From an optimization exercise on the open Yosys and OpenROAD flow, aimed at small area and a short achievable clock period; shortcuts taken in it are not production practice.
Where RTL was checked, it was by simulation tests only, not by an equivalence proof against the original.
The series may have gaps, and a smaller design here may also do less where the tests do not look.
No functional check of the RTL was part of runs 3 and 4.

==> design/flow/design.v <==
module multiply
  #(
    parameter WDTH = 0
    )
   (
    input wire                   clk,
    input wire                   rst_n,
    input wire                   ce,
    input wire signed [WDTH-1:0] x,
    input wire signed [WDTH-1:0] y,
    output wire signed [WDTH-1:0] z
    );
   wire signed [17:0]            xb;
   wire signed [17:0]            yb;
   assign xb = x;
   assign yb = y;
   wire signed [35:0]       xy;
   reg signed [WDTH-1:0]    zr;
   assign xy = xb * yb;
   always @ (posedge clk)
     if (~rst_n)
       zr <= {WDTH{1'b0}};
     else if (ce)
       zr <= xy >>> (WDTH-1);
   assign z = zr;
endmodule
module summult 
  #(
    parameter WDTH = 16,
    parameter MWDTH = 1,
    parameter N = 10
    )
   (
    input wire                clk,
    input wire                rst_n,
    input wire                in_nd,
    input wire [MWDTH-1:0]    in_m,
    input wire [2*WDTH*N-1:0] in_xs,
    input wire [WDTH*N-1:0]   in_ys,
    output wire [2*WDTH-1:0]  out_data,
    output reg                out_nd,
    output reg [MWDTH-1:0]    out_m,
    output reg                overflow
    );
   wire signed [WDTH-1:0]     x_re_y [N-1:0];
   wire signed [WDTH-1:0]     x_im_y [N-1:0];
   reg signed [WDTH-1:0]      out_data_re;
   reg signed [WDTH-1:0]      out_data_im;
   reg [1:0]                  p_nd;
   reg [MWDTH-1:0]            p_m[1:0];           
   assign out_data = {out_data_re, out_data_im};
   genvar i;
   generate
      for (i=0; i<N; i=i+1) begin: loop_0
         wire signed [WDTH-1:0]     x_re;
         wire signed [WDTH-1:0]     x_im;
         wire signed [WDTH-1:0]     y;
         assign x_re = in_xs[WDTH*(2*(i+1))-1 -:WDTH];
         assign x_im = in_xs[WDTH*(2*(i+1)-1)-1 -:WDTH];
         assign y = in_ys[WDTH*(i+1)-1 -:WDTH];
         multiply #(WDTH) mult_inst0 (clk, rst_n, in_nd, x_re, y, x_re_y[i]);
         multiply #(WDTH) mult_inst1 (clk, rst_n, in_nd, x_im, y, x_im_y[i]);
      end
   endgenerate
   always @ (posedge clk)
     if (~rst_n)
       begin
          p_nd <= 2'b0;
          out_nd <= 1'b0;
          overflow <= 1'b0;
       end
     else
       begin
          p_nd[0] <= in_nd;
          p_nd[1] <= p_nd[0];
          out_nd <= p_nd[1];
          p_m[0] <= in_m;
          p_m[1] <= p_m[0];
          out_m <= p_m[1];
          if (p_nd[1])
            begin
               out_data_re <= x_re_y[0] + x_re_y[1] + x_re_y[2] + x_re_y[3] + x_re_y[4] + x_re_y[5] + x_re_y[6] + x_re_y[7];
               out_data_im <= x_im_y[0] + x_im_y[1] + x_im_y[2] + x_im_y[3] + x_im_y[4] + x_im_y[5] + x_im_y[6] + x_im_y[7];
            end
       end
endmodule
module filter
  #(
    parameter WIDTH = 32,
    parameter MWIDTH = 1,
    parameter FLTLEN = 8,
    parameter ID = 123
    )
   (
    input wire                   clk,
    input wire                   rst_n,
    input wire [WIDTH-1:0]       in_data,
    input wire                   in_nd,
    input wire [MWIDTH-1:0]      in_m,
    input wire [32-1:0]  in_msg,
    input wire                   in_msg_nd, 
    output wire [WIDTH-1:0]      out_data,
    output wire                  out_nd,
    output wire [MWIDTH-1:0]     out_m,
    output wire                  error
    );
   function integer clog2;
      input integer              value;
      begin
         value = value-1;
         for (clog2=0; value>0; clog2=clog2+1)
           value = value>>1;
      end
   endfunction
   localparam integer            LOG_FLTLEN = clog2(FLTLEN);
   reg [WIDTH*(FLTLEN-1)-1:0]   history;
   wire                         in_first_filter;
   reg [LOG_FLTLEN-1:0]         which_pos;
   reg                          setting_taps;
   reg [WIDTH/2-1:0]            tapvalues[FLTLEN-1:0];
   wire signed [32-1:0] signed_msg;
   wire signed [WIDTH/2-1:0]    small_signed_msg;
   wire                         summult_error;
   reg                          tap_set_error;
   assign error = summult_error | tap_set_error;
   assign signed_msg = in_msg;
   assign small_signed_msg = signed_msg;
   genvar                       i;
   generate
      for (i=0; i<FLTLEN; i=i+1) begin: loop_0
         always @ (posedge clk)
           if (!rst_n)
             tapvalues[i] <= {WIDTH/2{1'b0}};
           else if (in_msg_nd & setting_taps)
             if (which_pos == i)
               tapvalues[i] <= small_signed_msg;
      end
   endgenerate
   always @ (posedge clk)
     if (!rst_n)
       begin
          setting_taps <= 1'b0;
          tap_set_error <= 1'b0;
       end
     else if (in_msg_nd)
       begin
          if (in_msg[32-1])
            begin
               if (setting_taps)
                 begin
                    tap_set_error <= 1'b1;
                 end
               if (in_msg[16:7] == ID)
                 begin
                    which_pos <= {LOG_FLTLEN{1'b0}};
                    setting_taps <= 1'b1;
                 end
            end
          else if (setting_taps)
            begin
               if (which_pos == FLTLEN-1)
                 begin
                    which_pos <= {LOG_FLTLEN{1'b0}};
                    setting_taps <= 1'b0;
                 end
               else
                 which_pos <= which_pos + 1;
            end
       end
   always @ (posedge clk)
     begin
        if (~rst_n)
          begin
             history <= {WIDTH*(FLTLEN-1){1'b0}};
          end
        else
          begin
             if (in_nd)
               begin
                  history <= {history[WIDTH*(FLTLEN-2)-1:0], in_data};
               end
           end
     end
   summult #(WIDTH/2, MWIDTH, FLTLEN) summult_i
     (.clk(clk),
      .rst_n(rst_n),
      .in_nd(in_nd),
      .in_m({in_m}),
      .in_xs({history, in_data}),
      .in_ys({tapvalues[7], tapvalues[6], tapvalues[5], tapvalues[4], tapvalues[3], tapvalues[2], tapvalues[1], tapvalues[0]}),
      .out_data(out_data),
      .out_nd(out_nd),
      .out_m({out_m}),
      .overflow(summult_error)
      );
endmodule
==> design/flow/run.sh <==
#!/bin/bash
# synth_recipe.tcl (not shown) runs the flow's synth.tcl, then flattens the netlist and writes it again
# the make line also repeats each setting of config.mk as NAME=value (left out here)
make -C /OpenROAD-flow-scripts/flow DESIGN_CONFIG=/design/flow/config.mk WORK_HOME=/design/flow/orfs CLKGATE_MAP_FILE= SYNTH_SCRIPT=/design/flow/synth_recipe.tcl finish
==> design/flow/config.mk <==
export PLATFORM = sky130hd
export DESIGN_NAME = filter
export DESIGN_NICKNAME = filter
export VERILOG_FILES = /design/flow/design.v
export SDC_FILE = /design/flow/constraint.sdc
export NUM_CORES = 4
export LEC_CHECK = 0
export CAP_MARGIN = 20
export CORE_MARGIN = 2
export CORE_UTILIZATION = 40
export SLEW_MARGIN = 20
==> design/flow/constraint.sdc <==
create_clock -name core_clock -period 10.0 [get_ports {clk}]
set_input_delay 2.0000 -clock core_clock [delete_from_list [all_inputs] [get_ports {clk}]]
set_output_delay 2.0000 -clock core_clock [all_outputs]
set_load 0.01 [all_outputs]
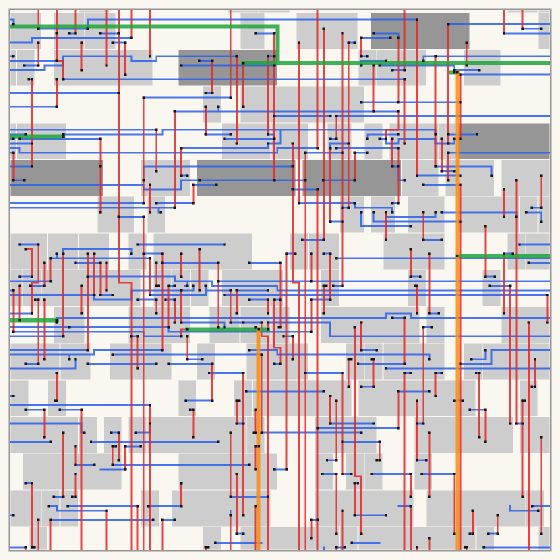
Run 1: layout detail
Region (477, 477) to (517, 517) microns. Cells in grey, sequential cells in the stronger grey; small squares are vias.
legend:
  met4:
    colour: orange
  met2:
    colour: red
  met1:
    colour: blue
  met3:
    colour: green
cells with their middle in the window: 105
sequential cells in the window: 6
netlist names of flops here include: history (6)
most frequent: inv_1 (37), fa_1 (17), ha_1 (11)

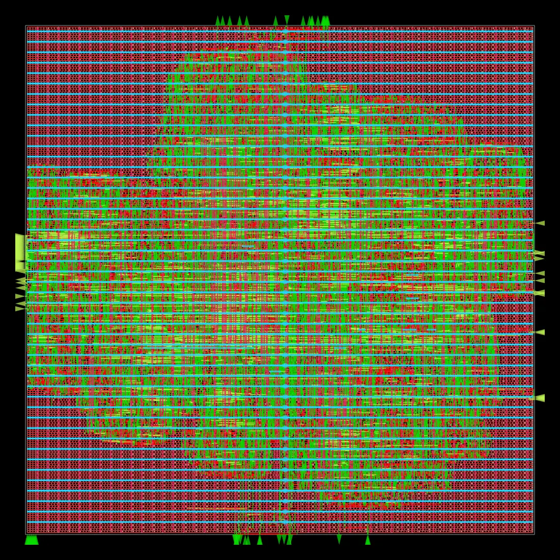
Run 1: the whole layout, all layers
full die area: 440,000 sq um
final core occ: 42.5%
I/O Pins: 104
total wire length: 501,000 microns

==> summary.txt, run 1 <==
CTS root buf: clkbuf_16
Critical path's top delay family: adder cells
RR Startpoint: tapvalues[4][3]
Post-Layout Cell Count: 24,200
CTS tree: done
Vias in the first global route: 132,000
Area contributors post-synth: fa_1 49%, inv_1 10%, ha_1 9.1%
Adder-Cell Fraction of Synth Area: 58.1%
Min Hold Slack: 0.395 ns
YS warnings: 6
Status: finished clean
Row count: 242
Clock Path Buffers: 4
Most frequent cells in the layout: 4,692 x inv_1, 4,254 x fa_1, 2,434 x nand2_1
Worst Path Buf+Inv: 6
HPWL after detailed placement: 391,000 microns
Worst endpoint required time: 10.71 ns
Setup ws final: 1.72 ns
Cts hold-fix bufs: 0
Post-synth top flop: dfxtp_1
Crit-path max cell delay: 1.15 ns
Final instance area: 184,000 sq um
Final worst-path cycle share: 82.8%
Drt first pass iters: 8
Number of I/O port buffers: 89
Pins Over Slew Limit: 0
Final hold viol count: 0
Worst setup EP type: flip-flop
Initial antenna violation count: 26
Crit path time final: 8.28 ns
Fmax: 121 MHz
Mean Syn Cell Area: 9.28 sq um
Skew final: 0.0513 ns
Post-DP Area: 181,000 sq um
Simple-gate share of the synthesized area: 14.5%
FF-to-FF path depth: 21
Sequential-to-total area share from yosys stat: 7.72%
Slew HR: 17.2%
Overflow after GRT: 0
Final setup fails: 0
Crit-path cells: clkdlybuf4s50_1 > nand2_1 > inv_1 > fa_1 > inv_1 > fa_1 > fa_1 > inv_1 > fa_1 > fa_1 > inv_1 > fa_1 > inv_1 > ha_1 > a21o_1 > a211o_1 > nor3b_2 > a21oi_1 > a31o_2 > a211o_1 > a31o_1 > a21oi_2 > xnor2_1 > o21ai_1
HP Class: flip-flop to flip-flop
Chip width: 663 microns
Via-per-instance ratio: 5.03
TritonCTS buffer count: 93
Crit path capture: summult_i.loop_0[0].mult_inst1.zr[15]
Initial DRC Count: 7,822
Synthesized Nets: 24,300
Routed WL per cell: 20.7 microns
Crit path from: in_data[15]
Clock transition at path regs: 0.06 ns
Critical path's slowest cell: clkdlybuf4s50_1
FF+latch count, synth: 651
Netlist cell types: 86
Largest family of logic cells by synthesized area: adder cells
Largest net degree at the start of global routing: 115
H-tree Lvls: 3
Worst slack, placed: 0.872 ns
Die Y: 663 microns
Core Box Area: 434,000 sq um
Synth Instances: 18,700
Levels on crit path: 24
Mux contribution to synthesized area: 1.68%
Routability cong.: 0.907
Slew @ Worst Pin: 1.23 ns
Via count: 122,000
Area leader, netlist: fa_1
R2r endpoint: summult_i.loop_0[4].mult_inst1.zr[12]
Total GRT Usage: 23.4%
Setup TNS: 0 ns
Post-Syn Area: 174,000 sq um
Number of clock sinks: 651
Startpoint types: input port
Placed Cells: 24,000
Antenna viol nets, final: 0
CTS resizes: 0
Hold Path Origin: summult_i.p_m[0]
Most frequent cell on the critical path: fa_1
Area share of the leading cell type in the synthesized netlist: 49.0%
CP max FO: 18
Final Net Count: 24,000
Area Overhead vs Synth: 5.98%
Maxcap violations: 0
Count of flip-flops with a built-in enable after synthesis: 38
Worst-skew pair later-pin latency: 0.85 ns
Hold endpoint: summult_i.p_m[1]
Post-synthesis xor/xnor area fraction: 2.41%
Most common cell after layout, fill and taps aside: inv_1
Post-CTS setup buffers: 0
Depth of the worst hold-timing path: 0
Share of synthesized registers carrying an async set or reset: 0%
First-pass GRT wire length: 791,000 microns
FF-to-FF setup slack: 2.15 ns
WP data arrival: 9.00 ns
RSZ-0062 raised after global routing: false
Layout cells sized above 1: 2.95%
Critical path type: input port to flip-flop
Synth Area in Compound Gates: 3.58%
Remaining DRCs: 0
Initial Util: 40.1%
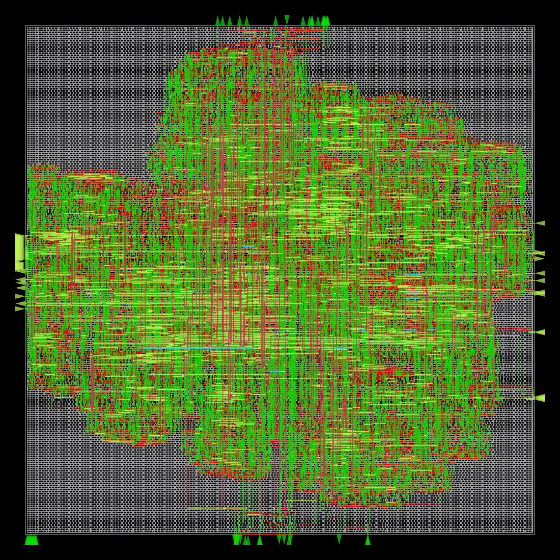
Run 1: signal routing as the flow saved it
WL met2: 235,000 microns
wl on met1: 208,000 microns

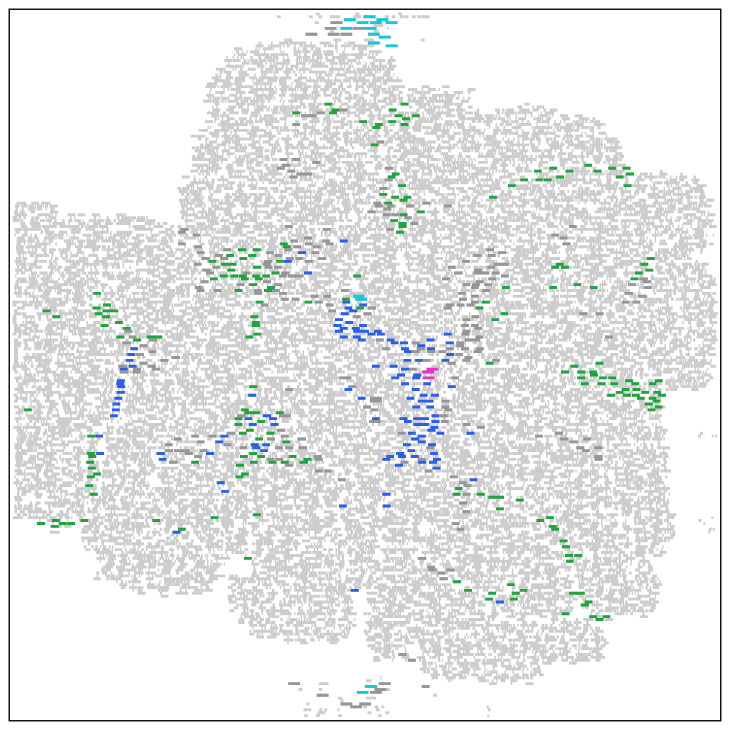
Run 1: sequential cells coloured by netlist name
Other sequential cells in the stronger grey, the rest of the logic in the fainter grey.
legend:
  summult_i.loop_0.mult_inst0.zr:
    colour: blue
    flops: 128
  which_pos:
    colour: magenta
    flops: 3
  history:
    colour: green
    flops: 224
  summult_i.out_data_im:
    colour: cyan
    flops: 16
not coloured: 280
register area: 13,400 sq um
Seq area share: 7.30%

==> run 1: area by class of cell <==
| class | count | area, sq um |
|---|---|---|
| tap | 5734 | 7170 |
| sequential | 651 | 13400 |
| inverter | 4695 | 17600 |
| timing repair buffer | 393 | 3150 |
| multi-input combinational | 12500 | 140000 |
| fill | 42800 | 249000 |
| antenna | 40 | 100 |
| clock inverter | 44 | 494 |
| clock buffer | 122 | 2570 |
==> run 1: state kept, by name, indices dropped and copies added (netlist names) <==
register,flops
history,224
summult_i.p_m,2
summult_i.out_m,1
summult_i.out_data_re,16
summult_i.loop_0.mult_inst1.zr,128
summult_i.p_nd,2
tapvalues,128
tap_set_error,1
setting_taps,1
summult_i.out_nd,1
summult_i.out_data_im,16
which_pos,3
summult_i.loop_0.mult_inst0.zr,128
==> run 1: synth_stat cells (8+ instances only) <==
| master | number |
|---|---|
| buf_1 | 24 |
| a21o_1 | 107 |
| o21ai_1 | 42 |
| nand2b_1 | 101 |
| nand4_1 | 52 |
| o21a_1 | 39 |
| nand2_1 | 2435 |
| nand3_1 | 42 |
| ha_1 | 1270 |
| and3_1 | 31 |
| fa_1 | 4254 |
| a31oi_1 | 24 |
| or2_2 | 9 |
| a31o_2 | 9 |
| o21ai_0 | 203 |
| or3_1 | 13 |
| a211oi_1 | 34 |
| a2111oi_0 | 8 |
| inv_1 | 4693 |
| mux2i_1 | 291 |
| o31ai_1 | 14 |
| o211ai_1 | 13 |
| nor2_1 | 612 |
| nor2b_1 | 20 |
| xor2_1 | 127 |
| and2_1 | 1866 |
| a22o_1 | 16 |
| xnor2_1 | 351 |
| o21bai_1 | 20 |
| a21oi_1 | 337 |
| dfxtp_1 | 613 |
| clkbuf_1 | 803 |
| a21boi_0 | 10 |
| a211o_1 | 17 |
| edfxtp_1 | 38 |
| nor3_1 | 48 |
==> run 1: routing by layer <==
metal  share of wire, %  up-vias  track usage (%)
li1                   -    53500                -
met1                 41    63900             30.8
met2                 47     3655             38.5
met3                6.8      804             3.76
met4                4.7       19             9.53
met5              0.048        -                0
Run 1, routed metal, one colour a layer:
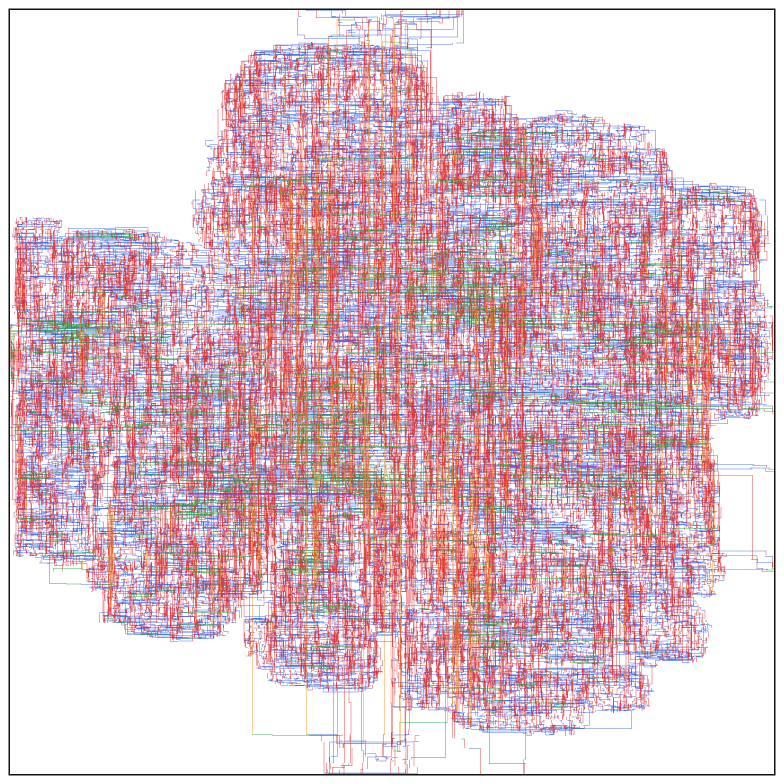

## Run 2: what changed since run 1
==> design/flow/design.v (replaced) <==
module multiply
  (
   input wire               clk,
   input wire signed [15:0] x,
   input wire signed [15:0] y,
   output reg [15:0]        z
   );
   wire signed [31:0] xy = x * y;
   always @(posedge clk)
     z <= xy[30:15];
endmodule
module summult
  (
   input wire         clk,
   input wire         first,
   input wire [15:0]  p_ra,
   input wire [15:0]  p_rb,
   input wire [15:0]  p_ia,
   input wire [15:0]  p_ib,
   output wire [31:0] out_data
   );
   reg [15:0] acc_re, acc_im;
   always @(posedge clk) begin
      acc_re <= (first ? 16'd0 : acc_re) + p_ra + p_rb;
      acc_im <= (first ? 16'd0 : acc_im) + p_ia + p_ib;
   end
   assign out_data = {acc_re, acc_im};
endmodule
module filter
  #(
    parameter WIDTH = 32,
    parameter MWIDTH = 1,
    parameter FLTLEN = 8,
    parameter ID = 123
    )
   (
    input wire                   clk,
    input wire                   rst_n,
    input wire [WIDTH-1:0]       in_data,
    input wire                   in_nd,
    input wire [MWIDTH-1:0]      in_m,
    input wire [32-1:0]  in_msg,
    input wire                   in_msg_nd,
    output wire [WIDTH-1:0]      out_data,
    output wire                  out_nd,
    output wire [MWIDTH-1:0]     out_m,
    output wire                  error
    );
   reg [2:0]   which_pos;
   reg         setting_taps;
   reg         tap_set_error;
   reg [15:0]  tap [0:7];
   reg [7:0]   tap_ok;
   assign error = tap_set_error;
   wire hdr    = in_msg[32-1];
   wire our_id = (in_msg[16:7] == ID);
   genvar i;
   generate
      for (i = 0; i < 8; i = i + 1) begin: taps
         always @(posedge clk)
           if (in_msg_nd & setting_taps & (which_pos == i))
             tap[i] <= in_msg[15:0];
         always @(posedge clk)
           if (!rst_n)
             tap_ok[i] <= 1'b0;
           else if (in_msg_nd & setting_taps & (which_pos == i))
             tap_ok[i] <= 1'b1;
      end
   endgenerate
   always @(posedge clk)
     if (!rst_n) begin
        setting_taps <= 1'b0;
        tap_set_error <= 1'b0;
     end else if (in_msg_nd) begin
        if (hdr) begin
           if (setting_taps)
             tap_set_error <= 1'b1;
           if (our_id) begin
              which_pos <= 3'd0;
              setting_taps <= 1'b1;
           end
        end else if (setting_taps) begin
           if (which_pos == 3'd7) begin
              which_pos <= 3'd0;
              setting_taps <= 1'b0;
           end else
             which_pos <= which_pos + 3'd1;
        end
     end
   reg [31:0]  hist [0:7];
   reg [7:0]   hist_ok;
   integer     j;
   always @(posedge clk)
     if (in_nd) begin
        hist[0] <= in_data;
        for (j = 1; j < 8; j = j + 1)
          hist[j] <= hist[j-1];
     end
   always @(posedge clk)
     if (!rst_n)
       hist_ok <= 8'd0;
     else if (in_nd)
       hist_ok <= {hist_ok[6:0], 1'b1};
   reg [5:0]   st;
   always @(posedge clk)
     if (!rst_n)
       st <= 6'd0;
     else
       st <= {st[4:0], in_nd};
   reg m0, m1;
   always @(posedge clk) begin
      if (in_nd)  m0 <= in_m;
      if (st[3])  m1 <= m0;
   end
   assign out_m  = m1;
   assign out_nd = st[5];
   reg [31:0] xa, xb;
   reg [15:0] ta, tb;
   integer k;
   always @* begin
      xa = 32'd0; xb = 32'd0; ta = 16'd0; tb = 16'd0;
      for (k = 0; k < 4; k = k + 1) begin
         xa = xa | ({32{st[k] & hist_ok[2*k]}}   & hist[2*k]);
         xb = xb | ({32{st[k] & hist_ok[2*k+1]}} & hist[2*k+1]);
         ta = ta | ({16{st[k] & tap_ok[2*k]}}    & tap[2*k]);
         tb = tb | ({16{st[k] & tap_ok[2*k+1]}}  & tap[2*k+1]);
      end
   end
   wire [15:0] p_ra, p_rb, p_ia, p_ib;
   multiply mra (.clk(clk), .x(xa[31:16]), .y(ta), .z(p_ra));
   multiply mrb (.clk(clk), .x(xb[31:16]), .y(tb), .z(p_rb));
   multiply mia (.clk(clk), .x(xa[15:0]),  .y(ta), .z(p_ia));
   multiply mib (.clk(clk), .x(xb[15:0]),  .y(tb), .z(p_ib));
   summult acc (.clk(clk), .first(st[1]),
                .p_ra(p_ra), .p_rb(p_rb), .p_ia(p_ia), .p_ib(p_ib),
                .out_data(out_data));
endmodule
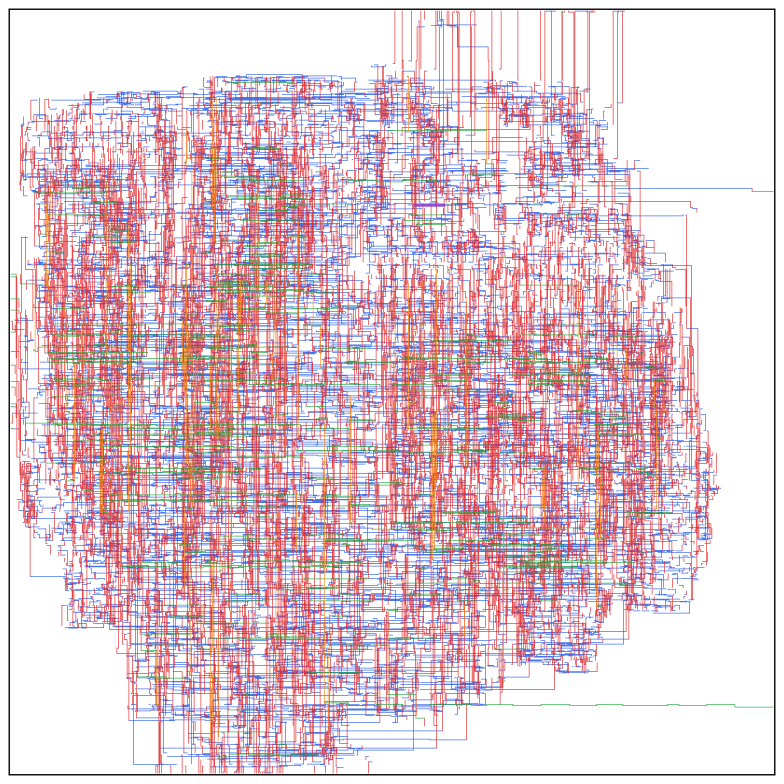
Run 2: routed metal, one colour a layer
legend:
  met5:
    colour: purple
    wire_length: 13.8 microns
  met2:
    colour: red
    wire_length: 76.0 mm
  met3:
    colour: green
    wire_length: 10,200 microns
  met1:
    colour: blue
    wire_length: 62.7 mm
  met4:
    colour: orange
    wire_length: 6,810 microns
Total GRT Usage: 22.7%
Routed WL per cell: 21.7 microns
via count: 38,200
total wire length: 156,000 microns

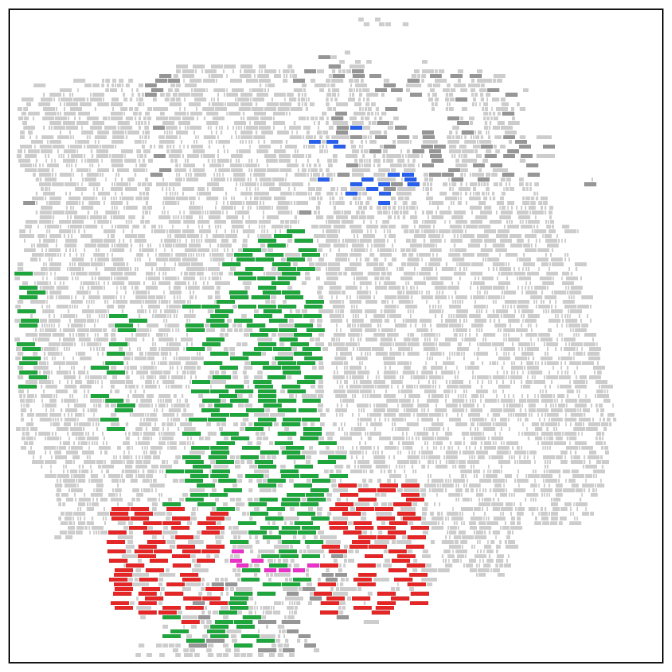
Run 2: sequential cells coloured by netlist name
Other sequential cells in the stronger grey, the rest of the logic in the fainter grey.
legend:
  hist:
    colour: green
    flops: 256
  hist_ok:
    colour: magenta
    flops: 8
    where: south
  tap:
    colour: red
    flops: 128
  mrb.z:
    colour: blue
    flops: 16
    where: north
not coloured: 101

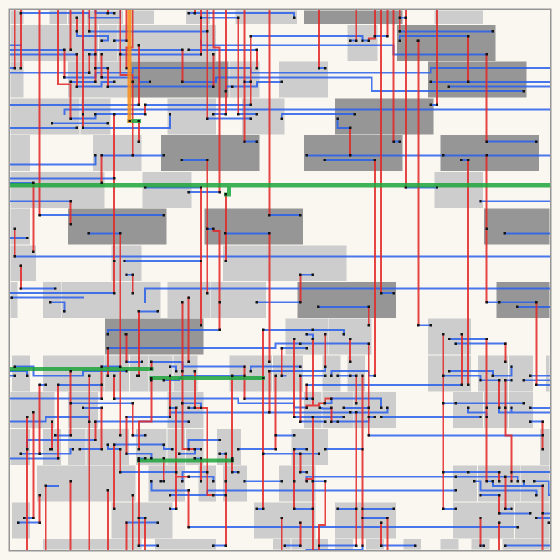
Run 2: layout detail
Region (263, 263) to (303, 303) microns. Cells in grey, sequential cells in the stronger grey; small squares are vias.
legend:
  met1:
    colour: blue
  met2:
    colour: red
  met4:
    colour: orange
  met3:
    colour: green
sequential cells in the window: 13
most frequent: dfxtp_1 (13), nor2_1 (7)
cells with their middle in the window: 82
netlist names of flops here include: mib.z (10), acc.acc_im (3)

==> run 2 against run 1 <==
Net effect:
- critical endpoint is now mra.z[9]
- sequential share of layout area grew 16 points
- routed wire length is 69% lower
- synthesized cell count is 72% lower
- non-clock buffer count down 173
- die area decreased by 68%
- via count fell by 69%
- still clean
- highest routed layer unchanged
- worst setup slack worse by 0.38 ns
- clock-buffer cell count decreased by 44
- fmax fell by 4.4%
==> summary.txt, run 2 <==
Status: finished clean
Netlist cell types: 85 (-1.2%)
Initial Util: 40.4% (+0.29 points)
Hold Path Origin: m0
Area share of the leading cell type in the synthesized netlist: 37.9% (-11 points)
Largest register FFs: 256 (+14%)
Vias in the first global route: 41,300 (-69%)
Chip width: 377 microns (-43%)
Sequential-to-total area share from yosys stat: 25.3% (+18 points)
FF+latch count, synth: 509 (-22%)
RSZ-0062 raised after global routing: false
Count of flip-flops with a built-in enable after synthesis: 389 (+920%)
FF-to-FF path depth: 23 (+9.5%)
Layout cells sized above 1: 5.51% (+2.6 points)
H-tree Lvls: 2 (-1)
Full die area: 142,000 sq um (-68%)
Critical path type: flip-flop to flip-flop
Die Y: 377 microns (-43%)
Pins Over Slew Limit: 0 (unchanged)
Setup TNS: 0 ns (unchanged)
Biggest register: hist
I/O Pins: 104 (unchanged)
Area Overhead vs Synth: 10.3%
Cts hold-fix bufs: 0 (unchanged)
Clock Path Buffers: 3 (-1)
WP data arrival: 9.12 ns (+0.12 ns)
Slew @ Worst Pin: 1.16 ns (-0.0718 ns)
TritonCTS buffer count: 60 (-35%)
CTS tree: done
Post-CTS setup buffers: 0 (unchanged)
HPWL after detailed placement: 124,000 microns (-68%)
YS warnings: 5 (-1)
Clock transition at path regs: 0.06 ns (about the same)
Initial antenna violation count: 3 (-88%)
Slew HR: 22.6% (+5.4 points)
Final instance area: 61,300 sq um (-67%)
Startpoint types: flip-flop
Worst slack, placed: 1.43 ns (+0.558 ns)
Final setup fails: 0 (unchanged)
Final core occ: 44.5% (+2.0 points)
First-pass GRT wire length: 243,000 microns (-69%)
CTS resizes: 0 (unchanged)
Min Hold Slack: 0.419 ns (+0.0238 ns)
Final hold viol count: 0 (unchanged)
Largest net degree at the start of global routing: 180 (+57%)
Row count: 136 (-44%)
Biggest regs: hist: 256 flops, tap: 128 flops
Number of I/O port buffers: 89 (unchanged)
Overflow after GRT: 0 (unchanged)
Synth Instances: 5,229 (-72%)
Synthesized Nets: 6,692 (-72%)
Fmax: 115 MHz (-4.4%)
RR Startpoint: st[3]
Drt first pass iters: 6 (-2)
FF-to-FF setup slack: 1.34 ns (-0.81 ns)
CTS root buf: clkbuf_16
Layout fillers: 12,900 (-70%)
Area leader, netlist: fa_1
Core Box Area: 138,000 sq um (-68%)
Placed Cells: 7,050 (-71%)
Post-DP Area: 59,200 sq um (-67%)
Most common cell after layout, fill and taps aside: inv_1
Synth cell count leaders: 1,164 x inv_1, 1,052 x fa_1, 573 x nor2_1, 516 x nand2_1, 389 x edfxtp_1
R2r endpoint: mra.z[9]
Final worst-path cycle share: 86.6% (+3.8 points)
Worst endpoint required time: 10.46 ns (-0.25 ns)
Worst setup EP type: flip-flop
Antenna viol nets, final: 0 (unchanged)
Post-synth top flop: edfxtp_1
Post-Syn Area: 55,600 sq um (-68%)
Post-Layout Cell Count: 7,170 (-70%)
Final Net Count: 6,786 (-72%)
Most frequent cells in the layout: 1,164 x inv_1, 1,052 x fa_1, 573 x nor2_1
Via-per-instance ratio: 5.33 (+5.9%)
Hold endpoint: m1
## run 2: how the worst max path moves through the flow
stage / startpoint / to / slack, ns / cells past startpoint
after global routing: st[3] / mia.z[9] / 0.97 / 23
after floorplan: st[3] / mrb.z[6] / 2.60 / 27
after CTS: st[2] / mrb.z[6] / 1.37 / 23
after detailed placement: st[2] / mrb.z[6] / 1.43 / 23
final: st[3] / mra.z[9] / 1.34 / 23
after global placement: st[2] / mrb.z[6] / 1.48 / 23
## run 2: routing by layer
metal | part of all wire, % | vias to the layer above | global-route usage (%)
met5 | 0.0083 | - | 0
met4 | 4.4 | 2 | 8.97
met1 | 40 | 19900 | 29.3
met3 | 6.6 | 331 | 3.20
met2 | 49 | 1372 | 38.5
li1 | - | 16600 | -
## run 2: kinds of logic (layout without fill, tap and decap cells)
family / after synthesis / in the layout / share of synthesized area [%]
flops: 509 / 509 / 25.3
simple gates: 1345 / 1345 / 10.2
fa+ha+maj: 1394 / 1394 / 45.6
buf+inv: 1353 / 1499 / 9.22
xor+xnor: 126 / 126 / 1.99
mux: 8 / 8 / 0.144
other cells: 0 / 1 / 0
compound gates: 494 / 494 / 7.49
## run 2: worst max-delay path, stage by stage (launching register included)
cell	delay, ns
dfxtp_1	0.73
and2_1	0.77
buf_4	0.38
a22o_1	0.27
a221o_1	0.53
nand2_1	0.19
fa_1	0.57
fa_1	0.46
fa_1	0.55
inv_1	0.06
fa_1	0.44
fa_1	0.53
inv_1	0.05
fa_1	0.48
inv_1	0.04
ha_1	0.30
a211o_1	0.32
o22a_1	0.16
a31oi_1	0.20
a31oi_2	0.15
o311a_1	0.44
a211oi_2	0.27
nor2_1	0.10
xnor2_1	0.43
## run 2: area by class of cell
type	count	area, sq um	share of cell area, %
antenna	1	2.50	0.00408
clock buffer	78	1610	2.62
clock inverter	36	432	0.704
inverter	1165	4370	7.13
multi-input combinational	3367	36700	59.8
sequential	509	14100	23.0
tap	1794	2240	3.66
timing repair buffer	220	1900	3.09
## Run 3: files that changed since run 2, shown whole
removed: design/flow/run.sh
==> design/flow/design.v <==
module multiply
  (
   input wire [15:0]  x,
   input wire [23:0]  d,    
   output wire [15:0] z0,
   output wire [15:0] z1,
   output wire        zg,
   output wire [5:0]  zl0,
   output wire [5:0]  zl1
   );
   wire [17:0] xs = {x[15], x, 1'b0};
   wire one0 = d[0], two0 = d[1], neg0 = d[2];
   wire [16:0] pp0 = (({17{one0}} & xs[17:1]) | ({17{two0}} & xs[16:0])) ^ {17{neg0}};
   wire one1 = d[3], two1 = d[4], neg1 = d[5];
   wire [16:0] pp1 = (({17{one1}} & xs[17:1]) | ({17{two1}} & xs[16:0])) ^ {17{neg1}};
   wire one2 = d[6], two2 = d[7], neg2 = d[8];
   wire [16:0] pp2 = (({17{one2}} & xs[17:1]) | ({17{two2}} & xs[16:0])) ^ {17{neg2}};
   wire one3 = d[9], two3 = d[10], neg3 = d[11];
   wire [16:0] pp3 = (({17{one3}} & xs[17:1]) | ({17{two3}} & xs[16:0])) ^ {17{neg3}};
   wire one4 = d[12], two4 = d[13], neg4 = d[14];
   wire [16:0] pp4 = (({17{one4}} & xs[17:1]) | ({17{two4}} & xs[16:0])) ^ {17{neg4}};
   wire one5 = d[15], two5 = d[16], neg5 = d[17];
   wire [16:0] pp5 = (({17{one5}} & xs[17:1]) | ({17{two5}} & xs[16:0])) ^ {17{neg5}};
   wire one6 = d[18], two6 = d[19], neg6 = d[20];
   wire [16:0] pp6 = (({17{one6}} & xs[17:1]) | ({17{two6}} & xs[16:0])) ^ {17{neg6}};
   wire one7 = d[21], two7 = d[22], neg7 = d[23];
   wire [16:0] pp7 = (({17{one7}} & xs[17:1]) | ({17{two7}} & xs[16:0])) ^ {17{neg7}};
   wire n0 = pp0[10] ^ pp1[8];
   wire n1 = pp0[10] & pp1[8];
   wire n2 = pp0[11] ^ pp1[9];
   wire n3 = pp0[11] & pp1[9];
   wire n4 = pp0[12] ^ pp1[10] ^ pp2[8];
   wire n5 = (pp0[12] & pp1[10]) | (pp0[12] & pp2[8]) | (pp1[10] & pp2[8]);
   wire n6 = pp3[6] ^ pp4[4];
   wire n7 = pp3[6] & pp4[4];
   wire n8 = pp0[13] ^ pp1[11] ^ pp2[9];
   wire n9 = (pp0[13] & pp1[11]) | (pp0[13] & pp2[9]) | (pp1[11] & pp2[9]);
   wire n10 = pp3[7] ^ pp4[5];
   wire n11 = pp3[7] & pp4[5];
   wire n12 = pp0[14] ^ pp1[12] ^ pp2[10];
   wire n13 = (pp0[14] & pp1[12]) | (pp0[14] & pp2[10]) | (pp1[12] & pp2[10]);
   wire n14 = pp3[8] ^ pp4[6] ^ pp5[4];
   wire n15 = (pp3[8] & pp4[6]) | (pp3[8] & pp5[4]) | (pp4[6] & pp5[4]);
   wire n16 = pp6[2] ^ pp7[0];
   wire n17 = pp6[2] & pp7[0];
   wire n18 = pp0[15] ^ pp1[13] ^ pp2[11];
   wire n19 = (pp0[15] & pp1[13]) | (pp0[15] & pp2[11]) | (pp1[13] & pp2[11]);
   wire n20 = pp3[9] ^ pp4[7] ^ pp5[5];
   wire n21 = (pp3[9] & pp4[7]) | (pp3[9] & pp5[5]) | (pp4[7] & pp5[5]);
   wire n22 = pp6[3] ^ pp7[1];
   wire n23 = pp6[3] & pp7[1];
   wire n24 = ~pp0[16] ^ pp1[14] ^ pp2[12];
   wire n25 = (~pp0[16] & pp1[14]) | (~pp0[16] & pp2[12]) | (pp1[14] & pp2[12]);
   wire n26 = pp3[10] ^ pp4[8] ^ pp5[6];
   wire n27 = (pp3[10] & pp4[8]) | (pp3[10] & pp5[6]) | (pp4[8] & pp5[6]);
   wire n28 = pp6[4] ^ pp7[2] ^ 1'b1;
   wire n29 = (pp6[4] & pp7[2]) | (pp6[4] & 1'b1) | (pp7[2] & 1'b1);
   wire n30 = pp1[15] ^ pp2[13] ^ pp3[11];
   wire n31 = (pp1[15] & pp2[13]) | (pp1[15] & pp3[11]) | (pp2[13] & pp3[11]);
   wire n32 = pp4[9] ^ pp5[7] ^ pp6[5];
   wire n33 = (pp4[9] & pp5[7]) | (pp4[9] & pp6[5]) | (pp5[7] & pp6[5]);
   wire n34 = pp7[3] ^ 1'b1;
   wire n35 = pp7[3] & 1'b1;
   wire n36 = ~pp1[16] ^ pp2[14] ^ pp3[12];
   wire n37 = (~pp1[16] & pp2[14]) | (~pp1[16] & pp3[12]) | (pp2[14] & pp3[12]);
   wire n38 = pp4[10] ^ pp5[8] ^ pp6[6];
   wire n39 = (pp4[10] & pp5[8]) | (pp4[10] & pp6[6]) | (pp5[8] & pp6[6]);
   wire n40 = pp2[15] ^ pp3[13] ^ pp4[11];
   wire n41 = (pp2[15] & pp3[13]) | (pp2[15] & pp4[11]) | (pp3[13] & pp4[11]);
   wire n42 = pp5[9] ^ pp6[7];
   wire n43 = pp5[9] & pp6[7];
   wire n44 = ~pp2[16] ^ pp3[14] ^ pp4[12];
   wire n45 = (~pp2[16] & pp3[14]) | (~pp2[16] & pp4[12]) | (pp3[14] & pp4[12]);
   wire n46 = pp3[15] ^ pp4[13];
   wire n47 = pp3[15] & pp4[13];
   wire n48 = pp0[6] ^ pp1[4];
   wire n49 = pp0[6] & pp1[4];
   wire n50 = pp0[7] ^ pp1[5];
   wire n51 = pp0[7] & pp1[5];
   wire n52 = pp0[8] ^ pp1[6] ^ pp2[4];
   wire n53 = (pp0[8] & pp1[6]) | (pp0[8] & pp2[4]) | (pp1[6] & pp2[4]);
   wire n54 = pp3[2] ^ pp4[0];
   wire n55 = pp3[2] & pp4[0];
   wire n56 = pp0[9] ^ pp1[7] ^ pp2[5];
   wire n57 = (pp0[9] & pp1[7]) | (pp0[9] & pp2[5]) | (pp1[7] & pp2[5]);
   wire n58 = pp3[3] ^ pp4[1];
   wire n59 = pp3[3] & pp4[1];
   wire n60 = n0 ^ pp2[6] ^ pp3[4];
   wire n61 = (n0 & pp2[6]) | (n0 & pp3[4]) | (pp2[6] & pp3[4]);
   wire n62 = pp4[2] ^ pp5[0] ^ neg5;
   wire n63 = (pp4[2] & pp5[0]) | (pp4[2] & neg5) | (pp5[0] & neg5);
   wire n64 = n1 ^ n2 ^ pp2[7];
   wire n65 = (n1 & n2) | (n1 & pp2[7]) | (n2 & pp2[7]);
   wire n66 = pp3[5] ^ pp4[3] ^ pp5[1];
   wire n67 = (pp3[5] & pp4[3]) | (pp3[5] & pp5[1]) | (pp4[3] & pp5[1]);
   wire n68 = n3 ^ n4 ^ n6;
   wire n69 = (n3 & n4) | (n3 & n6) | (n4 & n6);
   wire n70 = pp5[2] ^ pp6[0] ^ neg6;
   wire n71 = (pp5[2] & pp6[0]) | (pp5[2] & neg6) | (pp6[0] & neg6);
   wire n72 = n5 ^ n7 ^ n8;
   wire n73 = (n5 & n7) | (n5 & n8) | (n7 & n8);
   wire n74 = n10 ^ pp5[3] ^ pp6[1];
   wire n75 = (n10 & pp5[3]) | (n10 & pp6[1]) | (pp5[3] & pp6[1]);
   wire n76 = n9 ^ n11 ^ n12;
   wire n77 = (n9 & n11) | (n9 & n12) | (n11 & n12);
   wire n78 = n14 ^ n16 ^ neg7;
   wire n79 = (n14 & n16) | (n14 & neg7) | (n16 & neg7);
   wire n80 = n13 ^ n15 ^ n17;
   wire n81 = (n13 & n15) | (n13 & n17) | (n15 & n17);
   wire n82 = n18 ^ n20 ^ n22;
   wire n83 = (n18 & n20) | (n18 & n22) | (n20 & n22);
   wire n84 = n19 ^ n21 ^ n23;
   wire n85 = (n19 & n21) | (n19 & n23) | (n21 & n23);
   wire n86 = n24 ^ n26 ^ n28;
   wire n87 = (n24 & n26) | (n24 & n28) | (n26 & n28);
   wire n88 = n25 ^ n27 ^ n29;
   wire n89 = (n25 & n27) | (n25 & n29) | (n27 & n29);
   wire n90 = n30 ^ n32 ^ n34;
   wire n91 = (n30 & n32) | (n30 & n34) | (n32 & n34);
   wire n92 = n31 ^ n33 ^ n35;
   wire n93 = (n31 & n33) | (n31 & n35) | (n33 & n35);
   wire n94 = n36 ^ n38 ^ pp7[4];
   wire n95 = (n36 & n38) | (n36 & pp7[4]) | (n38 & pp7[4]);
   wire n96 = n37 ^ n39 ^ n40;
   wire n97 = (n37 & n39) | (n37 & n40) | (n39 & n40);
   wire n98 = n42 ^ pp7[5] ^ 1'b1;
   wire n99 = (n42 & pp7[5]) | (n42 & 1'b1) | (pp7[5] & 1'b1);
   wire n100 = n41 ^ n43 ^ n44;
   wire n101 = (n41 & n43) | (n41 & n44) | (n43 & n44);
   wire n102 = pp5[10] ^ pp6[8] ^ pp7[6];
   wire n103 = (pp5[10] & pp6[8]) | (pp5[10] & pp7[6]) | (pp6[8] & pp7[6]);
   wire n104 = n45 ^ n46 ^ pp5[11];
   wire n105 = (n45 & n46) | (n45 & pp5[11]) | (n46 & pp5[11]);
   wire n106 = pp6[9] ^ pp7[7] ^ 1'b1;
   wire n107 = (pp6[9] & pp7[7]) | (pp6[9] & 1'b1) | (pp7[7] & 1'b1);
   wire n108 = n47 ^ ~pp3[16] ^ pp4[14];
   wire n109 = (n47 & ~pp3[16]) | (n47 & pp4[14]) | (~pp3[16] & pp4[14]);
   wire n110 = pp5[12] ^ pp6[10] ^ pp7[8];
   wire n111 = (pp5[12] & pp6[10]) | (pp5[12] & pp7[8]) | (pp6[10] & pp7[8]);
   wire n112 = pp4[15] ^ pp5[13] ^ pp6[11];
   wire n113 = (pp4[15] & pp5[13]) | (pp4[15] & pp6[11]) | (pp5[13] & pp6[11]);
   wire n114 = pp7[9] ^ 1'b1;
   wire n115 = pp7[9] & 1'b1;
   wire n116 = ~pp4[16] ^ pp5[14] ^ pp6[12];
   wire n117 = (~pp4[16] & pp5[14]) | (~pp4[16] & pp6[12]) | (pp5[14] & pp6[12]);
   wire n118 = pp5[15] ^ pp6[13];
   wire n119 = pp5[15] & pp6[13];
   wire n120 = pp0[4] ^ pp1[2];
   wire n121 = pp0[4] & pp1[2];
   wire n122 = pp0[5] ^ pp1[3];
   wire n123 = pp0[5] & pp1[3];
   wire n124 = n48 ^ pp2[2] ^ pp3[0];
   wire n125 = (n48 & pp2[2]) | (n48 & pp3[0]) | (pp2[2] & pp3[0]);
   wire n126 = n49 ^ n50 ^ pp2[3];
   wire n127 = (n49 & n50) | (n49 & pp2[3]) | (n50 & pp2[3]);
   wire n128 = n51 ^ n52 ^ n54;
   wire n129 = (n51 & n52) | (n51 & n54) | (n52 & n54);
   wire n130 = n53 ^ n55 ^ n56;
   wire n131 = (n53 & n55) | (n53 & n56) | (n55 & n56);
   wire n132 = n57 ^ n59 ^ n60;
   wire n133 = (n57 & n59) | (n57 & n60) | (n59 & n60);
   wire n134 = n61 ^ n63 ^ n64;
   wire n135 = (n61 & n63) | (n61 & n64) | (n63 & n64);
   wire n136 = n65 ^ n67 ^ n68;
   wire n137 = (n65 & n67) | (n65 & n68) | (n67 & n68);
   wire n138 = n69 ^ n71 ^ n72;
   wire n139 = (n69 & n71) | (n69 & n72) | (n71 & n72);
   wire n140 = n73 ^ n75 ^ n76;
   wire n141 = (n73 & n75) | (n73 & n76) | (n75 & n76);
   wire n142 = n77 ^ n79 ^ n80;
   wire n143 = (n77 & n79) | (n77 & n80) | (n79 & n80);
   wire n144 = n81 ^ n83 ^ n84;
   wire n145 = (n81 & n83) | (n81 & n84) | (n83 & n84);
   wire n146 = n85 ^ n87 ^ n88;
   wire n147 = (n85 & n87) | (n85 & n88) | (n87 & n88);
   wire n148 = n89 ^ n91 ^ n92;
   wire n149 = (n89 & n91) | (n89 & n92) | (n91 & n92);
   wire n150 = n93 ^ n95 ^ n96;
   wire n151 = (n93 & n95) | (n93 & n96) | (n95 & n96);
   wire n152 = n97 ^ n99 ^ n100;
   wire n153 = (n97 & n99) | (n97 & n100) | (n99 & n100);
   wire n154 = n101 ^ n103 ^ n104;
   wire n155 = (n101 & n103) | (n101 & n104) | (n103 & n104);
   wire n156 = n105 ^ n107 ^ n108;
   wire n157 = (n105 & n107) | (n105 & n108) | (n107 & n108);
   wire n158 = n109 ^ n111 ^ n112;
   wire n159 = (n109 & n111) | (n109 & n112) | (n111 & n112);
   wire n160 = n113 ^ n115 ^ n116;
   wire n161 = (n113 & n115) | (n113 & n116) | (n115 & n116);
   wire n162 = n117 ^ n118 ^ pp7[11];
   wire n163 = (n117 & n118) | (n117 & pp7[11]) | (n118 & pp7[11]);
   wire n164 = n119 ^ ~pp5[16] ^ pp6[14];
   wire n165 = (n119 & ~pp5[16]) | (n119 & pp6[14]) | (~pp5[16] & pp6[14]);
   wire n166 = pp6[15] ^ pp7[13];
   wire n167 = pp6[15] & pp7[13];
   wire n168 = pp0[2] ^ pp1[0];
   wire n169 = pp0[2] & pp1[0];
   wire n170 = pp0[3] ^ pp1[1];
   wire n171 = pp0[3] & pp1[1];
   wire n172 = n120 ^ pp2[0] ^ neg2;
   wire n173 = (n120 & pp2[0]) | (n120 & neg2) | (pp2[0] & neg2);
   wire n174 = n121 ^ n122 ^ pp2[1];
   wire n175 = (n121 & n122) | (n121 & pp2[1]) | (n122 & pp2[1]);
   wire n176 = n123 ^ n124 ^ neg3;
   wire n177 = (n123 & n124) | (n123 & neg3) | (n124 & neg3);
   wire n178 = n125 ^ n126 ^ pp3[1];
   wire n179 = (n125 & n126) | (n125 & pp3[1]) | (n126 & pp3[1]);
   wire n180 = n127 ^ n128 ^ neg4;
   wire n181 = (n127 & n128) | (n127 & neg4) | (n128 & neg4);
   wire n182 = n129 ^ n130 ^ n58;
   wire n183 = (n129 & n130) | (n129 & n58) | (n130 & n58);
   wire n184 = n131 ^ n132 ^ n62;
   wire n185 = (n131 & n132) | (n131 & n62) | (n132 & n62);
   wire n186 = n133 ^ n134 ^ n66;
   wire n187 = (n133 & n134) | (n133 & n66) | (n134 & n66);
   wire n188 = n135 ^ n136 ^ n70;
   wire n189 = (n135 & n136) | (n135 & n70) | (n136 & n70);
   wire n190 = n137 ^ n138 ^ n74;
   wire n191 = (n137 & n138) | (n137 & n74) | (n138 & n74);
   wire n192 = n139 ^ n140 ^ n78;
   wire n193 = (n139 & n140) | (n139 & n78) | (n140 & n78);
   wire n194 = n141 ^ n142 ^ n82;
   wire n195 = (n141 & n142) | (n141 & n82) | (n142 & n82);
   wire n196 = n143 ^ n144 ^ n86;
   wire n197 = (n143 & n144) | (n143 & n86) | (n144 & n86);
   wire n198 = n145 ^ n146 ^ n90;
   wire n199 = (n145 & n146) | (n145 & n90) | (n146 & n90);
   wire n200 = n147 ^ n148 ^ n94;
   wire n201 = (n147 & n148) | (n147 & n94) | (n148 & n94);
   wire n202 = n149 ^ n150 ^ n98;
   wire n203 = (n149 & n150) | (n149 & n98) | (n150 & n98);
   wire n204 = n151 ^ n152 ^ n102;
   wire n205 = (n151 & n152) | (n151 & n102) | (n152 & n102);
   wire n206 = n153 ^ n154 ^ n106;
   wire n207 = (n153 & n154) | (n153 & n106) | (n154 & n106);
   wire n208 = n155 ^ n156 ^ n110;
   wire n209 = (n155 & n156) | (n155 & n110) | (n156 & n110);
   wire n210 = n157 ^ n158 ^ n114;
   wire n211 = (n157 & n158) | (n157 & n114) | (n158 & n114);
   wire n212 = n159 ^ n160 ^ pp7[10];
   wire n213 = (n159 & n160) | (n159 & pp7[10]) | (n160 & pp7[10]);
   wire n214 = n161 ^ n162 ^ 1'b1;
   wire n215 = (n161 & n162) | (n161 & 1'b1) | (n162 & 1'b1);
   wire n216 = n163 ^ n164 ^ pp7[12];
   wire n217 = (n163 & n164) | (n163 & pp7[12]) | (n164 & pp7[12]);
   wire n218 = n165 ^ n166 ^ 1'b1;
   wire n219 = (n165 & n166) | (n165 & 1'b1) | (n166 & 1'b1);
   wire n220 = n167 ^ ~pp6[16] ^ pp7[14];
   wire n221 = (n167 & ~pp6[16]) | (n167 & pp7[14]) | (~pp6[16] & pp7[14]);
   wire n222 = pp7[15] ^ 1'b1;
   wire n223 = pp7[15] & 1'b1;
   wire n224 = pp0[0] & neg0;
   wire n225 = pp0[0] | neg0;
   wire n226 = n168 & neg1;
   wire n227 = n168 | neg1;
   wire n228 = n169 & n170;
   wire n229 = n169 | n170;
   wire n230 = n171 & n172;
   wire n231 = n171 | n172;
   wire n232 = n173 & n174;
   wire n233 = n173 | n174;
   wire n234 = n175 & n176;
   wire n235 = n175 | n176;
   wire n236 = n177 & n178;
   wire n237 = n177 | n178;
   wire n238 = n179 & n180;
   wire n239 = n179 | n180;
   wire n240 = pp0[1] & n224;
   wire n241 = pp0[1] & n225;
   wire n242 = n228 | (n229 & n226);
   wire n243 = n229 & n227;
   wire n244 = n242 | (n243 & n240);
   wire n245 = n243 & n241;
   wire n246 = n232 | (n233 & n230);
   wire n247 = n233 & n231;
   wire n248 = n238 | (n239 & n236);
   wire n249 = n239 & n237;
   wire n250 = n248 | (n249 & n234);
   wire n251 = n249 & n235;
   wire n252 = n250 | (n251 & n246);
   wire n253 = n251 & n247;
   wire n254 = n252 | (n253 & n244);
   wire n255 = n253 & n245;
   assign zg = n254;
   assign zl0 = {n191, n189, n187, n185, n183, n181};
   assign zl1 = {n192, n190, n188, n186, n184, n182};
   assign z0 = {n223, n221, n219, n217, n215, n213, n211, n209, n207, n205, n203, n201, n199, n197, n195, n193};
   assign z1 = {~pp7[16], n222, n220, n218, n216, n214, n212, n210, n208, n206, n204, n202, n200, n198, n196, n194};
endmodule
module recode
  (
   input wire [15:0]  y,
   output wire [23:0] d
   );
   wire [16:0] yy = {y, 1'b0};
   genvar j;
   generate
      for (j = 0; j < 8; j = j + 1) begin: dig
         wire b2 = yy[2*j+2], b1 = yy[2*j+1], b0 = yy[2*j];
         assign d[3*j]   = b1 ^ b0;
         assign d[3*j+1] = (b2 & ~b1 & ~b0) | (~b2 & b1 & b0);
         assign d[3*j+2] = b2 & ~(b1 & b0);
      end
   endgenerate
endmodule
module summult
  (
   input wire         clk,
   input wire         first,
   input wire [15:0]  a0,
   input wire [15:0]  a1,
   input wire         ag,
   input wire [5:0]  al0,
   input wire [5:0]  al1,
   input wire [15:0]  b0,
   input wire [15:0]  b1,
   input wire         bg,
   input wire [5:0]  bl0,
   input wire [5:0]  bl1,
   output reg [15:0]  acc
   );
   wire [15:0] q = acc & {16{~first}};
   wire s0 = al0[0] & al1[0];
   wire s1 = al0[0] | al1[0];
   wire s2 = al0[1] & al1[1];
   wire s3 = al0[1] | al1[1];
   wire s4 = al0[2] & al1[2];
   wire s5 = al0[2] | al1[2];
   wire s6 = al0[3] & al1[3];
   wire s7 = al0[3] | al1[3];
   wire s8 = al0[4] & al1[4];
   wire s9 = al0[4] | al1[4];
   wire s10 = al0[5] & al1[5];
   wire s11 = al0[5] | al1[5];
   wire s12 = s2 | (s3 & s0);
   wire s13 = s3 & s1;
   wire s14 = s12 | (s13 & ag);
   wire s15 = s6 | (s7 & s4);
   wire s16 = s7 & s5;
   wire s17 = s10 | (s11 & s8);
   wire s18 = s11 & s9;
   wire s19 = s17 | (s18 & s15);
   wire s20 = s18 & s16;
   wire s21 = s19 | (s20 & s14);
   wire s22 = bl0[0] & bl1[0];
   wire s23 = bl0[0] | bl1[0];
   wire s24 = bl0[1] & bl1[1];
   wire s25 = bl0[1] | bl1[1];
   wire s26 = bl0[2] & bl1[2];
   wire s27 = bl0[2] | bl1[2];
   wire s28 = bl0[3] & bl1[3];
   wire s29 = bl0[3] | bl1[3];
   wire s30 = bl0[4] & bl1[4];
   wire s31 = bl0[4] | bl1[4];
   wire s32 = bl0[5] & bl1[5];
   wire s33 = bl0[5] | bl1[5];
   wire s34 = s24 | (s25 & s22);
   wire s35 = s25 & s23;
   wire s36 = s34 | (s35 & bg);
   wire s37 = s28 | (s29 & s26);
   wire s38 = s29 & s27;
   wire s39 = s32 | (s33 & s30);
   wire s40 = s33 & s31;
   wire s41 = s39 | (s40 & s37);
   wire s42 = s40 & s38;
   wire s43 = s41 | (s42 & s36);
   wire s44 = q[0] ^ a0[0];
   wire s45 = q[0] & a0[0];
   wire s46 = q[1] ^ a0[1] ^ a1[1];
   wire s47 = (q[1] & a0[1]) | (q[1] & a1[1]) | (a0[1] & a1[1]);
   wire s48 = q[2] ^ a0[2] ^ a1[2];
   wire s49 = (q[2] & a0[2]) | (q[2] & a1[2]) | (a0[2] & a1[2]);
   wire s50 = q[3] ^ a0[3] ^ a1[3];
   wire s51 = (q[3] & a0[3]) | (q[3] & a1[3]) | (a0[3] & a1[3]);
   wire s52 = q[4] ^ a0[4] ^ a1[4];
   wire s53 = (q[4] & a0[4]) | (q[4] & a1[4]) | (a0[4] & a1[4]);
   wire s54 = q[5] ^ a0[5] ^ a1[5];
   wire s55 = (q[5] & a0[5]) | (q[5] & a1[5]) | (a0[5] & a1[5]);
   wire s56 = q[6] ^ a0[6] ^ a1[6];
   wire s57 = (q[6] & a0[6]) | (q[6] & a1[6]) | (a0[6] & a1[6]);
   wire s58 = q[7] ^ a0[7] ^ a1[7];
   wire s59 = (q[7] & a0[7]) | (q[7] & a1[7]) | (a0[7] & a1[7]);
   wire s60 = q[8] ^ a0[8] ^ a1[8];
   wire s61 = (q[8] & a0[8]) | (q[8] & a1[8]) | (a0[8] & a1[8]);
   wire s62 = q[9] ^ a0[9] ^ a1[9];
   wire s63 = (q[9] & a0[9]) | (q[9] & a1[9]) | (a0[9] & a1[9]);
   wire s64 = q[10] ^ a0[10] ^ a1[10];
   wire s65 = (q[10] & a0[10]) | (q[10] & a1[10]) | (a0[10] & a1[10]);
   wire s66 = q[11] ^ a0[11] ^ a1[11];
   wire s67 = (q[11] & a0[11]) | (q[11] & a1[11]) | (a0[11] & a1[11]);
   wire s68 = q[12] ^ a0[12] ^ a1[12];
   wire s69 = (q[12] & a0[12]) | (q[12] & a1[12]) | (a0[12] & a1[12]);
   wire s70 = q[13] ^ a0[13] ^ a1[13];
   wire s71 = (q[13] & a0[13]) | (q[13] & a1[13]) | (a0[13] & a1[13]);
   wire s72 = q[14] ^ a0[14] ^ a1[14];
   wire s73 = (q[14] & a0[14]) | (q[14] & a1[14]) | (a0[14] & a1[14]);
   wire s74 = q[15] ^ a0[15] ^ a1[15];
   wire s75 = (q[15] & a0[15]) | (q[15] & a1[15]) | (a0[15] & a1[15]);
   wire s76 = s44 ^ a1[0];
   wire s77 = s44 & a1[0];
   wire s78 = s45 ^ s46 ^ b0[1];
   wire s79 = (s45 & s46) | (s45 & b0[1]) | (s46 & b0[1]);
   wire s80 = s47 ^ s48 ^ b0[2];
   wire s81 = (s47 & s48) | (s47 & b0[2]) | (s48 & b0[2]);
   wire s82 = s49 ^ s50 ^ b0[3];
   wire s83 = (s49 & s50) | (s49 & b0[3]) | (s50 & b0[3]);
   wire s84 = s51 ^ s52 ^ b0[4];
   wire s85 = (s51 & s52) | (s51 & b0[4]) | (s52 & b0[4]);
   wire s86 = s53 ^ s54 ^ b0[5];
   wire s87 = (s53 & s54) | (s53 & b0[5]) | (s54 & b0[5]);
   wire s88 = s55 ^ s56 ^ b0[6];
   wire s89 = (s55 & s56) | (s55 & b0[6]) | (s56 & b0[6]);
   wire s90 = s57 ^ s58 ^ b0[7];
   wire s91 = (s57 & s58) | (s57 & b0[7]) | (s58 & b0[7]);
   wire s92 = s59 ^ s60 ^ b0[8];
   wire s93 = (s59 & s60) | (s59 & b0[8]) | (s60 & b0[8]);
   wire s94 = s61 ^ s62 ^ b0[9];
   wire s95 = (s61 & s62) | (s61 & b0[9]) | (s62 & b0[9]);
   wire s96 = s63 ^ s64 ^ b0[10];
   wire s97 = (s63 & s64) | (s63 & b0[10]) | (s64 & b0[10]);
   wire s98 = s65 ^ s66 ^ b0[11];
   wire s99 = (s65 & s66) | (s65 & b0[11]) | (s66 & b0[11]);
   wire s100 = s67 ^ s68 ^ b0[12];
   wire s101 = (s67 & s68) | (s67 & b0[12]) | (s68 & b0[12]);
   wire s102 = s69 ^ s70 ^ b0[13];
   wire s103 = (s69 & s70) | (s69 & b0[13]) | (s70 & b0[13]);
   wire s104 = s71 ^ s72 ^ b0[14];
   wire s105 = (s71 & s72) | (s71 & b0[14]) | (s72 & b0[14]);
   wire s106 = s73 ^ s74 ^ b0[15];
   wire s107 = (s73 & s74) | (s73 & b0[15]) | (s74 & b0[15]);
   wire s108 = s76 ^ b0[0] ^ b1[0];
   wire s109 = (s76 & b0[0]) | (s76 & b1[0]) | (b0[0] & b1[0]);
   wire s110 = s77 ^ s78 ^ b1[1];
   wire s111 = (s77 & s78) | (s77 & b1[1]) | (s78 & b1[1]);
   wire s112 = s79 ^ s80 ^ b1[2];
   wire s113 = (s79 & s80) | (s79 & b1[2]) | (s80 & b1[2]);
   wire s114 = s81 ^ s82 ^ b1[3];
   wire s115 = (s81 & s82) | (s81 & b1[3]) | (s82 & b1[3]);
   wire s116 = s83 ^ s84 ^ b1[4];
   wire s117 = (s83 & s84) | (s83 & b1[4]) | (s84 & b1[4]);
   wire s118 = s85 ^ s86 ^ b1[5];
   wire s119 = (s85 & s86) | (s85 & b1[5]) | (s86 & b1[5]);
   wire s120 = s87 ^ s88 ^ b1[6];
   wire s121 = (s87 & s88) | (s87 & b1[6]) | (s88 & b1[6]);
   wire s122 = s89 ^ s90 ^ b1[7];
   wire s123 = (s89 & s90) | (s89 & b1[7]) | (s90 & b1[7]);
   wire s124 = s91 ^ s92 ^ b1[8];
   wire s125 = (s91 & s92) | (s91 & b1[8]) | (s92 & b1[8]);
   wire s126 = s93 ^ s94 ^ b1[9];
   wire s127 = (s93 & s94) | (s93 & b1[9]) | (s94 & b1[9]);
   wire s128 = s95 ^ s96 ^ b1[10];
   wire s129 = (s95 & s96) | (s95 & b1[10]) | (s96 & b1[10]);
   wire s130 = s97 ^ s98 ^ b1[11];
   wire s131 = (s97 & s98) | (s97 & b1[11]) | (s98 & b1[11]);
   wire s132 = s99 ^ s100 ^ b1[12];
   wire s133 = (s99 & s100) | (s99 & b1[12]) | (s100 & b1[12]);
   wire s134 = s101 ^ s102 ^ b1[13];
   wire s135 = (s101 & s102) | (s101 & b1[13]) | (s102 & b1[13]);
   wire s136 = s103 ^ s104 ^ b1[14];
   wire s137 = (s103 & s104) | (s103 & b1[14]) | (s104 & b1[14]);
   wire s138 = s105 ^ s106 ^ b1[15];
   wire s139 = (s105 & s106) | (s105 & b1[15]) | (s106 & b1[15]);
   wire [15:0] r0 = {s137, s135, s133, s131, s129, s127, s125, s123, s121, s119, s117, s115, s113, s111, s109, s108};
   wire [15:0] r1 = {s138, s136, s134, s132, s130, s128, s126, s124, s122, s120, s118, s116, s114, s112, s110, s43};
   always @(posedge clk)
     acc <= r0 + r1 + {15'd0, s21};
endmodule
module filter
  #(
    parameter WIDTH = 32,
    parameter MWIDTH = 1,
    parameter FLTLEN = 8,
    parameter ID = 123
    )
   (
    input wire                   clk,
    input wire                   rst_n,
    input wire [WIDTH-1:0]       in_data,
    input wire                   in_nd,
    input wire [MWIDTH-1:0]      in_m,
    input wire [32-1:0]  in_msg,
    input wire                   in_msg_nd,
    output wire [WIDTH-1:0]      out_data,
    output wire                  out_nd,
    output wire [MWIDTH-1:0]     out_m,
    output wire                  error
    );
   integer j;
   reg [1:0] g;
   always @(posedge clk)
     if (!rst_n)
       g <= 2'd0;
     else
       g <= g + 2'd1;
   wire last = (g == 2'd3);
   reg [2:0]   which_pos;
   reg         setting_taps;
   reg         tap_set_error;
   assign error = tap_set_error;
   wire hdr    = in_msg[32-1];
   wire our_id = (in_msg[16:7] == ID);
   always @(posedge clk)
     if (!rst_n) begin
        setting_taps <= 1'b0;
        tap_set_error <= 1'b0;
     end else if (in_msg_nd) begin
        if (hdr) begin
           if (setting_taps)
             tap_set_error <= 1'b1;
           if (our_id) begin
              which_pos <= 3'd0;
              setting_taps <= 1'b1;
           end
        end else if (setting_taps) begin
           if (which_pos == 3'd7) begin
              which_pos <= 3'd0;
              setting_taps <= 1'b0;
           end else
             which_pos <= which_pos + 3'd1;
        end
     end
   reg [15:0]  tr [0:7];
   reg [7:0]   tv;
   wire [2:0]  wslot = which_pos - {g, 1'b0} - 3'd2;
   wire        twr = in_msg_nd & setting_taps;
   reg [15:0]  tr_d [0:7];
   reg [7:0]   tv_d;
   always @* begin
      for (j = 0; j < 8; j = j + 1) begin
         tr_d[j] = (twr && wslot == j) ? in_msg[15:0] : tr[(j+2)%8];
         tv_d[j] = rst_n & ((twr && wslot == j) | tv[(j+2)%8]);
      end
   end
   always @(posedge clk)
     for (j = 0; j < 8; j = j + 1)
       tr[j] <= tr_d[j];
   always @(posedge clk)
     tv <= tv_d;
   reg [31:0]  inbuf;
   reg         mbuf;
   reg         pending;
   always @(posedge clk)
     if (in_nd) begin
        inbuf <= in_data;
        mbuf <= in_m;
     end
   always @(posedge clk)
     if (!rst_n)
       pending <= 1'b0;
     else
       pending <= in_nd | (pending & ~last);
   wire ins = pending & last;
   reg [31:0]  hr [0:7];
   reg [7:0]   hv;
   always @(posedge clk)
     if (ins) begin
        hr[0] <= inbuf;
        for (j = 1; j < 8; j = j + 1)
          hr[j] <= hr[(j+1)%8];
     end else
       for (j = 0; j < 8; j = j + 1)
         hr[j] <= hr[(j+2)%8];
   wire [7:0]  hv_d = !rst_n ? 8'd0 :
                      ins ? ({hv[0], hv[7:1]} | 8'd1) : {hv[1:0], hv[7:2]};
   always @(posedge clk)
     hv <= hv_d;
   reg [5:0]   q;
   always @(posedge clk)
     if (!rst_n)
       q <= 6'd0;
     else
       q <= {q[4:0], ins};
   assign out_nd = q[5];
   reg mframe, mout;
   always @(posedge clk)
     if (last) begin
        mout <= mframe;
        if (pending)
          mframe <= mbuf;
     end
   assign out_m = mout;
   wire [15:0] ta_d = tr[2] & {16{tv[2] & hv_d[0]}};
   wire [15:0] tb_d = tr[3] & {16{tv[3] & hv_d[1]}};
   wire [23:0] da_d, db_d;
   recode rca (.y(ta_d), .d(da_d));
   recode rcb (.y(tb_d), .d(db_d));
   reg [23:0]  da, db;
   always @(posedge clk) begin
      da <= da_d;
      db <= db_d;
   end
   localparam K = 8;             
   localparam W = 14 - K;
   wire [15:0]  ra0, ra1, rb0, rb1, ia0, ia1, ib0, ib1;
   wire         rag, rbg, iag, ibg;
   wire [W-1:0] ral0, ral1, rbl0, rbl1, ial0, ial1, ibl0, ibl1;
   multiply mra (.x(hr[0][31:16]), .d(da), .z0(ra0), .z1(ra1), .zg(rag), .zl0(ral0), .zl1(ral1));
   multiply mrb (.x(hr[1][31:16]), .d(db), .z0(rb0), .z1(rb1), .zg(rbg), .zl0(rbl0), .zl1(rbl1));
   multiply mia (.x(hr[0][15:0]),  .d(da), .z0(ia0), .z1(ia1), .zg(iag), .zl0(ial0), .zl1(ial1));
   multiply mib (.x(hr[1][15:0]),  .d(db), .z0(ib0), .z1(ib1), .zg(ibg), .zl0(ibl0), .zl1(ibl1));
   reg [15:0]  pra0, pra1, prb0, prb1, pia0, pia1, pib0, pib1;
   reg         prag, prbg, piag, pibg;
   reg [W-1:0] pral0, pral1, prbl0, prbl1, pial0, pial1, pibl0, pibl1;
   always @(posedge clk) begin
      pra0 <= ra0; pra1 <= ra1; prag <= rag; pral0 <= ral0; pral1 <= ral1;
      prb0 <= rb0; prb1 <= rb1; prbg <= rbg; prbl0 <= rbl0; prbl1 <= rbl1;
      pia0 <= ia0; pia1 <= ia1; piag <= iag; pial0 <= ial0; pial1 <= ial1;
      pib0 <= ib0; pib1 <= ib1; pibg <= ibg; pibl0 <= ibl0; pibl1 <= ibl1;
   end
   wire [15:0] acc_re, acc_im;
   summult sre (.clk(clk), .first(q[1]),
                .a0(pra0), .a1(pra1), .ag(prag), .al0(pral0), .al1(pral1),
                .b0(prb0), .b1(prb1), .bg(prbg), .bl0(prbl0), .bl1(prbl1),
                .acc(acc_re));
   summult sim (.clk(clk), .first(q[1]),
                .a0(pia0), .a1(pia1), .ag(piag), .al0(pial0), .al1(pial1),
                .b0(pib0), .b1(pib1), .bg(pibg), .bl0(pibl0), .bl1(pibl1),
                .acc(acc_im));
   assign out_data = {acc_re, acc_im};
endmodule
==> design/flow/flow/run.sh <==
#!/bin/bash
# Standard layout, with timing repair aiming past the 10 ns constraint and
# regular buffers on the ports. Each tool's log stays under orfs/logs/.
set -euo pipefail
bash standard.sh SETUP_SLACK_MARGIN=7.0 "BUFFER_PORTS_ARGS=-buffer_cell sky130_fd_sc_hd__buf_2" finish > make_finish.log 2>&1
==> design/flow/standard.sh <==
#!/bin/bash
# synth_recipe.tcl (not shown) runs the flow's synth.tcl, then flattens the netlist and writes it again
# the make line also repeats each setting of config.mk as NAME=value (left out here)
make -C /OpenROAD-flow-scripts/flow DESIGN_CONFIG=/design/flow/config.mk WORK_HOME=/design/flow/orfs CLKGATE_MAP_FILE= SYNTH_SCRIPT=/design/flow/synth_recipe.tcl "${@:-finish}"
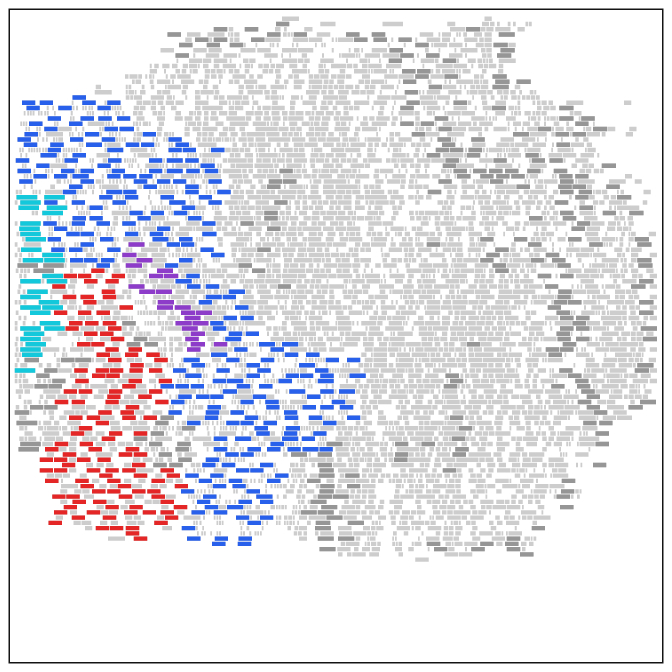
Run 3: sequential cells coloured by netlist name
Other sequential cells in the stronger grey, the rest of the logic in the fainter grey.
legend:
  tr:
    colour: red
    flops: 128
  hr:
    colour: blue
    flops: 256
  inbuf:
    colour: cyan
    flops: 32
    where: west
  da:
    colour: purple
    flops: 24
    where: west
final core occ: 51.1%
Seq area share: 26.3%
register area: 14,900 sq um

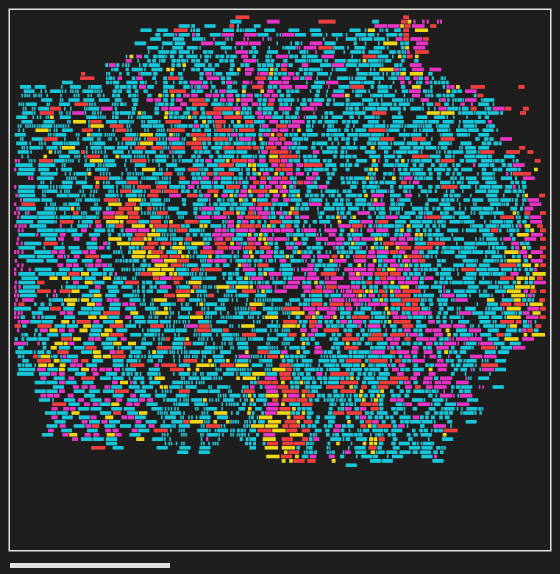
Run 3: cells by drive strength
Scale bar: 100 microns.
legend:
  drive 2:
    colour: magenta
    cells: 699
  drive 6 and up:
    colour: red
    cells: 367
  drive 1 or less:
    colour: cyan
    cells: 3,568
  drive 3 to 4:
    colour: yellow
    cells: 349

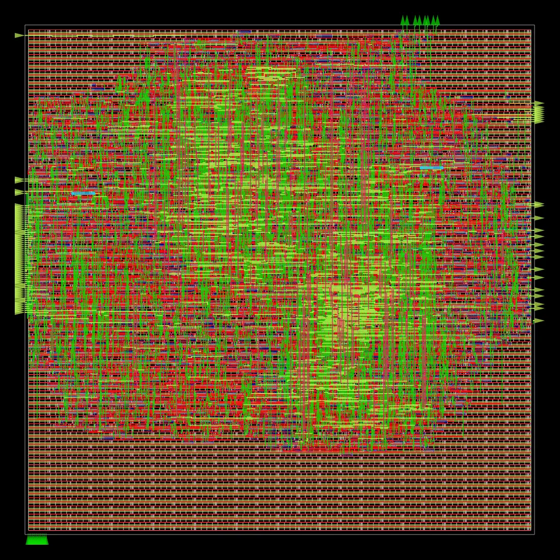
Run 3: signal routing as the flow saved it
Routed WL per cell: 21.0 microns
WL met2: 59,600 microns

==> run 3 against run 2 <==
Net effect:
- fmax up 120%
- hold slack worse by 0.00081 ns
- non-clock buffer count increased by 293
- synthesized cell count decreased by 10%
- register-to-register slack gained 4.7 ns
- design area decreased by 7.8%
- area after synthesis is 20% lower
- critical path type unchanged
==> summary.txt, run 3 <==
Vias in the first global route: 33,500 (-19%)
Largest net degree at the start of global routing: 93 (-48%)
Pins Over Slew Limit: 0 (unchanged)
Total wire length: 136,000 microns (-13%)
CTS root buf: clkbuf_16
Via-per-instance ratio: 5.29 (-0.70%)
Largest register FFs: 256 (unchanged)
Number of clock sinks: 709
Via count: 34,200 (-10%)
Sequential-to-total area share from yosys stat: 32.7% (+7.4 points)
Post-synth top flop: dfxtp_1
Startpoint types: flip-flop
R2r endpoint: sre.acc[15]
Biggest register: hr
Final hold viol count: 0 (unchanged)
Synth Instances: 4,706 (-10%)
Synth cell count leaders: 848 x nand2_1, 671 x dfxtp_1, 575 x inv_1, 477 x a22oi_1, 422 x fa_1
Slew @ Worst Pin: 1.13 ns (-0.0362 ns)
Status: finished clean
FF-to-FF setup slack: 6.02 ns (+4.68 ns)
Area leader, netlist: dfxtp_1
I/O Pins: 104 (unchanged)
FF+latch count, synth: 709 (+39%)
Critical path type: flip-flop to flip-flop
Initial Util: 40.3% (-0.059 points)
Most Used Layer, Global Route: met2
Setup TNS: 0 ns (unchanged)
Wl on met1: 58,200 microns (-7.1%)
Met3 WL: 11,800 microns (+15%)
Crit path from: q[1]
Number of I/O port buffers: 89 (unchanged)
Final setup fails: 0 (unchanged)
Drt first pass iters: 6 (unchanged)
Area share of the leading cell type in the synthesized netlist: 30.1% (-7.7 points)
Overflow after GRT: 0 (unchanged)
Min Hold Slack: 0.418 ns (-0.000806 ns)
Worst setup EP type: flip-flop
Row count: 122 (-10%)
Layout fillers: 9,727 (-25%)
RSZ-0062 raised after global routing: true
Cts hold-fix bufs: 0 (unchanged)
TritonCTS buffer count: 77 (+28%)
Top sig layer: met5
Netlist cell types: 69 (-19%)
Clock transition at path regs: 0.06 ns (about the same)
Final Net Count: 5,552 (-18%)
Layout cells sized above 1: 28.4% (+23 points)
Chip width: 338 microns (-10%)
Fmax: 251 MHz (+120%)
GR met2 Demand/Resource: 36.0% (-2.5 points)
Full die area: 114,000 sq um (-20%)
Final worst-path cycle share: 39.8% (-47 points)
Met1 Use GR: 31.8% (+2.5 points)
Met3 usage: 5.62% (+2.4 points)
Count of flip-flops with a built-in enable after synthesis: 38 (-90%)
FF-to-FF path depth: 15 (-35%)
CTS tree: done
Initial antenna violation count: 7 (+4)
RR Startpoint: q[1]
Biggest regs: hr: 256 flops, tr: 128 flops, inbuf: 32 flops
First-pass GRT wire length: 206,000 microns (-15%)
HPWL after detailed placement: 78,800 microns (-36%)
Core Box Area: 111,000 sq um (-20%)
Total GRT Usage: 23.6% (+0.91 points)
Clock Path Buffers: 3 (unchanged)
Multi-input combinational cell area: 28,400 sq um (-22%)
Synthesized Nets: 5,339 (-20%)
H-tree Lvls: 3 (+1)
Die Y: 338 microns (-10%)
Slew HR: 24.2% (+1.6 points)
WP data arrival: 4.55 ns (-4.57 ns)
Post-Syn Area: 44,600 sq um (-20%)
Antenna viol nets, final: 0 (unchanged)
-- run 3: worst max-delay path by stage --
stage                  end  slack, ns  depth (start not counted)
2_1_floorplan  sim.acc[12]       6.36                         13
3_3_place_gp   sre.acc[15]       5.58                         12
3_5_place_dp   sre.acc[15]       5.60                         12
4_1_cts        sim.acc[12]       6.05                         13
5_1_grt        sim.acc[12]       5.90                         13
6_report       sre.acc[15]       6.02                         15
-- run 3: layout make-up --
cell class                      count  share of cell area [%]
Antenna cell                        2                 0.00886
Clock buffer                      105                    3.81
Clock inverter                     38                   0.988
Inverter                          577                    3.95
Multi-Input combinational cell   3039                    50.3
Sequential cell                   709                    26.3
Tap cell                         1488                    3.30
Timing Repair Buffer              513                    11.2
Timing Repair inverter              2                  0.0310
-- run 3: what timing repair did --
item | in CTS | in global routing
gates cloned | 44 | 3
pin swaps | 256 | 218
resized for setup | 677 | 238
buffers inserted | 228 | 66
setup endpoints to repair | 363 | 221
-- run 3: stage by stage --
step	std cells	area (sq um)	utilization (%)	worst slack, ns
6_report	6473	56500	51.1	6.02
5_1_grt	6471	56500	51.1	5.90
4_1_cts	6402	55200	50.0	6.05
3_5_place_dp	5987	46700	42.3	5.60
3_3_place_gp	5987	46700	42.3	5.58
2_1_floorplan	4706	46500	-	6.36
-- run 3: cells by family after synthesis --
logic type      count (synthesis)  share of synthesized area, %
buf+inv                       959                          8.24
flops                         709                          32.7
simple gates                 1061                          9.82
xor+xnor                      576                          11.3
mux                           139                          3.56
compound gates                685                          11.1
fa+ha+maj                     577                          23.2
-- run 3: critical path: stages, from the launching register on --
cell and delay, ns:
dfxtp_4 0.43, buf_12 0.18, nand2b_1 0.17, fa_1 0.48, inv_1 0.05, fa_1 0.49
inv_1 0.05, fa_1 0.49, inv_1 0.06, ha_4 0.26, and3_1 0.20, a221oi_2 0.35
o22ai_1 0.14, o31a_1 0.26, nor2_2 0.13, xnor2_1 0.12
## Run 4: what changed since run 3
==> design/flow/flow/run.sh (replaced) <==
#!/bin/bash
# Standard layout, with timing repair aiming past the 10 ns constraint and
# regular buffers on the ports. Each tool's log stays under orfs/logs/.
set -euo pipefail
bash standard.sh SETUP_SLACK_MARGIN=6.5 "BUFFER_PORTS_ARGS=-buffer_cell sky130_fd_sc_hd__buf_2" finish > make_finish.log 2>&1
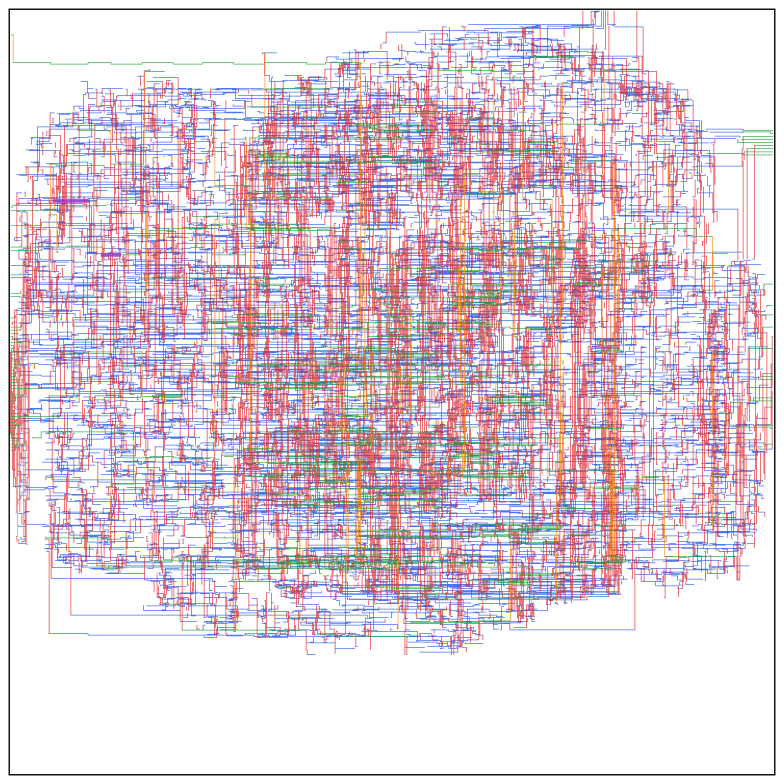
Run 4: routed metal, one colour a layer
legend:
  met1:
    colour: blue
    wire_length: 55.2 mm
  met5:
    colour: purple
    wire_length: 22.1 microns
  met4:
    colour: orange
    wire_length: 4,020 microns
  met2:
    colour: red
    wire_length: 52.2 mm
  met3:
    colour: green
    wire_length: 9,630 microns
via count: 32,000
Total GRT Usage: 20.7%
Routed WL per cell: 19.5 microns
total wire length: 121,000 microns

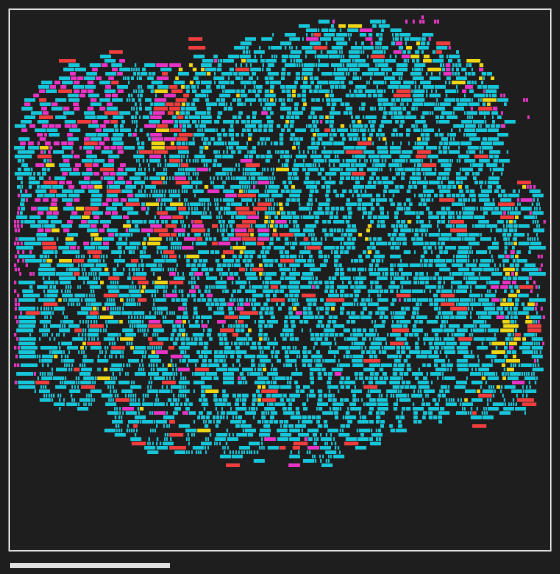
Run 4: cells by drive strength
Scale bar: 100 microns.
legend:
  drive 2:
    colour: magenta
    cells: 320
  drive 1 or less:
    colour: cyan
    cells: 4,057
  drive 6 and up:
    colour: red
    cells: 170
  drive 3 to 4:
    colour: yellow
    cells: 161
Repair and plain buffers: 245
Area Overhead vs Synth: 13.2%
setup ws final: 6.10 ns

==> run 4 against run 3 <==
Net effect:
- still clean on timing, DRC and antenna
- non-clock buffer count down 268
- sequential share of layout area increased by 2.8 points
- global-route usage is 2.9 points lower
- via count shrank 6.4%
- area after synthesis did not move
- hold slack improved by 0.0029 ns
- sequential cell count stayed put
- design area shrank 11%
- final cell count down 4.2%
- register-to-register slack improved by 0.09 ns
- critical path type unchanged
- critical endpoint is now sim.acc[12]
- largest cell class unchanged
==> summary.txt, run 4 <==
Synth cell count leaders: 848 x nand2_1, 671 x dfxtp_1, 575 x inv_1, 477 x a22oi_1, 422 x fa_1
TritonCTS buffer count: 75 (-2.6%)
Skew final: 0.0359 ns
Pins Over Slew Limit: 0 (unchanged)
Count of flip-flops with a built-in enable after synthesis: 38 (unchanged)
Via-per-instance ratio: 5.17 (-2.3%)
CP max FO: 16
Netlist cell types: 69 (unchanged)
Antenna viol nets, final: 0 (unchanged)
Crit path time final: 3.90 ns
Largest register FFs: 256 (unchanged)
Worst endpoint required time: 10.58 ns
Worst setup EP type: flip-flop
RR Startpoint: q[1]
YS warnings: 8
Final worst-path cycle share: 39.0% (-0.89 points)
Final hold viol count: 0 (unchanged)
FF+latch count, synth: 709 (unchanged)
CTS tree: done
Core Box Area: 111,000 sq um (unchanged)
Clock transition at path regs: 0.06 ns (about the same)
Number of I/O port buffers: 89 (unchanged)
Most frequent cell on the critical path: fa_1
Final setup fails: 0 (unchanged)
HPWL after detailed placement: 79,300 microns (+0.69%)
WP data arrival: 4.48 ns (-0.07 ns)
Status: finished clean
Sequential-to-total area share from yosys stat: 32.7% (unchanged)
Clock Path Buffers: 3 (unchanged)
Vias in the first global route: 31,700 (-5.4%)
Area share of the leading cell type in the synthesized netlist: 30.1% (unchanged)
Synth Instances: 4,706 (unchanged)
Most frequent cell after synthesis: nand2_1
Largest net degree at the start of global routing: 202 (+120%)
Biggest register: hr
Initial Util: 40.3% (unchanged)
First-pass GRT wire length: 185,000 microns (-10%)
HP Class: flip-flop to flip-flop
Critical path's slowest cell: fa_1
Full die area: 114,000 sq um (unchanged)
I/O Pins: 104 (unchanged)
RSZ-0062 raised after global routing: true
Biggest regs: hr: 256 flops, tr: 128 flops, inbuf: 32 flops
Crit path capture: sim.acc[12]
Synthesized Nets: 5,339 (unchanged)
Post-Syn Area: 44,600 sq um (unchanged)
Number of clock sinks: 709 (unchanged)
Worst Path Buf+Inv: 2 (-2)
Final Net Count: 5,279 (-4.9%)
Setup TNS: 0 ns (unchanged)
Overflow after GRT: 0 (unchanged)
Initial antenna violation count: 6 (-1)
Layout cells sized above 1: 13.8% (-15 points)
Worst-skew pair later-pin latency: 0.66 ns
Post-synth top flop: dfxtp_1
Remaining DRCs: 0
Chip width: 338 microns (unchanged)
Initial DRC Count: 2,768
Critical path's top delay family: adder cells
Fmax: 257 MHz (+2.3%)
R2r endpoint: sim.acc[12]
Most common cell after layout, fill and taps aside: nand2_1
Routability cong.: 0.848
Crit-path cells: buf_12 > nand2b_4 > fa_1 > fa_1 > inv_1 > fa_1 > fa_2 > a21o_1 > a21o_1 > a211o_1 > a311o_1 > a21oi_2 > xnor2_1
Share of synthesized registers carrying an async set or reset: 0%
CTS root buf: clkbuf_16
Row count: 122 (unchanged)
FF-to-FF path depth: 13 (-2)
Maxcap violations: 0
Slew HR: 32.8% (+8.6 points)
Drt first pass iters: 5 (-1)
Crit-path max cell delay: 0.51 ns (+0.02 ns)
Startpoint types: flip-flop
Mean Syn Cell Area: 9.47 sq um
Critical path type: flip-flop to flip-flop
Crit path from: q[1]
Area contributors post-synth: dfxtp_1 30%, fa_1 19%, a22oi_1 8.0%
Most frequent cells in the layout: 847 x nand2_1, 609 x dfxtp_1, 570 x inv_1
Area leader, netlist: dfxtp_1
Slew @ Worst Pin: 1.01 ns (-0.117 ns)
Die Y: 338 microns (unchanged)
Levels on crit path: 13 (-2)
FF-to-FF setup slack: 6.10 ns (+0.09 ns)
H-tree Lvls: 3 (unchanged)
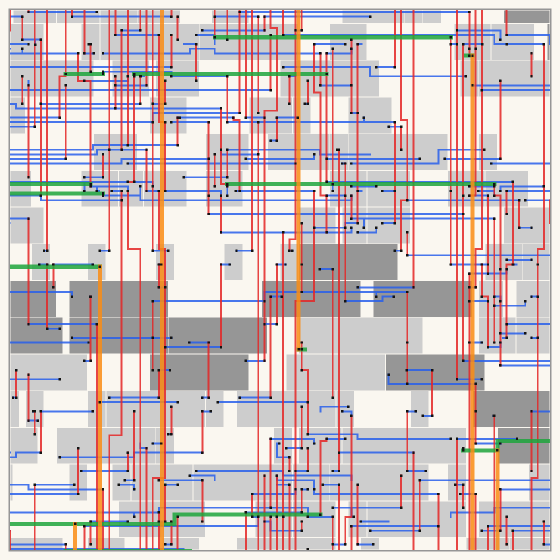
Run 4: layout detail
Region (233, 233) to (273, 273) microns. Cells in grey, sequential cells in the stronger grey; small squares are vias.
legend:
  met3:
    colour: green
  met2:
    colour: red
  met4:
    colour: orange
  met1:
    colour: blue
most frequent: inv_1 (21), fa_1 (14), a22oi_1 (13)
sequential cells in the window: 11
cells with their middle in the window: 87
netlist names of flops here include: pia1 (6), pia0 (5)

## run 4: cell counts after synthesis
Identical to the previous run, type by type.
## run 4: cells by family after synthesis
kind of cell,after synthesis,synth area share (%)
adders and majority gates,577,23.2
muxes,139,3.56
xor gates and xnor gates,576,11.3
buffers and inverters,959,8.24
DFF,709,32.7
AOI/OAI and AO/OA,685,11.1
and+or+nand+nor,1061,9.82
## run 4: through the flow
stage                     hold slack, ns  util (%)  setup slack, ns  cell area, sq um  std cells
after global routing               0.432      45.6             5.93             50400       6199
final                              0.421      45.6             6.10             50400       6199
after global placement             0.403      41.8             5.76             46200       5988
after CTS                          0.416      44.9             6.10             49700       6155
after floorplan                    0.400         -             6.36             44700       4706
after detailed placement           0.413      41.8             5.75             46200       5988
## run 4: worst min path at each step
| stage | from | endpoint | slack [ns] | cells after the start |
|---|---|---|---|---|
| finish | hr[4][27] | hr[3][27] | 0.42 | 2 |
| global route | mbuf | mframe | 0.43 | 0 |
| CTS | hr[2][29] | hr[1][29] | 0.42 | 2 |
| detailed placement | mbuf | mframe | 0.41 | 0 |
| global placement | mbuf | mframe | 0.40 | 0 |
| floorplan | mbuf | mframe | 0.40 | 0 |
## run 4: layout make-up
type / count / area (sq um)
inverter: 577 / 2200
sequential: 709 / 14700
timing repair buffer: 245 / 2240
antenna: 3 / 7.51
fill: 10500 / 60100
clock inverter: 37 / 561
tap: 1488 / 1860
clock buffer: 102 / 2140
multi-input combinational: 3038 / 26700
## run 4: tightest hold or removal path: stages, from the launching register on
cell and delay (ns):
dfxtp_1 0.31, nand2_1 0.05, nand2_1 0.04
## run 4: repair_timing
action                                 4_1_cts  5_1_grt
setup endpoints to repair                  113       71
hold buffers                                 0        0
cloned                                       5        9
buffers inserted                            23       32
pin swaps                                    8       30
gates resized for setup                    125       94
endpoints found under the hold margin        0        0
## run 4: layer usage
layer / GRT usage, % / routed length, microns
met4: 6.34 / 4020
met3: 4.14 / 9630
met2: 31.6 / 52200
met5: 0 / 22
met1: 29.6 / 55200
--- run 5: outline of the changes from run 4 ---
design/flow/design.v: 620 -> 612 lines; modules unchanged: 1
  multiply: edited, 289 -> 303 lines
  summult: edited, 162 -> 146 lines
  filter: edited, 153 -> 147 lines
==> module filter as of run 5 <==
module filter
  #(
    parameter WIDTH = 32,
    parameter MWIDTH = 1,
    parameter FLTLEN = 8,
    parameter ID = 123
    )
   (
    input wire                   clk,
    input wire                   rst_n,
    input wire [WIDTH-1:0]       in_data,
    input wire                   in_nd,
    input wire [MWIDTH-1:0]      in_m,
    input wire [32-1:0]  in_msg,
    input wire                   in_msg_nd,
    output wire [WIDTH-1:0]      out_data,
    output wire                  out_nd,
    output wire [MWIDTH-1:0]     out_m,
    output wire                  error
    );
   integer j;
   reg [1:0] g;
   always @(posedge clk)
     if (!rst_n)
       g <= 2'd0;
     else
       g <= g + 2'd1;
   wire last = (g == 2'd3);
   reg [2:0]   which_pos;
   reg         setting_taps;
   reg         tap_set_error;
   assign error = tap_set_error;
   wire hdr    = in_msg[32-1];
   wire our_id = (in_msg[16:7] == ID);
   always @(posedge clk)
     if (!rst_n) begin
        setting_taps <= 1'b0;
        tap_set_error <= 1'b0;
     end else if (in_msg_nd) begin
        if (hdr) begin
           if (setting_taps)
             tap_set_error <= 1'b1;
           if (our_id) begin
              which_pos <= 3'd0;
              setting_taps <= 1'b1;
           end
        end else if (setting_taps) begin
           if (which_pos == 3'd7) begin
              which_pos <= 3'd0;
              setting_taps <= 1'b0;
           end else
             which_pos <= which_pos + 3'd1;
        end
     end
   reg [15:0]  tr [0:7];
   reg [7:0]   tv;
   wire [2:0]  wslot = which_pos - {g, 1'b0} - 3'd2;
   wire        twr = in_msg_nd & setting_taps;
   reg [15:0]  tr_d [0:7];
   reg [7:0]   tv_d;
   always @* begin
      for (j = 0; j < 8; j = j + 1) begin
         tr_d[j] = (twr && wslot == j) ? in_msg[15:0] : tr[(j+2)%8];
         tv_d[j] = rst_n & ((twr && wslot == j) | tv[(j+2)%8]);
      end
   end
   always @(posedge clk)
     for (j = 0; j < 8; j = j + 1)
       tr[j] <= tr_d[j];
   always @(posedge clk)
     tv <= tv_d;
   reg [31:0]  inbuf;
   reg         mbuf;
   reg         pending;
   always @(posedge clk)
     if (in_nd) begin
        inbuf <= in_data;
        mbuf <= in_m;
     end
   always @(posedge clk)
     if (!rst_n)
       pending <= 1'b0;
     else
       pending <= in_nd | (pending & ~last);
   wire ins = pending & last;
   reg [31:0]  hr [0:7];
   reg [7:0]   hv;
   always @(posedge clk)
     if (ins) begin
        hr[0] <= inbuf;
        for (j = 1; j < 8; j = j + 1)
          hr[j] <= hr[(j+1)%8];
     end else
       for (j = 0; j < 8; j = j + 1)
         hr[j] <= hr[(j+2)%8];
   wire [7:0]  hv_d = !rst_n ? 8'd0 :
                      ins ? ({hv[0], hv[7:1]} | 8'd1) : {hv[1:0], hv[7:2]};
   always @(posedge clk)
     hv <= hv_d;
   reg [5:0]   q;
   always @(posedge clk)
     if (!rst_n)
       q <= 6'd0;
     else
       q <= {q[4:0], ins};
   assign out_nd = q[5];
   reg mframe, mout;
   always @(posedge clk)
     if (last) begin
        mout <= mframe;
        if (pending)
          mframe <= mbuf;
     end
   assign out_m = mout;
   wire [15:0] ta_d = tr_d[0] & {16{tv_d[0] & hv_d[0]}};
   wire [15:0] tb_d = tr_d[1] & {16{tv_d[1] & hv_d[1]}};
   wire [23:0] da_d, db_d;
   recode rca (.y(ta_d), .d(da_d));
   recode rcb (.y(tb_d), .d(db_d));
   reg [23:0]  da, db;
   always @(posedge clk) begin
      da <= da_d;
      db <= db_d;
   end
   wire [15:0] ra0, ra1, rb0, rb1, ia0, ia1, ib0, ib1;
   wire        rac, rbc, iac, ibc;
   multiply mra (.x(hr[0][31:16]), .d(da), .z0(ra0), .z1(ra1), .zc(rac));
   multiply mrb (.x(hr[1][31:16]), .d(db), .z0(rb0), .z1(rb1), .zc(rbc));
   multiply mia (.x(hr[0][15:0]),  .d(da), .z0(ia0), .z1(ia1), .zc(iac));
   multiply mib (.x(hr[1][15:0]),  .d(db), .z0(ib0), .z1(ib1), .zc(ibc));
   reg [15:0] pra0, pra1, prb0, prb1, pia0, pia1, pib0, pib1;
   reg        prac, prbc, piac, pibc;
   always @(posedge clk) begin
      pra0 <= ra0; pra1 <= ra1; prac <= rac;
      prb0 <= rb0; prb1 <= rb1; prbc <= rbc;
      pia0 <= ia0; pia1 <= ia1; piac <= iac;
      pib0 <= ib0; pib1 <= ib1; pibc <= ibc;
   end
   wire [15:0] acc_re, acc_im;
   summult sre (.clk(clk), .first(q[1]),
                .a0(pra0), .a1(pra1), .ac(prac), .b0(prb0), .b1(prb1), .bc(prbc),
                .acc(acc_re));
   summult sim (.clk(clk), .first(q[1]),
                .a0(pia0), .a1(pia1), .ac(piac), .b0(pib0), .b1(pib1), .bc(pibc),
                .acc(acc_im));
   assign out_data = {acc_re, acc_im};
endmodule
==> design/flow/run.sh (new file) <==
#!/bin/bash
# synth_recipe.tcl (not shown) runs the flow's synth.tcl, then flattens the netlist and writes it again
# the make line also repeats each setting of config.mk as NAME=value (left out here)
make -C /OpenROAD-flow-scripts/flow DESIGN_CONFIG=/design/flow/config.mk WORK_HOME=/design/flow/orfs CLKGATE_MAP_FILE= SYNTH_SCRIPT=/design/flow/synth_recipe.tcl finish
--- a/design/flow/config.mk
+++ b/design/flow/config.mk
@@ -6,6 +6,8 @@
 export NUM_CORES = 4
 export LEC_CHECK = 0
+export ABC_CLOCK_PERIOD_IN_PS = 3000
 export CAP_MARGIN = 20
 export CORE_MARGIN = 2
 export CORE_UTILIZATION = 40
+export GPL_TIMING_DRIVEN = 0
 export SLEW_MARGIN = 20
removed: design/flow/flow/run.sh
removed: design/flow/standard.sh
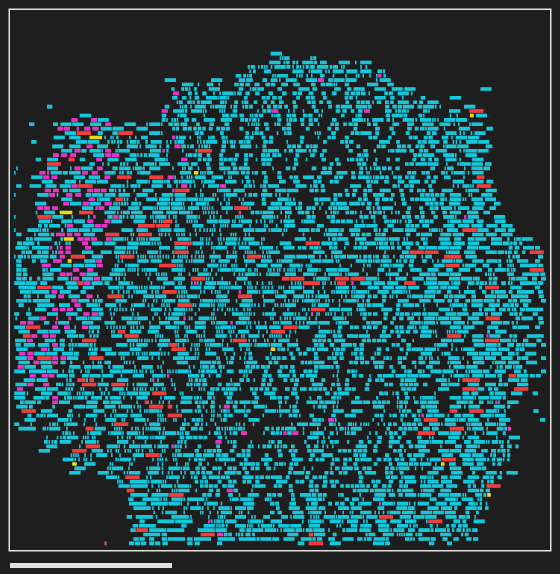
Run 5: cells by drive strength
Scale bar: 100 microns.
legend:
  drive 1 or less:
    colour: cyan
    cells: 4,498
  drive 6 and up:
    colour: red
    cells: 101
  drive 2:
    colour: magenta
    cells: 159
  drive 3 to 4:
    colour: yellow
    cells: 10

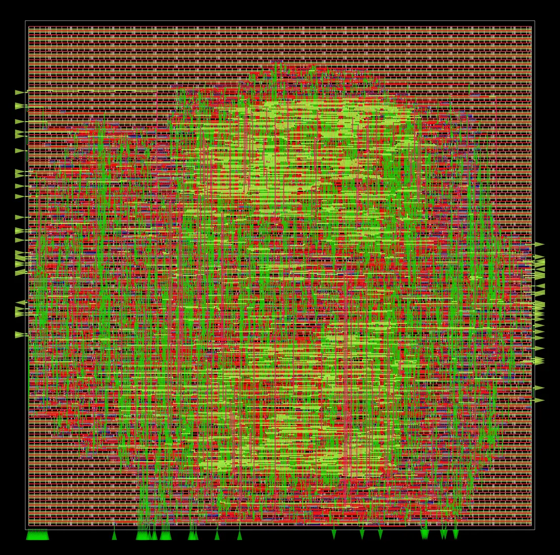
Run 5: signal routing as the flow saved it
top sig layer: met4
met3 WL: 15,400 microns
via count: 33,400
Total GRT Usage: 26.8%
wl on met1: 63,300 microns

==> run 5 against run 4 <==
Net effect:
- utilization shrank 0.57 points
- critical path depth grew 2
- worst setup slack lost 1.6 ns
- via count grew 4.3%
- hold slack gained 0.0064 ns
- sequential share of layout area shrank 0.96 points
- routed wire length grew 24%
- synthesized cell count shrank 3.2%
==> summary.txt, run 5 <==
CTS root buf: clkbuf_16
Total wire length: 150,000 microns (+24%)
Routed WL per cell: 24.3 microns (+25%)
Final hold viol count: 0 (unchanged)
Layout cells sized above 1: 5.66% (-8.2 points)
Worst endpoint required time: 10.59 ns (about the same)
TritonCTS buffer count: 71 (-5.3%)
Largest register FFs: 256 (unchanged)
Area contributors post-synth: dfxtp_1 29%, fa_1 19%, a22oi_1 8.3%
Share of synthesized registers carrying an async set or reset: 0% (unchanged)
Largest net degree at the start of global routing: 21 (-90%)
Adder-Cell Fraction of Synth Area: 24.6% (+1.3 points)
Post-synthesis xor/xnor area fraction: 11.8% (+0.43 points)
Number of clock sinks: 661 (-6.8%)
Core Box Area: 107,000 sq um (-3.0%)
Area share of the leading cell type in the synthesized netlist: 28.8% (-1.3 points)
Hold Path Origin: hr[6][10]
Slew @ Worst Pin: 1.16 ns (+0.152 ns)
Worst-skew pair later-pin latency: 0.65 ns (about the same)
Post-Syn Area: 43,300 sq um (-2.9%)
Crit-path max cell delay: 0.77 ns (+0.26 ns)
WP data arrival: 6.07 ns (+1.59 ns)
YS warnings: 8 (unchanged)
RSZ-0062 raised after global routing: false
Startpoint types: flip-flop
Sequential-to-total area share from yosys stat: 31.5% (-1.3 points)
Largest family of logic cells by synthesized area: adder cells
CTS resizes: 0 (-100%)
Clock transition at path regs: 0.07 ns (about the same)
Crit-path cells: clkbuf_1 > clkbuf_1 > a22oi_1 > xor2_1 > fa_1 > inv_1 > fa_1 > fa_1 > o22a_1 > nand2_1 > o311ai_1 > o22ai_1 > a21oi_1 > maj3_2 > maj3_2
Most common cell after layout, fill and taps aside: nand2_1
Die Y: 333 microns (-1.4%)
Netlist cell types: 68 (-1.4%)
FF+latch count, synth: 661 (-6.8%)
Status: finished clean
Vias in the first global route: 33,200 (+4.7%)
First-pass GRT wire length: 220,000 microns (+19%)
Antenna viol nets, final: 0 (unchanged)
Critical path's top delay family: adder cells
Most frequent cell after synthesis: nand2_1
Row count: 120 (-1.6%)
Layout fillers: 10,400 (-1.1%)
Final Net Count: 5,369 (+1.7%)
Initial DRC Count: 3,891 (+41%)
Initial antenna violation count: 3 (-3)
Biggest register: hr
Most frequent cells in the layout: 829 x nand2_1, 623 x dfxtp_1, 477 x a22oi_1
Crit path from: hr[1][18]
RR Startpoint: hr[1][18]
Mux contribution to synthesized area: 3.70% (+0.14 points)
Most frequent cell on the critical path: fa_1
Pins Over Slew Limit: 0 (unchanged)
Register area: 13,600 sq um (-7.4%)
Number of I/O port buffers: 82 (-7.9%)
Via-per-instance ratio: 5.41 (+4.7%)
Area leader, netlist: dfxtp_1
Worst setup EP type: flip-flop
Initial Util: 40.4% (+0.052 points)
Synth Instances: 4,554 (-3.2%)
Critical path's slowest cell: clkbuf_1
Slew HR: 22.7% (-10 points)
CTS tree: done
Routability cong.: 1.00 (+18%)
Worst Path Buf+Inv: 3 (+1)
Mean Syn Cell Area: 9.50 sq um (+0.37%)
Setup TNS: 0 ns (unchanged)
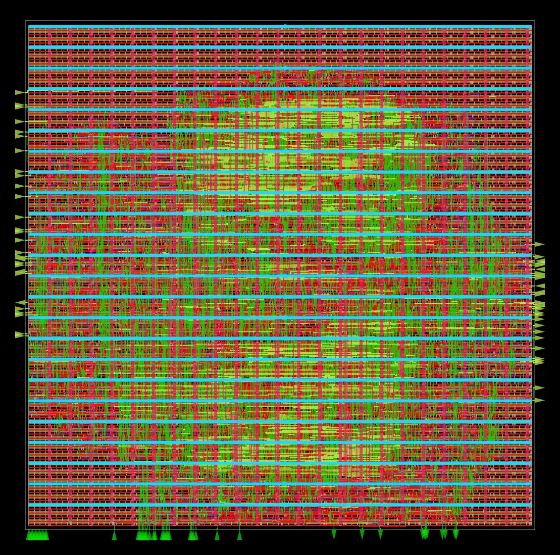
Run 5: the whole layout, all layers
final core occ: 45.1%
final instance area: 48,300 sq um
full die area: 111,000 sq um
Post-Layout Cell Count: 6,173

-- run 5: changes by cell type after synthesis, moves of 12 or more --
cell / change
nand2b_1: -13
clkbuf_1: +13
xor2_1: +12
inv_1: -106
nand3_1: +29
nor3_1: +12
nand2_1: -19
and3_1: -28
ha_1: +32
mux2i_1: +18
dfxtp_1: -48
-- run 5: per-layer routing --
metal	up-vias	global-route usage, %	routed length [microns]
met5	-	0	0
met4	0	10.3	6560
met3	321	6.82	15400
met2	1768	41.0	65000
met1	16400	36.2	63300
li1	15000	-	-
-- run 5: worst paths after layout --
kind | to | slack (ns) | cells past startpoint
worst max-delay path | prbc | 4.52 | 15
worst max register to register | prbc | 4.52 | 15
worst min-delay path | hr[5][10] | 0.43 | 2
worst min register to register | hr[5][10] | 0.43 | 2
-- run 5: final cells by class --
type / count / share of cell area, %
sequential: 661 / 28.2
antenna: 2 / 0.0104
multi-input combinational: 3036 / 54.7
tap: 1403 / 3.63
inverter: 469 / 3.64
timing repair buffer: 83 / 1.73
buffer: 388 / 3.08
clock buffer: 97 / 4.19
clock inverter: 34 / 0.862
-- run 5: cell families after synthesis --
family          after synthesis
compound gates              682
xor+xnor                    579
fa+ha+maj                   602
buf+inv                     857
flops                       661
mux                         143
simple gates               1030
-- run 5: per-stage QoR --
stage | instances | instance area (sq um) | setup slack (ns) | hold slack (ns) | utilization, %
6_report | 6173 | 48300 | 4.52 | 0.428 | 45.1
5_1_grt | 6171 | 48300 | 4.35 | 0.439 | 45.1
4_1_cts | 6171 | 48300 | 4.63 | 0.423 | 45.1
3_5_place_dp | 6040 | 45900 | 4.70 | 0.408 | 42.8
3_3_place_gp | 6039 | 45900 | 4.67 | 0.405 | 42.8
2_1_floorplan | 4554 | 43300 | 5.85 | 0.400 | -
-- run 5: worst min-delay path, delay by kind of cell, from the launching register on --
kind / cells / cell delay, ns
DFF: 1 / 0.31
and+or+nand+nor: 2 / 0.09
## Run 6: what changed since run 5
--- a/design/flow/config.mk
+++ b/design/flow/config.mk
@@ -6,8 +6,6 @@
 export NUM_CORES = 4
 export LEC_CHECK = 0
-export ABC_CLOCK_PERIOD_IN_PS = 3000
 export CAP_MARGIN = 20
 export CORE_MARGIN = 2
 export CORE_UTILIZATION = 40
-export GPL_TIMING_DRIVEN = 0
 export SLEW_MARGIN = 20
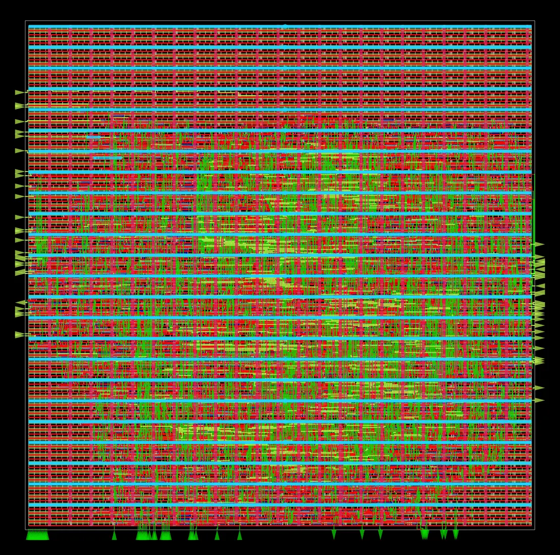
Run 6: the whole layout, all layers
final core occ: 44.4%
total wire length: 116,000 microns

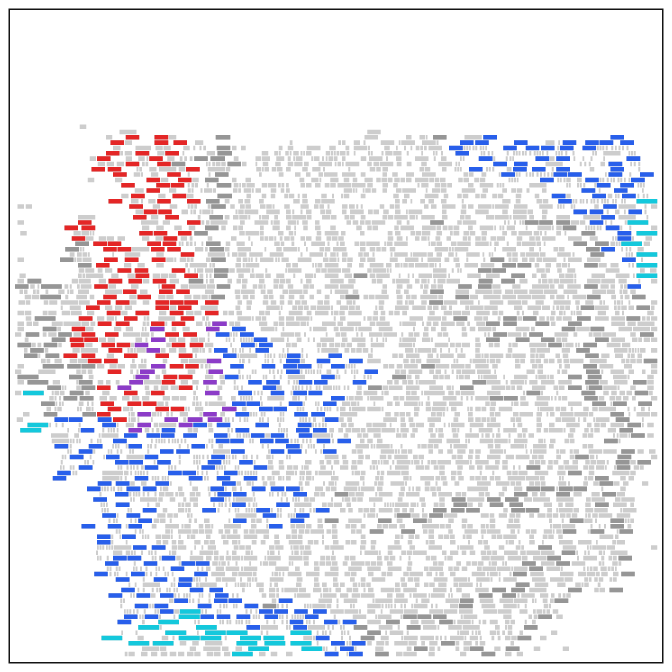
Run 6: sequential cells coloured by netlist name
Other sequential cells in the stronger grey, the rest of the logic in the fainter grey.
legend:
  hr:
    colour: blue
    flops: 256
    where: all over the die
  inbuf:
    colour: cyan
    flops: 32
    where: all over the die
  da:
    colour: purple
    flops: 24
    where: west
  tr:
    colour: red
    flops: 128
    where: west
Seq area share: 28.7%
register area: 13,600 sq um

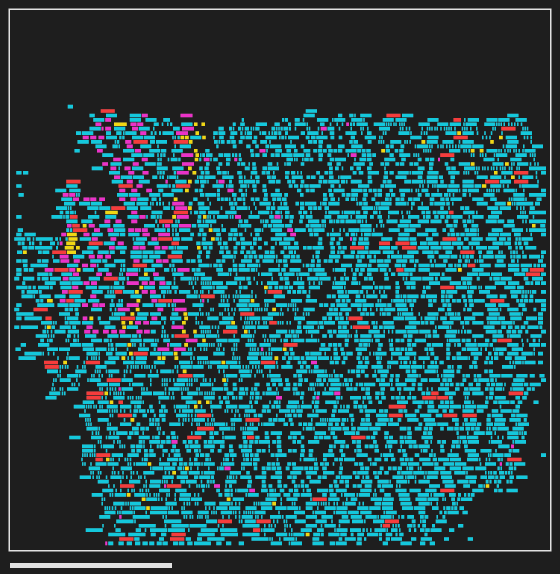
Run 6: cells by drive strength
Scale bar: 100 microns.
legend:
  drive 1 or less:
    colour: cyan
    cells: 4,109
  drive 6 and up:
    colour: red
    cells: 98
  drive 2:
    colour: magenta
    cells: 164
  drive 3 to 4:
    colour: yellow
    cells: 101
Area Overhead vs Synth: 9.92%
setup ws final: 5.49 ns

==> run 6 against run 5 <==
Net effect:
- still clean
- sequential cell count is the same
- design area is 1.6% lower
- non-clock buffer count decreased by 291
- global-route usage shrank 5.8 points
- critical endpoint unchanged
==> summary.txt, run 6 <==
Status: finished clean
Full die area: 111,000 sq um (unchanged)
FF-to-FF path depth: 13 (-2)
Initial Util: 40.4% (unchanged)
Worst slack, placed: 5.42 ns (+0.720 ns)
Antenna viol nets, final: 0 (unchanged)
YS warnings: 8 (unchanged)
GR met2 Demand/Resource: 33.3% (-7.7 points)
Final hold viol count: 0 (unchanged)
Crit path capture: prbc
Post-Syn Area: 43,300 sq um (unchanged)
Mux contribution to synthesized area: 3.70% (unchanged)
Mean Syn Cell Area: 9.50 sq um (unchanged)
Post-synth top flop: dfxtp_1
Via count: 30,700 (-8.0%)
Netlist cell types: 68 (unchanged)
Worst endpoint required time: 10.59 ns (about the same)
Most frequent cell after synthesis: nand2_1
CTS tree: done
WP data arrival: 5.10 ns (-0.97 ns)
Met3 usage: 3.29% (-3.5 points)
Pins Over Slew Limit: 0 (unchanged)
Vias in the first global route: 31,400 (-5.5%)
Slew @ Worst Pin: 1.14 ns (-0.0249 ns)
Biggest register: hr
Largest net degree at the start of global routing: 119 (+470%)
Row count: 120 (unchanged)
FF-to-FF setup slack: 5.49 ns (+0.97 ns)
Startpoint types: flip-flop
CTS root buf: clkbuf_16
Crit path from: db[13]
Most common cell after layout, fill and taps aside: nand2_1
Area contributors post-synth: dfxtp_1 29%, fa_1 19%, a22oi_1 8.3%
Initial antenna violation count: 2 (-1)
Largest register FFs: 256 (unchanged)
Number of I/O port buffers: 89 (+8.5%)
FF+latch count, synth: 661 (unchanged)
Area leader, netlist: dfxtp_1
R2r endpoint: prbc
Slew HR: 24.3% (+1.7 points)
Routability cong.: 0.864 (-14%)
Core Box Area: 107,000 sq um (unchanged)
Total GRT Usage: 20.9% (-5.8 points)
Initial DRC Count: 2,500 (-36%)
Area share of the leading cell type in the synthesized netlist: 28.8% (unchanged)
Setup TNS: 0 ns (unchanged)
Routed WL per cell: 19.7 microns (-19%)
CTS resizes: 0 (unchanged)
Final Net Count: 5,077 (-5.4%)
Crit-path max cell delay: 0.91 ns (+0.14 ns)
RSZ-0062 raised after global routing: false
Most frequent cell on the critical path: fa_1
Largest family of logic cells by synthesized area: adder cells
Met1 Use GR: 28.7% (-7.5 points)
Worst setup EP type: flip-flop
Die Y: 333 microns (unchanged)
Most frequent cells in the layout: 828 x nand2_1, 601 x dfxtp_1, 477 x a22oi_1
Worst-skew pair later-pin latency: 0.65 ns (about the same)
RR Startpoint: db[13]
Clock transition at path regs: 0.06 ns (about the same)
Adder-Cell Fraction of Synth Area: 24.6% (unchanged)
Crit-path cells: a22oi_1 > xor2_1 > fa_1 > fa_1 > inv_1 > fa_1 > o22a_1 > nand2_1 > o311ai_1 > o22ai_1 > a21oi_1 > maj3_2 > maj3_2
Via-per-instance ratio: 5.23 (-3.4%)
Layout cells sized above 1: 8.12% (+2.5 points)
Share of synthesized registers carrying an async set or reset: 0% (unchanged)
Post-synthesis xor/xnor area fraction: 11.8% (unchanged)
Sequential-to-total area share from yosys stat: 31.5% (unchanged)
TritonCTS buffer count: 70 (-1.4%)
First-pass GRT wire length: 183,000 microns (-17%)
==> run 6: through the flow <==
stage | cell area [sq um] | cells | util (%)
floorplan | 43300 | 4554 | -
global placement | 45200 | 5749 | 42.2
detailed placement | 45200 | 5749 | 42.2
CTS | 47600 | 5875 | 44.4
global route | 47600 | 5875 | 44.4
finish | 47600 | 5876 | 44.4
==> run 6: kinds of logic after synthesis <==
logic type | Yosys count
simple gates | 1030
buf+inv | 857
compound gates | 682
flops | 661
fa+ha+maj | 602
xor+xnor | 579
mux | 143
==> run 6: worst min-delay path by stage <==
stage | cells past startpoint | slack (ns) | endpoint | startpoint
final | 2 | 0.41 | hr[2][12] | hr[3][12]
after global routing | 2 | 0.44 | hr[2][12] | hr[3][12]
after CTS | 2 | 0.41 | hr[2][12] | hr[3][12]
after floorplan | 0 | 0.40 | mframe | mbuf
after detailed placement | 0 | 0.41 | mframe | mbuf
after global placement | 0 | 0.40 | mframe | mbuf
==> run 6: area by class of cell <==
class / instances / area, sq um
antenna: 1 / 2.50
clock buffer: 105 / 2130
clock inverter: 21 / 249
fill: 10300 / 59600
inverter: 469 / 1770
multi-input combinational: 3036 / 26500
sequential: 661 / 13600
tap: 1403 / 1760
timing repair buffer: 180 / 1570
==> run 6: critical path: cells and delay by family, from the launching register on <==
kind	cells	cell delay (ns)
compound gates	5	1.06
xor+xnor	1	0.22
fa+ha+maj	5	2.13
buf+inv	1	0.05
flops	1	0.91
simple gates	1	0.07
==> run 6: per-layer routing <==
metal	wire length (microns)	vias up
li1	-	14300
met1	51300	15000
met2	52600	1123
met3	7840	223
met4	4110	4
met5	23	-
## Run 7: what changed since run 6
==> design/flow/flow/run.sh (new file) <==
#!/bin/bash
# Standard layout, with timing repair aiming past the 10 ns constraint and
# regular buffers on the ports. Each tool's log stays under orfs/logs/.
set -euo pipefail
bash standard.sh SETUP_SLACK_MARGIN=6.5 "BUFFER_PORTS_ARGS=-buffer_cell sky130_fd_sc_hd__buf_2" finish > make_finish.log 2>&1
==> design/flow/standard.sh (new file) <==
#!/bin/bash
# synth_recipe.tcl (not shown) runs the flow's synth.tcl, then flattens the netlist and writes it again
# the make line also repeats each setting of config.mk as NAME=value (left out here)
make -C /OpenROAD-flow-scripts/flow DESIGN_CONFIG=/design/flow/config.mk WORK_HOME=/design/flow/orfs CLKGATE_MAP_FILE= SYNTH_SCRIPT=/design/flow/synth_recipe.tcl "${@:-finish}"
removed: design/flow/run.sh
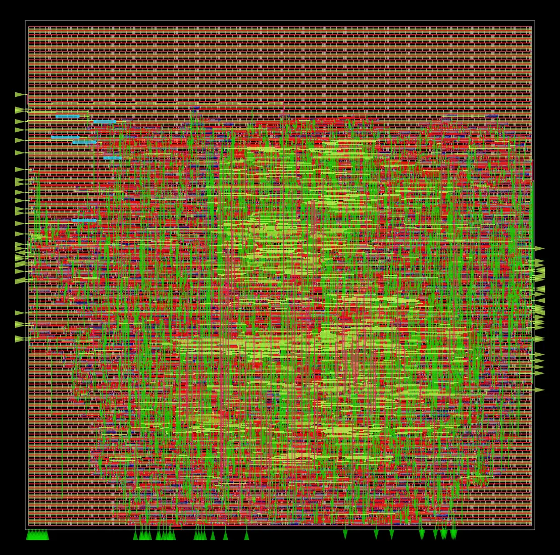
Run 7: signal routing as the flow saved it
WL met2: 57,800 microns
Total GRT Usage: 23.6%
total wire length: 131,000 microns

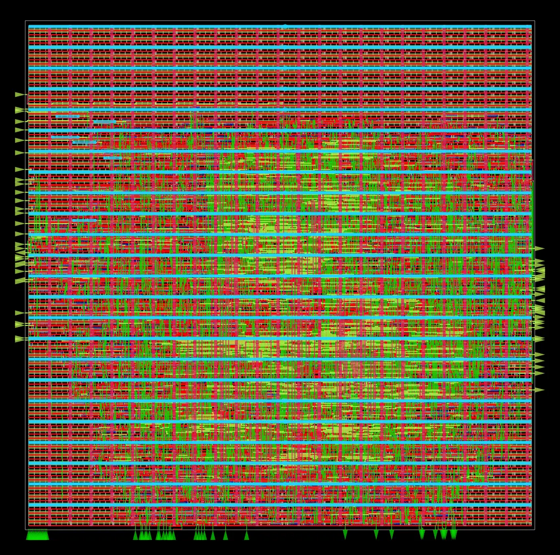
Run 7: the whole layout, all layers
row count: 120
final instance area: 51,600 sq um
Die Y: 333 microns
final core occ: 48.1%
Post-Layout Cell Count: 6,089

==> run 7 against run 6 <==
Net effect:
- still clean
- hold slack gained 0.0063 ns
- register-to-register slack gained 0.68 ns
- sequential share of layout area shrank 1.9 points
- utilization grew 3.7 points
- fmax grew 18%
- global-route usage grew 2.7 points
- routed wire length grew 13%
- non-clock buffer count grew 202
- critical path depth grew 1
==> summary.txt, run 7 <==
Status: finished clean
Largest family of logic cells by synthesized area: adder cells
Startpoint types: flip-flop
Full die area: 111,000 sq um (unchanged)
R2r endpoint: prbc
Worst-skew pair later-pin latency: 0.64 ns (about the same)
RSZ-0062 raised after global routing: true
Biggest regs: hr: 256 flops, tr: 128 flops, inbuf: 32 flops
Crit path time final: 3.84 ns
Count of flip-flops with a built-in enable after synthesis: 38
Worst endpoint required time: 10.53 ns (-0.06 ns)
Final Net Count: 5,282 (+4.0%)
Post-synthesis xor/xnor area fraction: 11.8% (unchanged)
FF-to-FF setup slack: 6.16 ns (+0.68 ns)
Synth Area in Compound Gates: 11.3%
Overflow after GRT: 0
YS warnings: 8 (unchanged)
Final setup fails: 0
Worst slack, placed: 5.65 ns (+0.229 ns)
Largest net degree at the start of global routing: 104 (-13%)
First-pass GRT wire length: 201,000 microns (+10%)
H-tree Lvls: 3
Area share of the leading cell type in the synthesized netlist: 28.8% (unchanged)
Pins Over Slew Limit: 0 (unchanged)
Chip width: 333 microns
Simple-gate share of the synthesized area: 9.72%
WP data arrival: 4.37 ns (-0.73 ns)
Drt first pass iters: 6
Routed WL per cell: 21.6 microns (+9.4%)
Most common cell after layout, fill and taps aside: nand2_1
I/O Pins: 104
Via count: 32,600 (+6.2%)
Clock Path Buffers: 3
Largest register FFs: 256 (unchanged)
Final worst-path cycle share: 38.4%
Worst setup EP type: flip-flop
Synth Instances: 4,554
Clock transition at path regs: 0.06 ns (about the same)
Routability cong.: 0.849 (-1.8%)
FF-to-FF path depth: 14 (+1)
Number of I/O port buffers: 89 (unchanged)
FF+latch count, synth: 661 (unchanged)
Most frequent cells in the layout: 824 x nand2_1, 546 x dfxtp_1, 456 x inv_1
Share of synthesized registers carrying an async set or reset: 0% (unchanged)
Setup TNS: 0 ns (unchanged)
Skew final: 0.0183 ns
Netlist cell types: 68 (unchanged)
Adder-Cell Fraction of Synth Area: 24.6% (unchanged)
Initial antenna violation count: 12 (+10)
Area contributors post-synth: dfxtp_1 29%, fa_1 19%, a22oi_1 8.3%
TritonCTS buffer count: 73 (+4.3%)
Biggest register: hr
Remaining DRCs: 0
Via-per-instance ratio: 5.36 (+2.5%)
Number of clock sinks: 661
CTS tree: done
Most frequent cell after synthesis: nand2_1
Mux contribution to synthesized area: 3.70% (unchanged)
Post-Syn Area: 43,300 sq um (unchanged)
Slew @ Worst Pin: 0.943 ns (-0.192 ns)
Post-DP Area: 44,800 sq um (-0.75%)
Vias in the first global route: 32,700 (+4.2%)
HPWL after detailed placement: 76,200 microns
Layout fillers: 9,831 (-4.8%)
Synthesized Nets: 5,213
Area leader, netlist: dfxtp_1
CP max FO: 8
Maxcap violations: 0
Initial Util: 40.4% (unchanged)
Hold endpoint: hr[0][20]
Sequential-to-total area share from yosys stat: 31.5% (unchanged)
Slew HR: 36.9% (+13 points)
HP Class: flip-flop to flip-flop
Final hold viol count: 0 (unchanged)
Cts hold-fix bufs: 0
Antenna viol nets, final: 0 (unchanged)
Mean Syn Cell Area: 9.50 sq um (unchanged)
Hold Path Origin: hr[2][20]
Initial DRC Count: 3,375 (+35%)
Multi-input combinational cell area: 27,600 sq um (+4.5%)
Fmax: 261 MHz
Critical path type: flip-flop to flip-flop
Min Hold Slack: 0.419 ns
Placed Cells: 5,734 (-0.26%)
CTS root buf: clkbuf_16
Synth cell count leaders: 829 x nand2_1, 623 x dfxtp_1, 477 x a22oi_1, 469 x inv_1, 416 x fa_1
Depth of the worst hold-timing path: 2 (unchanged)
Layout cells sized above 1: 20.3% (+12 points)
Core Box Area: 107,000 sq um (unchanged)
Register area: 13,800 sq um (+1.3%)
RR Startpoint: db[12]
Post-synth top flop: dfxtp_1
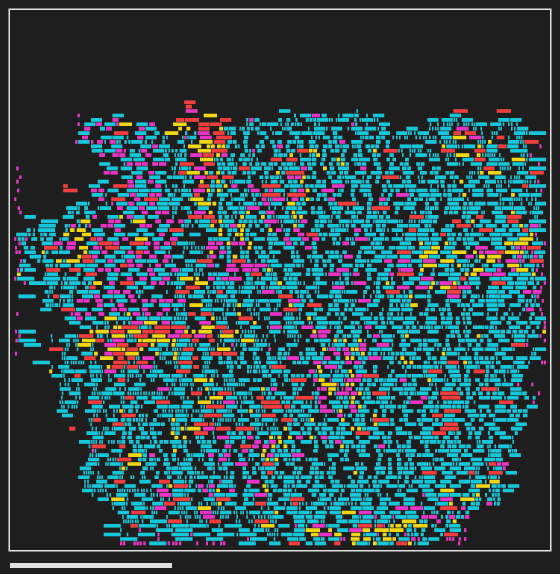
Run 7: cells by drive strength
Scale bar: 100 microns.
legend:
  drive 1 or less:
    colour: cyan
    cells: 3,733
  drive 3 to 4:
    colour: yellow
    cells: 289
  drive 6 and up:
    colour: red
    cells: 214
  drive 2:
    colour: magenta
    cells: 446
Area Overhead vs Synth: 19.1%
setup ws final: 6.16 ns
Repair and plain buffers: 382

==> run 7: cell count changes in the layout (fill, tap and decap cells not counted), moves of 17 or more <==
| cell | change |
|---|---|
| buf_4 | +91 |
| clkdlybuf4s50_1 | -88 |
| buf_2 | +87 |
| a22oi_1 | -62 |
| a22oi_2 | +62 |
| buf_12 | +56 |
| dfxtp_1 | -55 |
| fa_1 | -50 |
| fa_2 | +50 |
| dfxtp_4 | +44 |
| buf_6 | +27 |
| ha_1 | -27 |
| a21oi_1 | -17 |
| ha_4 | +17 |
==> run 7: how the worst max path moves through the flow <==
stage	slack (ns)	end	cells past startpoint	from
finish	6.16	prbc	14	db[12]
global route	6.04	prbc	15	db[0]
CTS	6.18	prbc	14	db[3]
detailed placement	5.65	prbc	13	hr[1][24]
global placement	5.68	da[10]	9	in_msg_nd
floorplan	6.37	prbc	15	db[6]
==> run 7: logic make-up (layout without fill, tap and decap cells) <==
| logic type | count (synthesis) | after routing |
|---|---|---|
| adders and majority gates | 602 | 602 |
| other | 0 | 4 |
| DFF | 661 | 661 |
| and+or+nand+nor | 1030 | 1030 |
| muxes | 143 | 143 |
| AOI/OAI and AO/OA | 682 | 682 |
| xor gates and xnor gates | 579 | 579 |
| buffers and inverters | 857 | 985 |
==> run 7: final cells by class <==
| cell class | count | area share [%] |
|---|---|---|
| flip-flops and latches | 661 | 26.8 |
| well taps | 1403 | 3.41 |
| clock buffers | 104 | 4.12 |
| repair buffers | 382 | 7.86 |
| diodes | 4 | 0.0194 |
| multi-input cells | 3036 | 53.6 |
| clock inverters | 30 | 0.716 |
| inverters | 469 | 3.45 |
==> run 7: timing repair <==
item	CTS	global route
gates resized for setup	345	124
pin swaps	115	100
setup endpoints to repair	203	251
buffers inserted	173	26
gates cloned	18	0
==> run 7: critical path, cell delays in order, from the launching register on <==
cell and delay, ns:
dfxtp_4 0.35, buf_12 0.14, a22oi_2 0.20, xor2_1 0.12, fa_1 0.57, inv_1 0.06
fa_1 0.50, fa_1 0.45, a31oi_2 0.18, a2bb2oi_2 0.18, o311ai_2 0.13, nor2_1 0.16
a21oi_2 0.09, maj3_2 0.30, maj3_2 0.28
==> run 7: layer usage <==
metal | vias up | GRT usage, % | share of wire [%]
li1 | 14800 | - | -
met1 | 16000 | 31.8 | 42
met2 | 1563 | 36.0 | 44
met3 | 309 | 5.45 | 9.6
met4 | 12 | 10.6 | 4.7
met5 | - | 0 | 0.061
Run 7, layout detail:
Region (230, 230) to (270, 270) microns. Cells in grey, sequential cells in the stronger grey; small squares are vias.
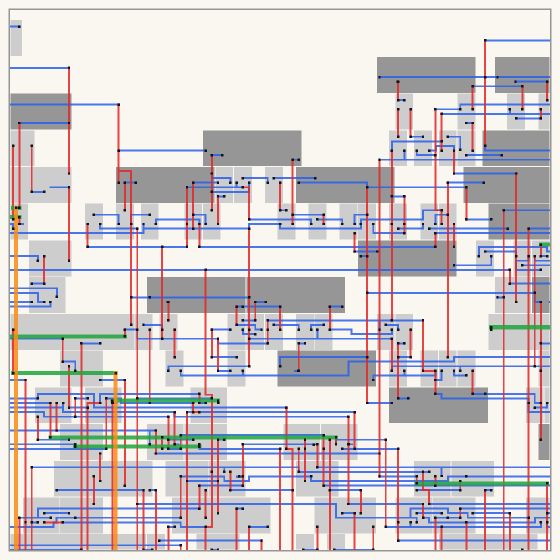

## Run 8: large edit since run 7, in outline
design/flow/design.v: 612 -> 673 lines; modules unchanged: 1
  multiply: edited, 303 -> 275 lines
  summult: edited, 146 -> 229 lines
  filter: edited, 147 -> 153 lines
==> design/flow/flow/run.sh (replaced) <==
#!/bin/bash
# Standard layout, with timing repair aiming past the 10 ns constraint and
# regular buffers on the ports. Each tool's log stays under orfs/logs/.
set -euo pipefail
bash standard.sh SETUP_SLACK_MARGIN=6.8 "BUFFER_PORTS_ARGS=-buffer_cell sky130_fd_sc_hd__buf_2" finish > make_finish.log 2>&1
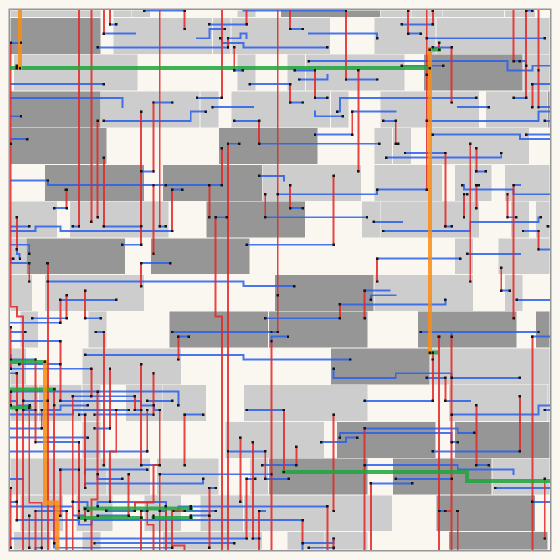
Run 8: layout detail
Region (238, 238) to (278, 278) microns. Cells in grey, sequential cells in the stronger grey; small squares are vias.
legend:
  met2:
    colour: red
  met3:
    colour: green
  met4:
    colour: orange
  met1:
    colour: blue
most frequent: inv_1 (21), dfxtp_1 (21), fa_1 (19)
cells with their middle in the window: 83
netlist names of flops here include: pia1 (6), pib1 (6), pia0 (4)
sequential cells in the window: 21

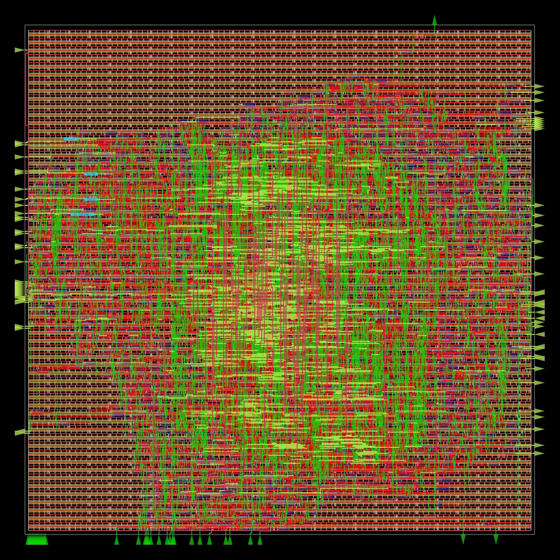
Run 8: signal routing as the flow saved it
WL met2: 53,700 microns
total wire length: 127,000 microns
via count: 32,900

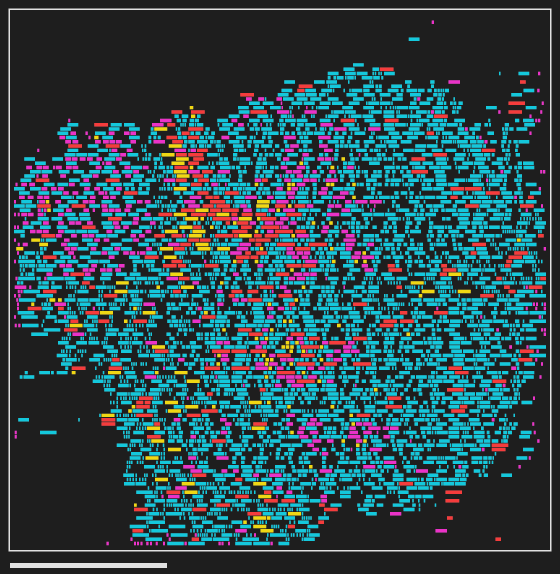
Run 8: cells by drive strength
Scale bar: 100 microns.
legend:
  drive 3 to 4:
    colour: yellow
    cells: 158
  drive 6 and up:
    colour: red
    cells: 233
  drive 1 or less:
    colour: cyan
    cells: 3,934
  drive 2:
    colour: magenta
    cells: 497
final instance area: 54,200 sq um
Repair and plain buffers: 286
setup ws final: 6.74 ns
Area Overhead vs Synth: 17.4%

==> run 8 against run 7 <==
Net effect:
- worst setup slack better by 0.58 ns
- via count grew 0.85%
- synthesized cell count rose by 4.6%
- area after synthesis grew 6.6%
- design area rose by 5.1%
- clock-buffer cell count grew 14
- register-to-register slack gained 0.58 ns
- routed wire length decreased by 3.0%
==> summary.txt, run 8 <==
Final worst-path cycle share: 32.6% (-5.8 points)
Worst endpoint required time: 10.59 ns (+0.06 ns)
Slew @ Worst Pin: 1.02 ns (+0.0807 ns)
Synthesized Nets: 5,438 (+4.3%)
Post-Layout Cell Count: 6,335 (+4.0%)
Final setup fails: 0 (unchanged)
Remaining DRCs: 0 (unchanged)
Clock transition at path regs: 0.06 ns (about the same)
Largest family of logic cells by synthesized area: adder cells
I/O Pins: 104 (unchanged)
Area share of the leading cell type in the synthesized netlist: 31.8% (+2.9 points)
Setup TNS: 0 ns (unchanged)
CP max FO: 5 (-3)
Antenna viol nets, final: 0 (unchanged)
Clock Path Buffers: 3 (unchanged)
FF-to-FF path depth: 13 (-1)
Largest net degree at the start of global routing: 93 (-11%)
Routed WL per cell: 20.1 microns (-6.8%)
Row count: 124 (+3.3%)
Min Hold Slack: 0.384 ns (-0.0343 ns)
Number of clock sinks: 770 (+16%)
RSZ-0062 raised after global routing: true
Status: finished clean
==> run 8: cell type report <==
cell class | instances | area, sq um
inverters | 531 | 2030
repair buffers | 286 | 3350
diodes | 1 | 2.50
fillers | 10500 | 60200
clock buffers | 118 | 2450
well taps | 1512 | 1890
clock inverters | 40 | 559
multi-input cells | 3077 | 27800
flip-flops and latches | 770 | 16100
==> run 8: repair_timing <==
action,in CTS,in global routing
setup buffers,55,34
setup endpoints to repair,120,81
gates resized for setup,290,209
cloned,21,13
pin swaps,58,128
==> run 8: layer usage <==
layer / routed length, microns / share of wire (%) / track usage (%) / vias up
li1: - / - / - / 15100
met1: 56200 / 44 / 29.4 / 16100
met2: 53700 / 42 / 31.0 / 1388
met3: 11300 / 8.9 / 4.64 / 335
met4: 6180 / 4.9 / 8.89 / 8
met5: 35 / 0.027 / 0 / -
==> run 8: how the worst max path moves through the flow <==
stage	endpoint	cells past startpoint
final	piag	13
after global routing	piag	13
after CTS	out_m[0]	1
after detailed placement	pral1[5]	9
after global placement	pral1[4]	9
after floorplan	tr[3][0]	4
==> run 8: critical path, delay by kind of cell (launching register included) <==
kind	cells	cell delay, ns
flip-flops	1	0.45
AND/OR/NAND/NOR	3	0.22
XOR/XNOR	1	0.18
buffers and inverters	3	0.29
AO/OA/AOI/OAI	3	0.33
adder cells (fa/ha/maj)	3	1.67

## separate check: timing with driven ports
In the flow no input, the clock included, has a driving cell. The finished layouts below were timed again as built, in two steps. Step 1, drivers: a clkbuf_16 drives clk and a buf_2 each remaining input, both assumed. Step 2, shift: input delay + t, output delay - t, t = (earliest + latest rising clock arrival at the registers) / 2. This alone moves slack from input paths to output paths. a / b / c = no drivers / after step 1 / after step 2; a / b = the first two.
| run | t (ns) | setup WS [ns] | worst slew at a driven data input, ns | cell pins on the clock port's net |
|---|---|---|---|---|
| run 1 | 0.918 | 1.717 / 1.776 / 0.857 | 0.25 | 1 |
| run 2 | 0.730 | 1.337 / 1.337 / 1.337 | 0.08 | 1 |
| run 3 | 0.710 | 6.015 / 6.015 / 6.015 | 0.07 | 1 |
| run 4 | 0.708 | 6.104 / 6.104 / 6.104 | 0.10 | 1 |
| run 5 | 0.710 | 4.520 / 4.520 / 4.520 | 0.06 | 1 |
| run 6 | 0.705 | 5.488 / 5.488 / 5.393 | 0.07 | 1 |
| run 7 | 0.706 | 6.164 / 6.164 / 5.952 | 0.09 | 1 |
| run 8 | 0.756 | 6.742 / 6.680 / 6.293 | 0.07 | 1 |
After both steps setup and hold are still met in every run listed. For run 1, which loses most, drivers alone change the setup slack by +0.059 ns; drivers and shift together by -0.860 ns.
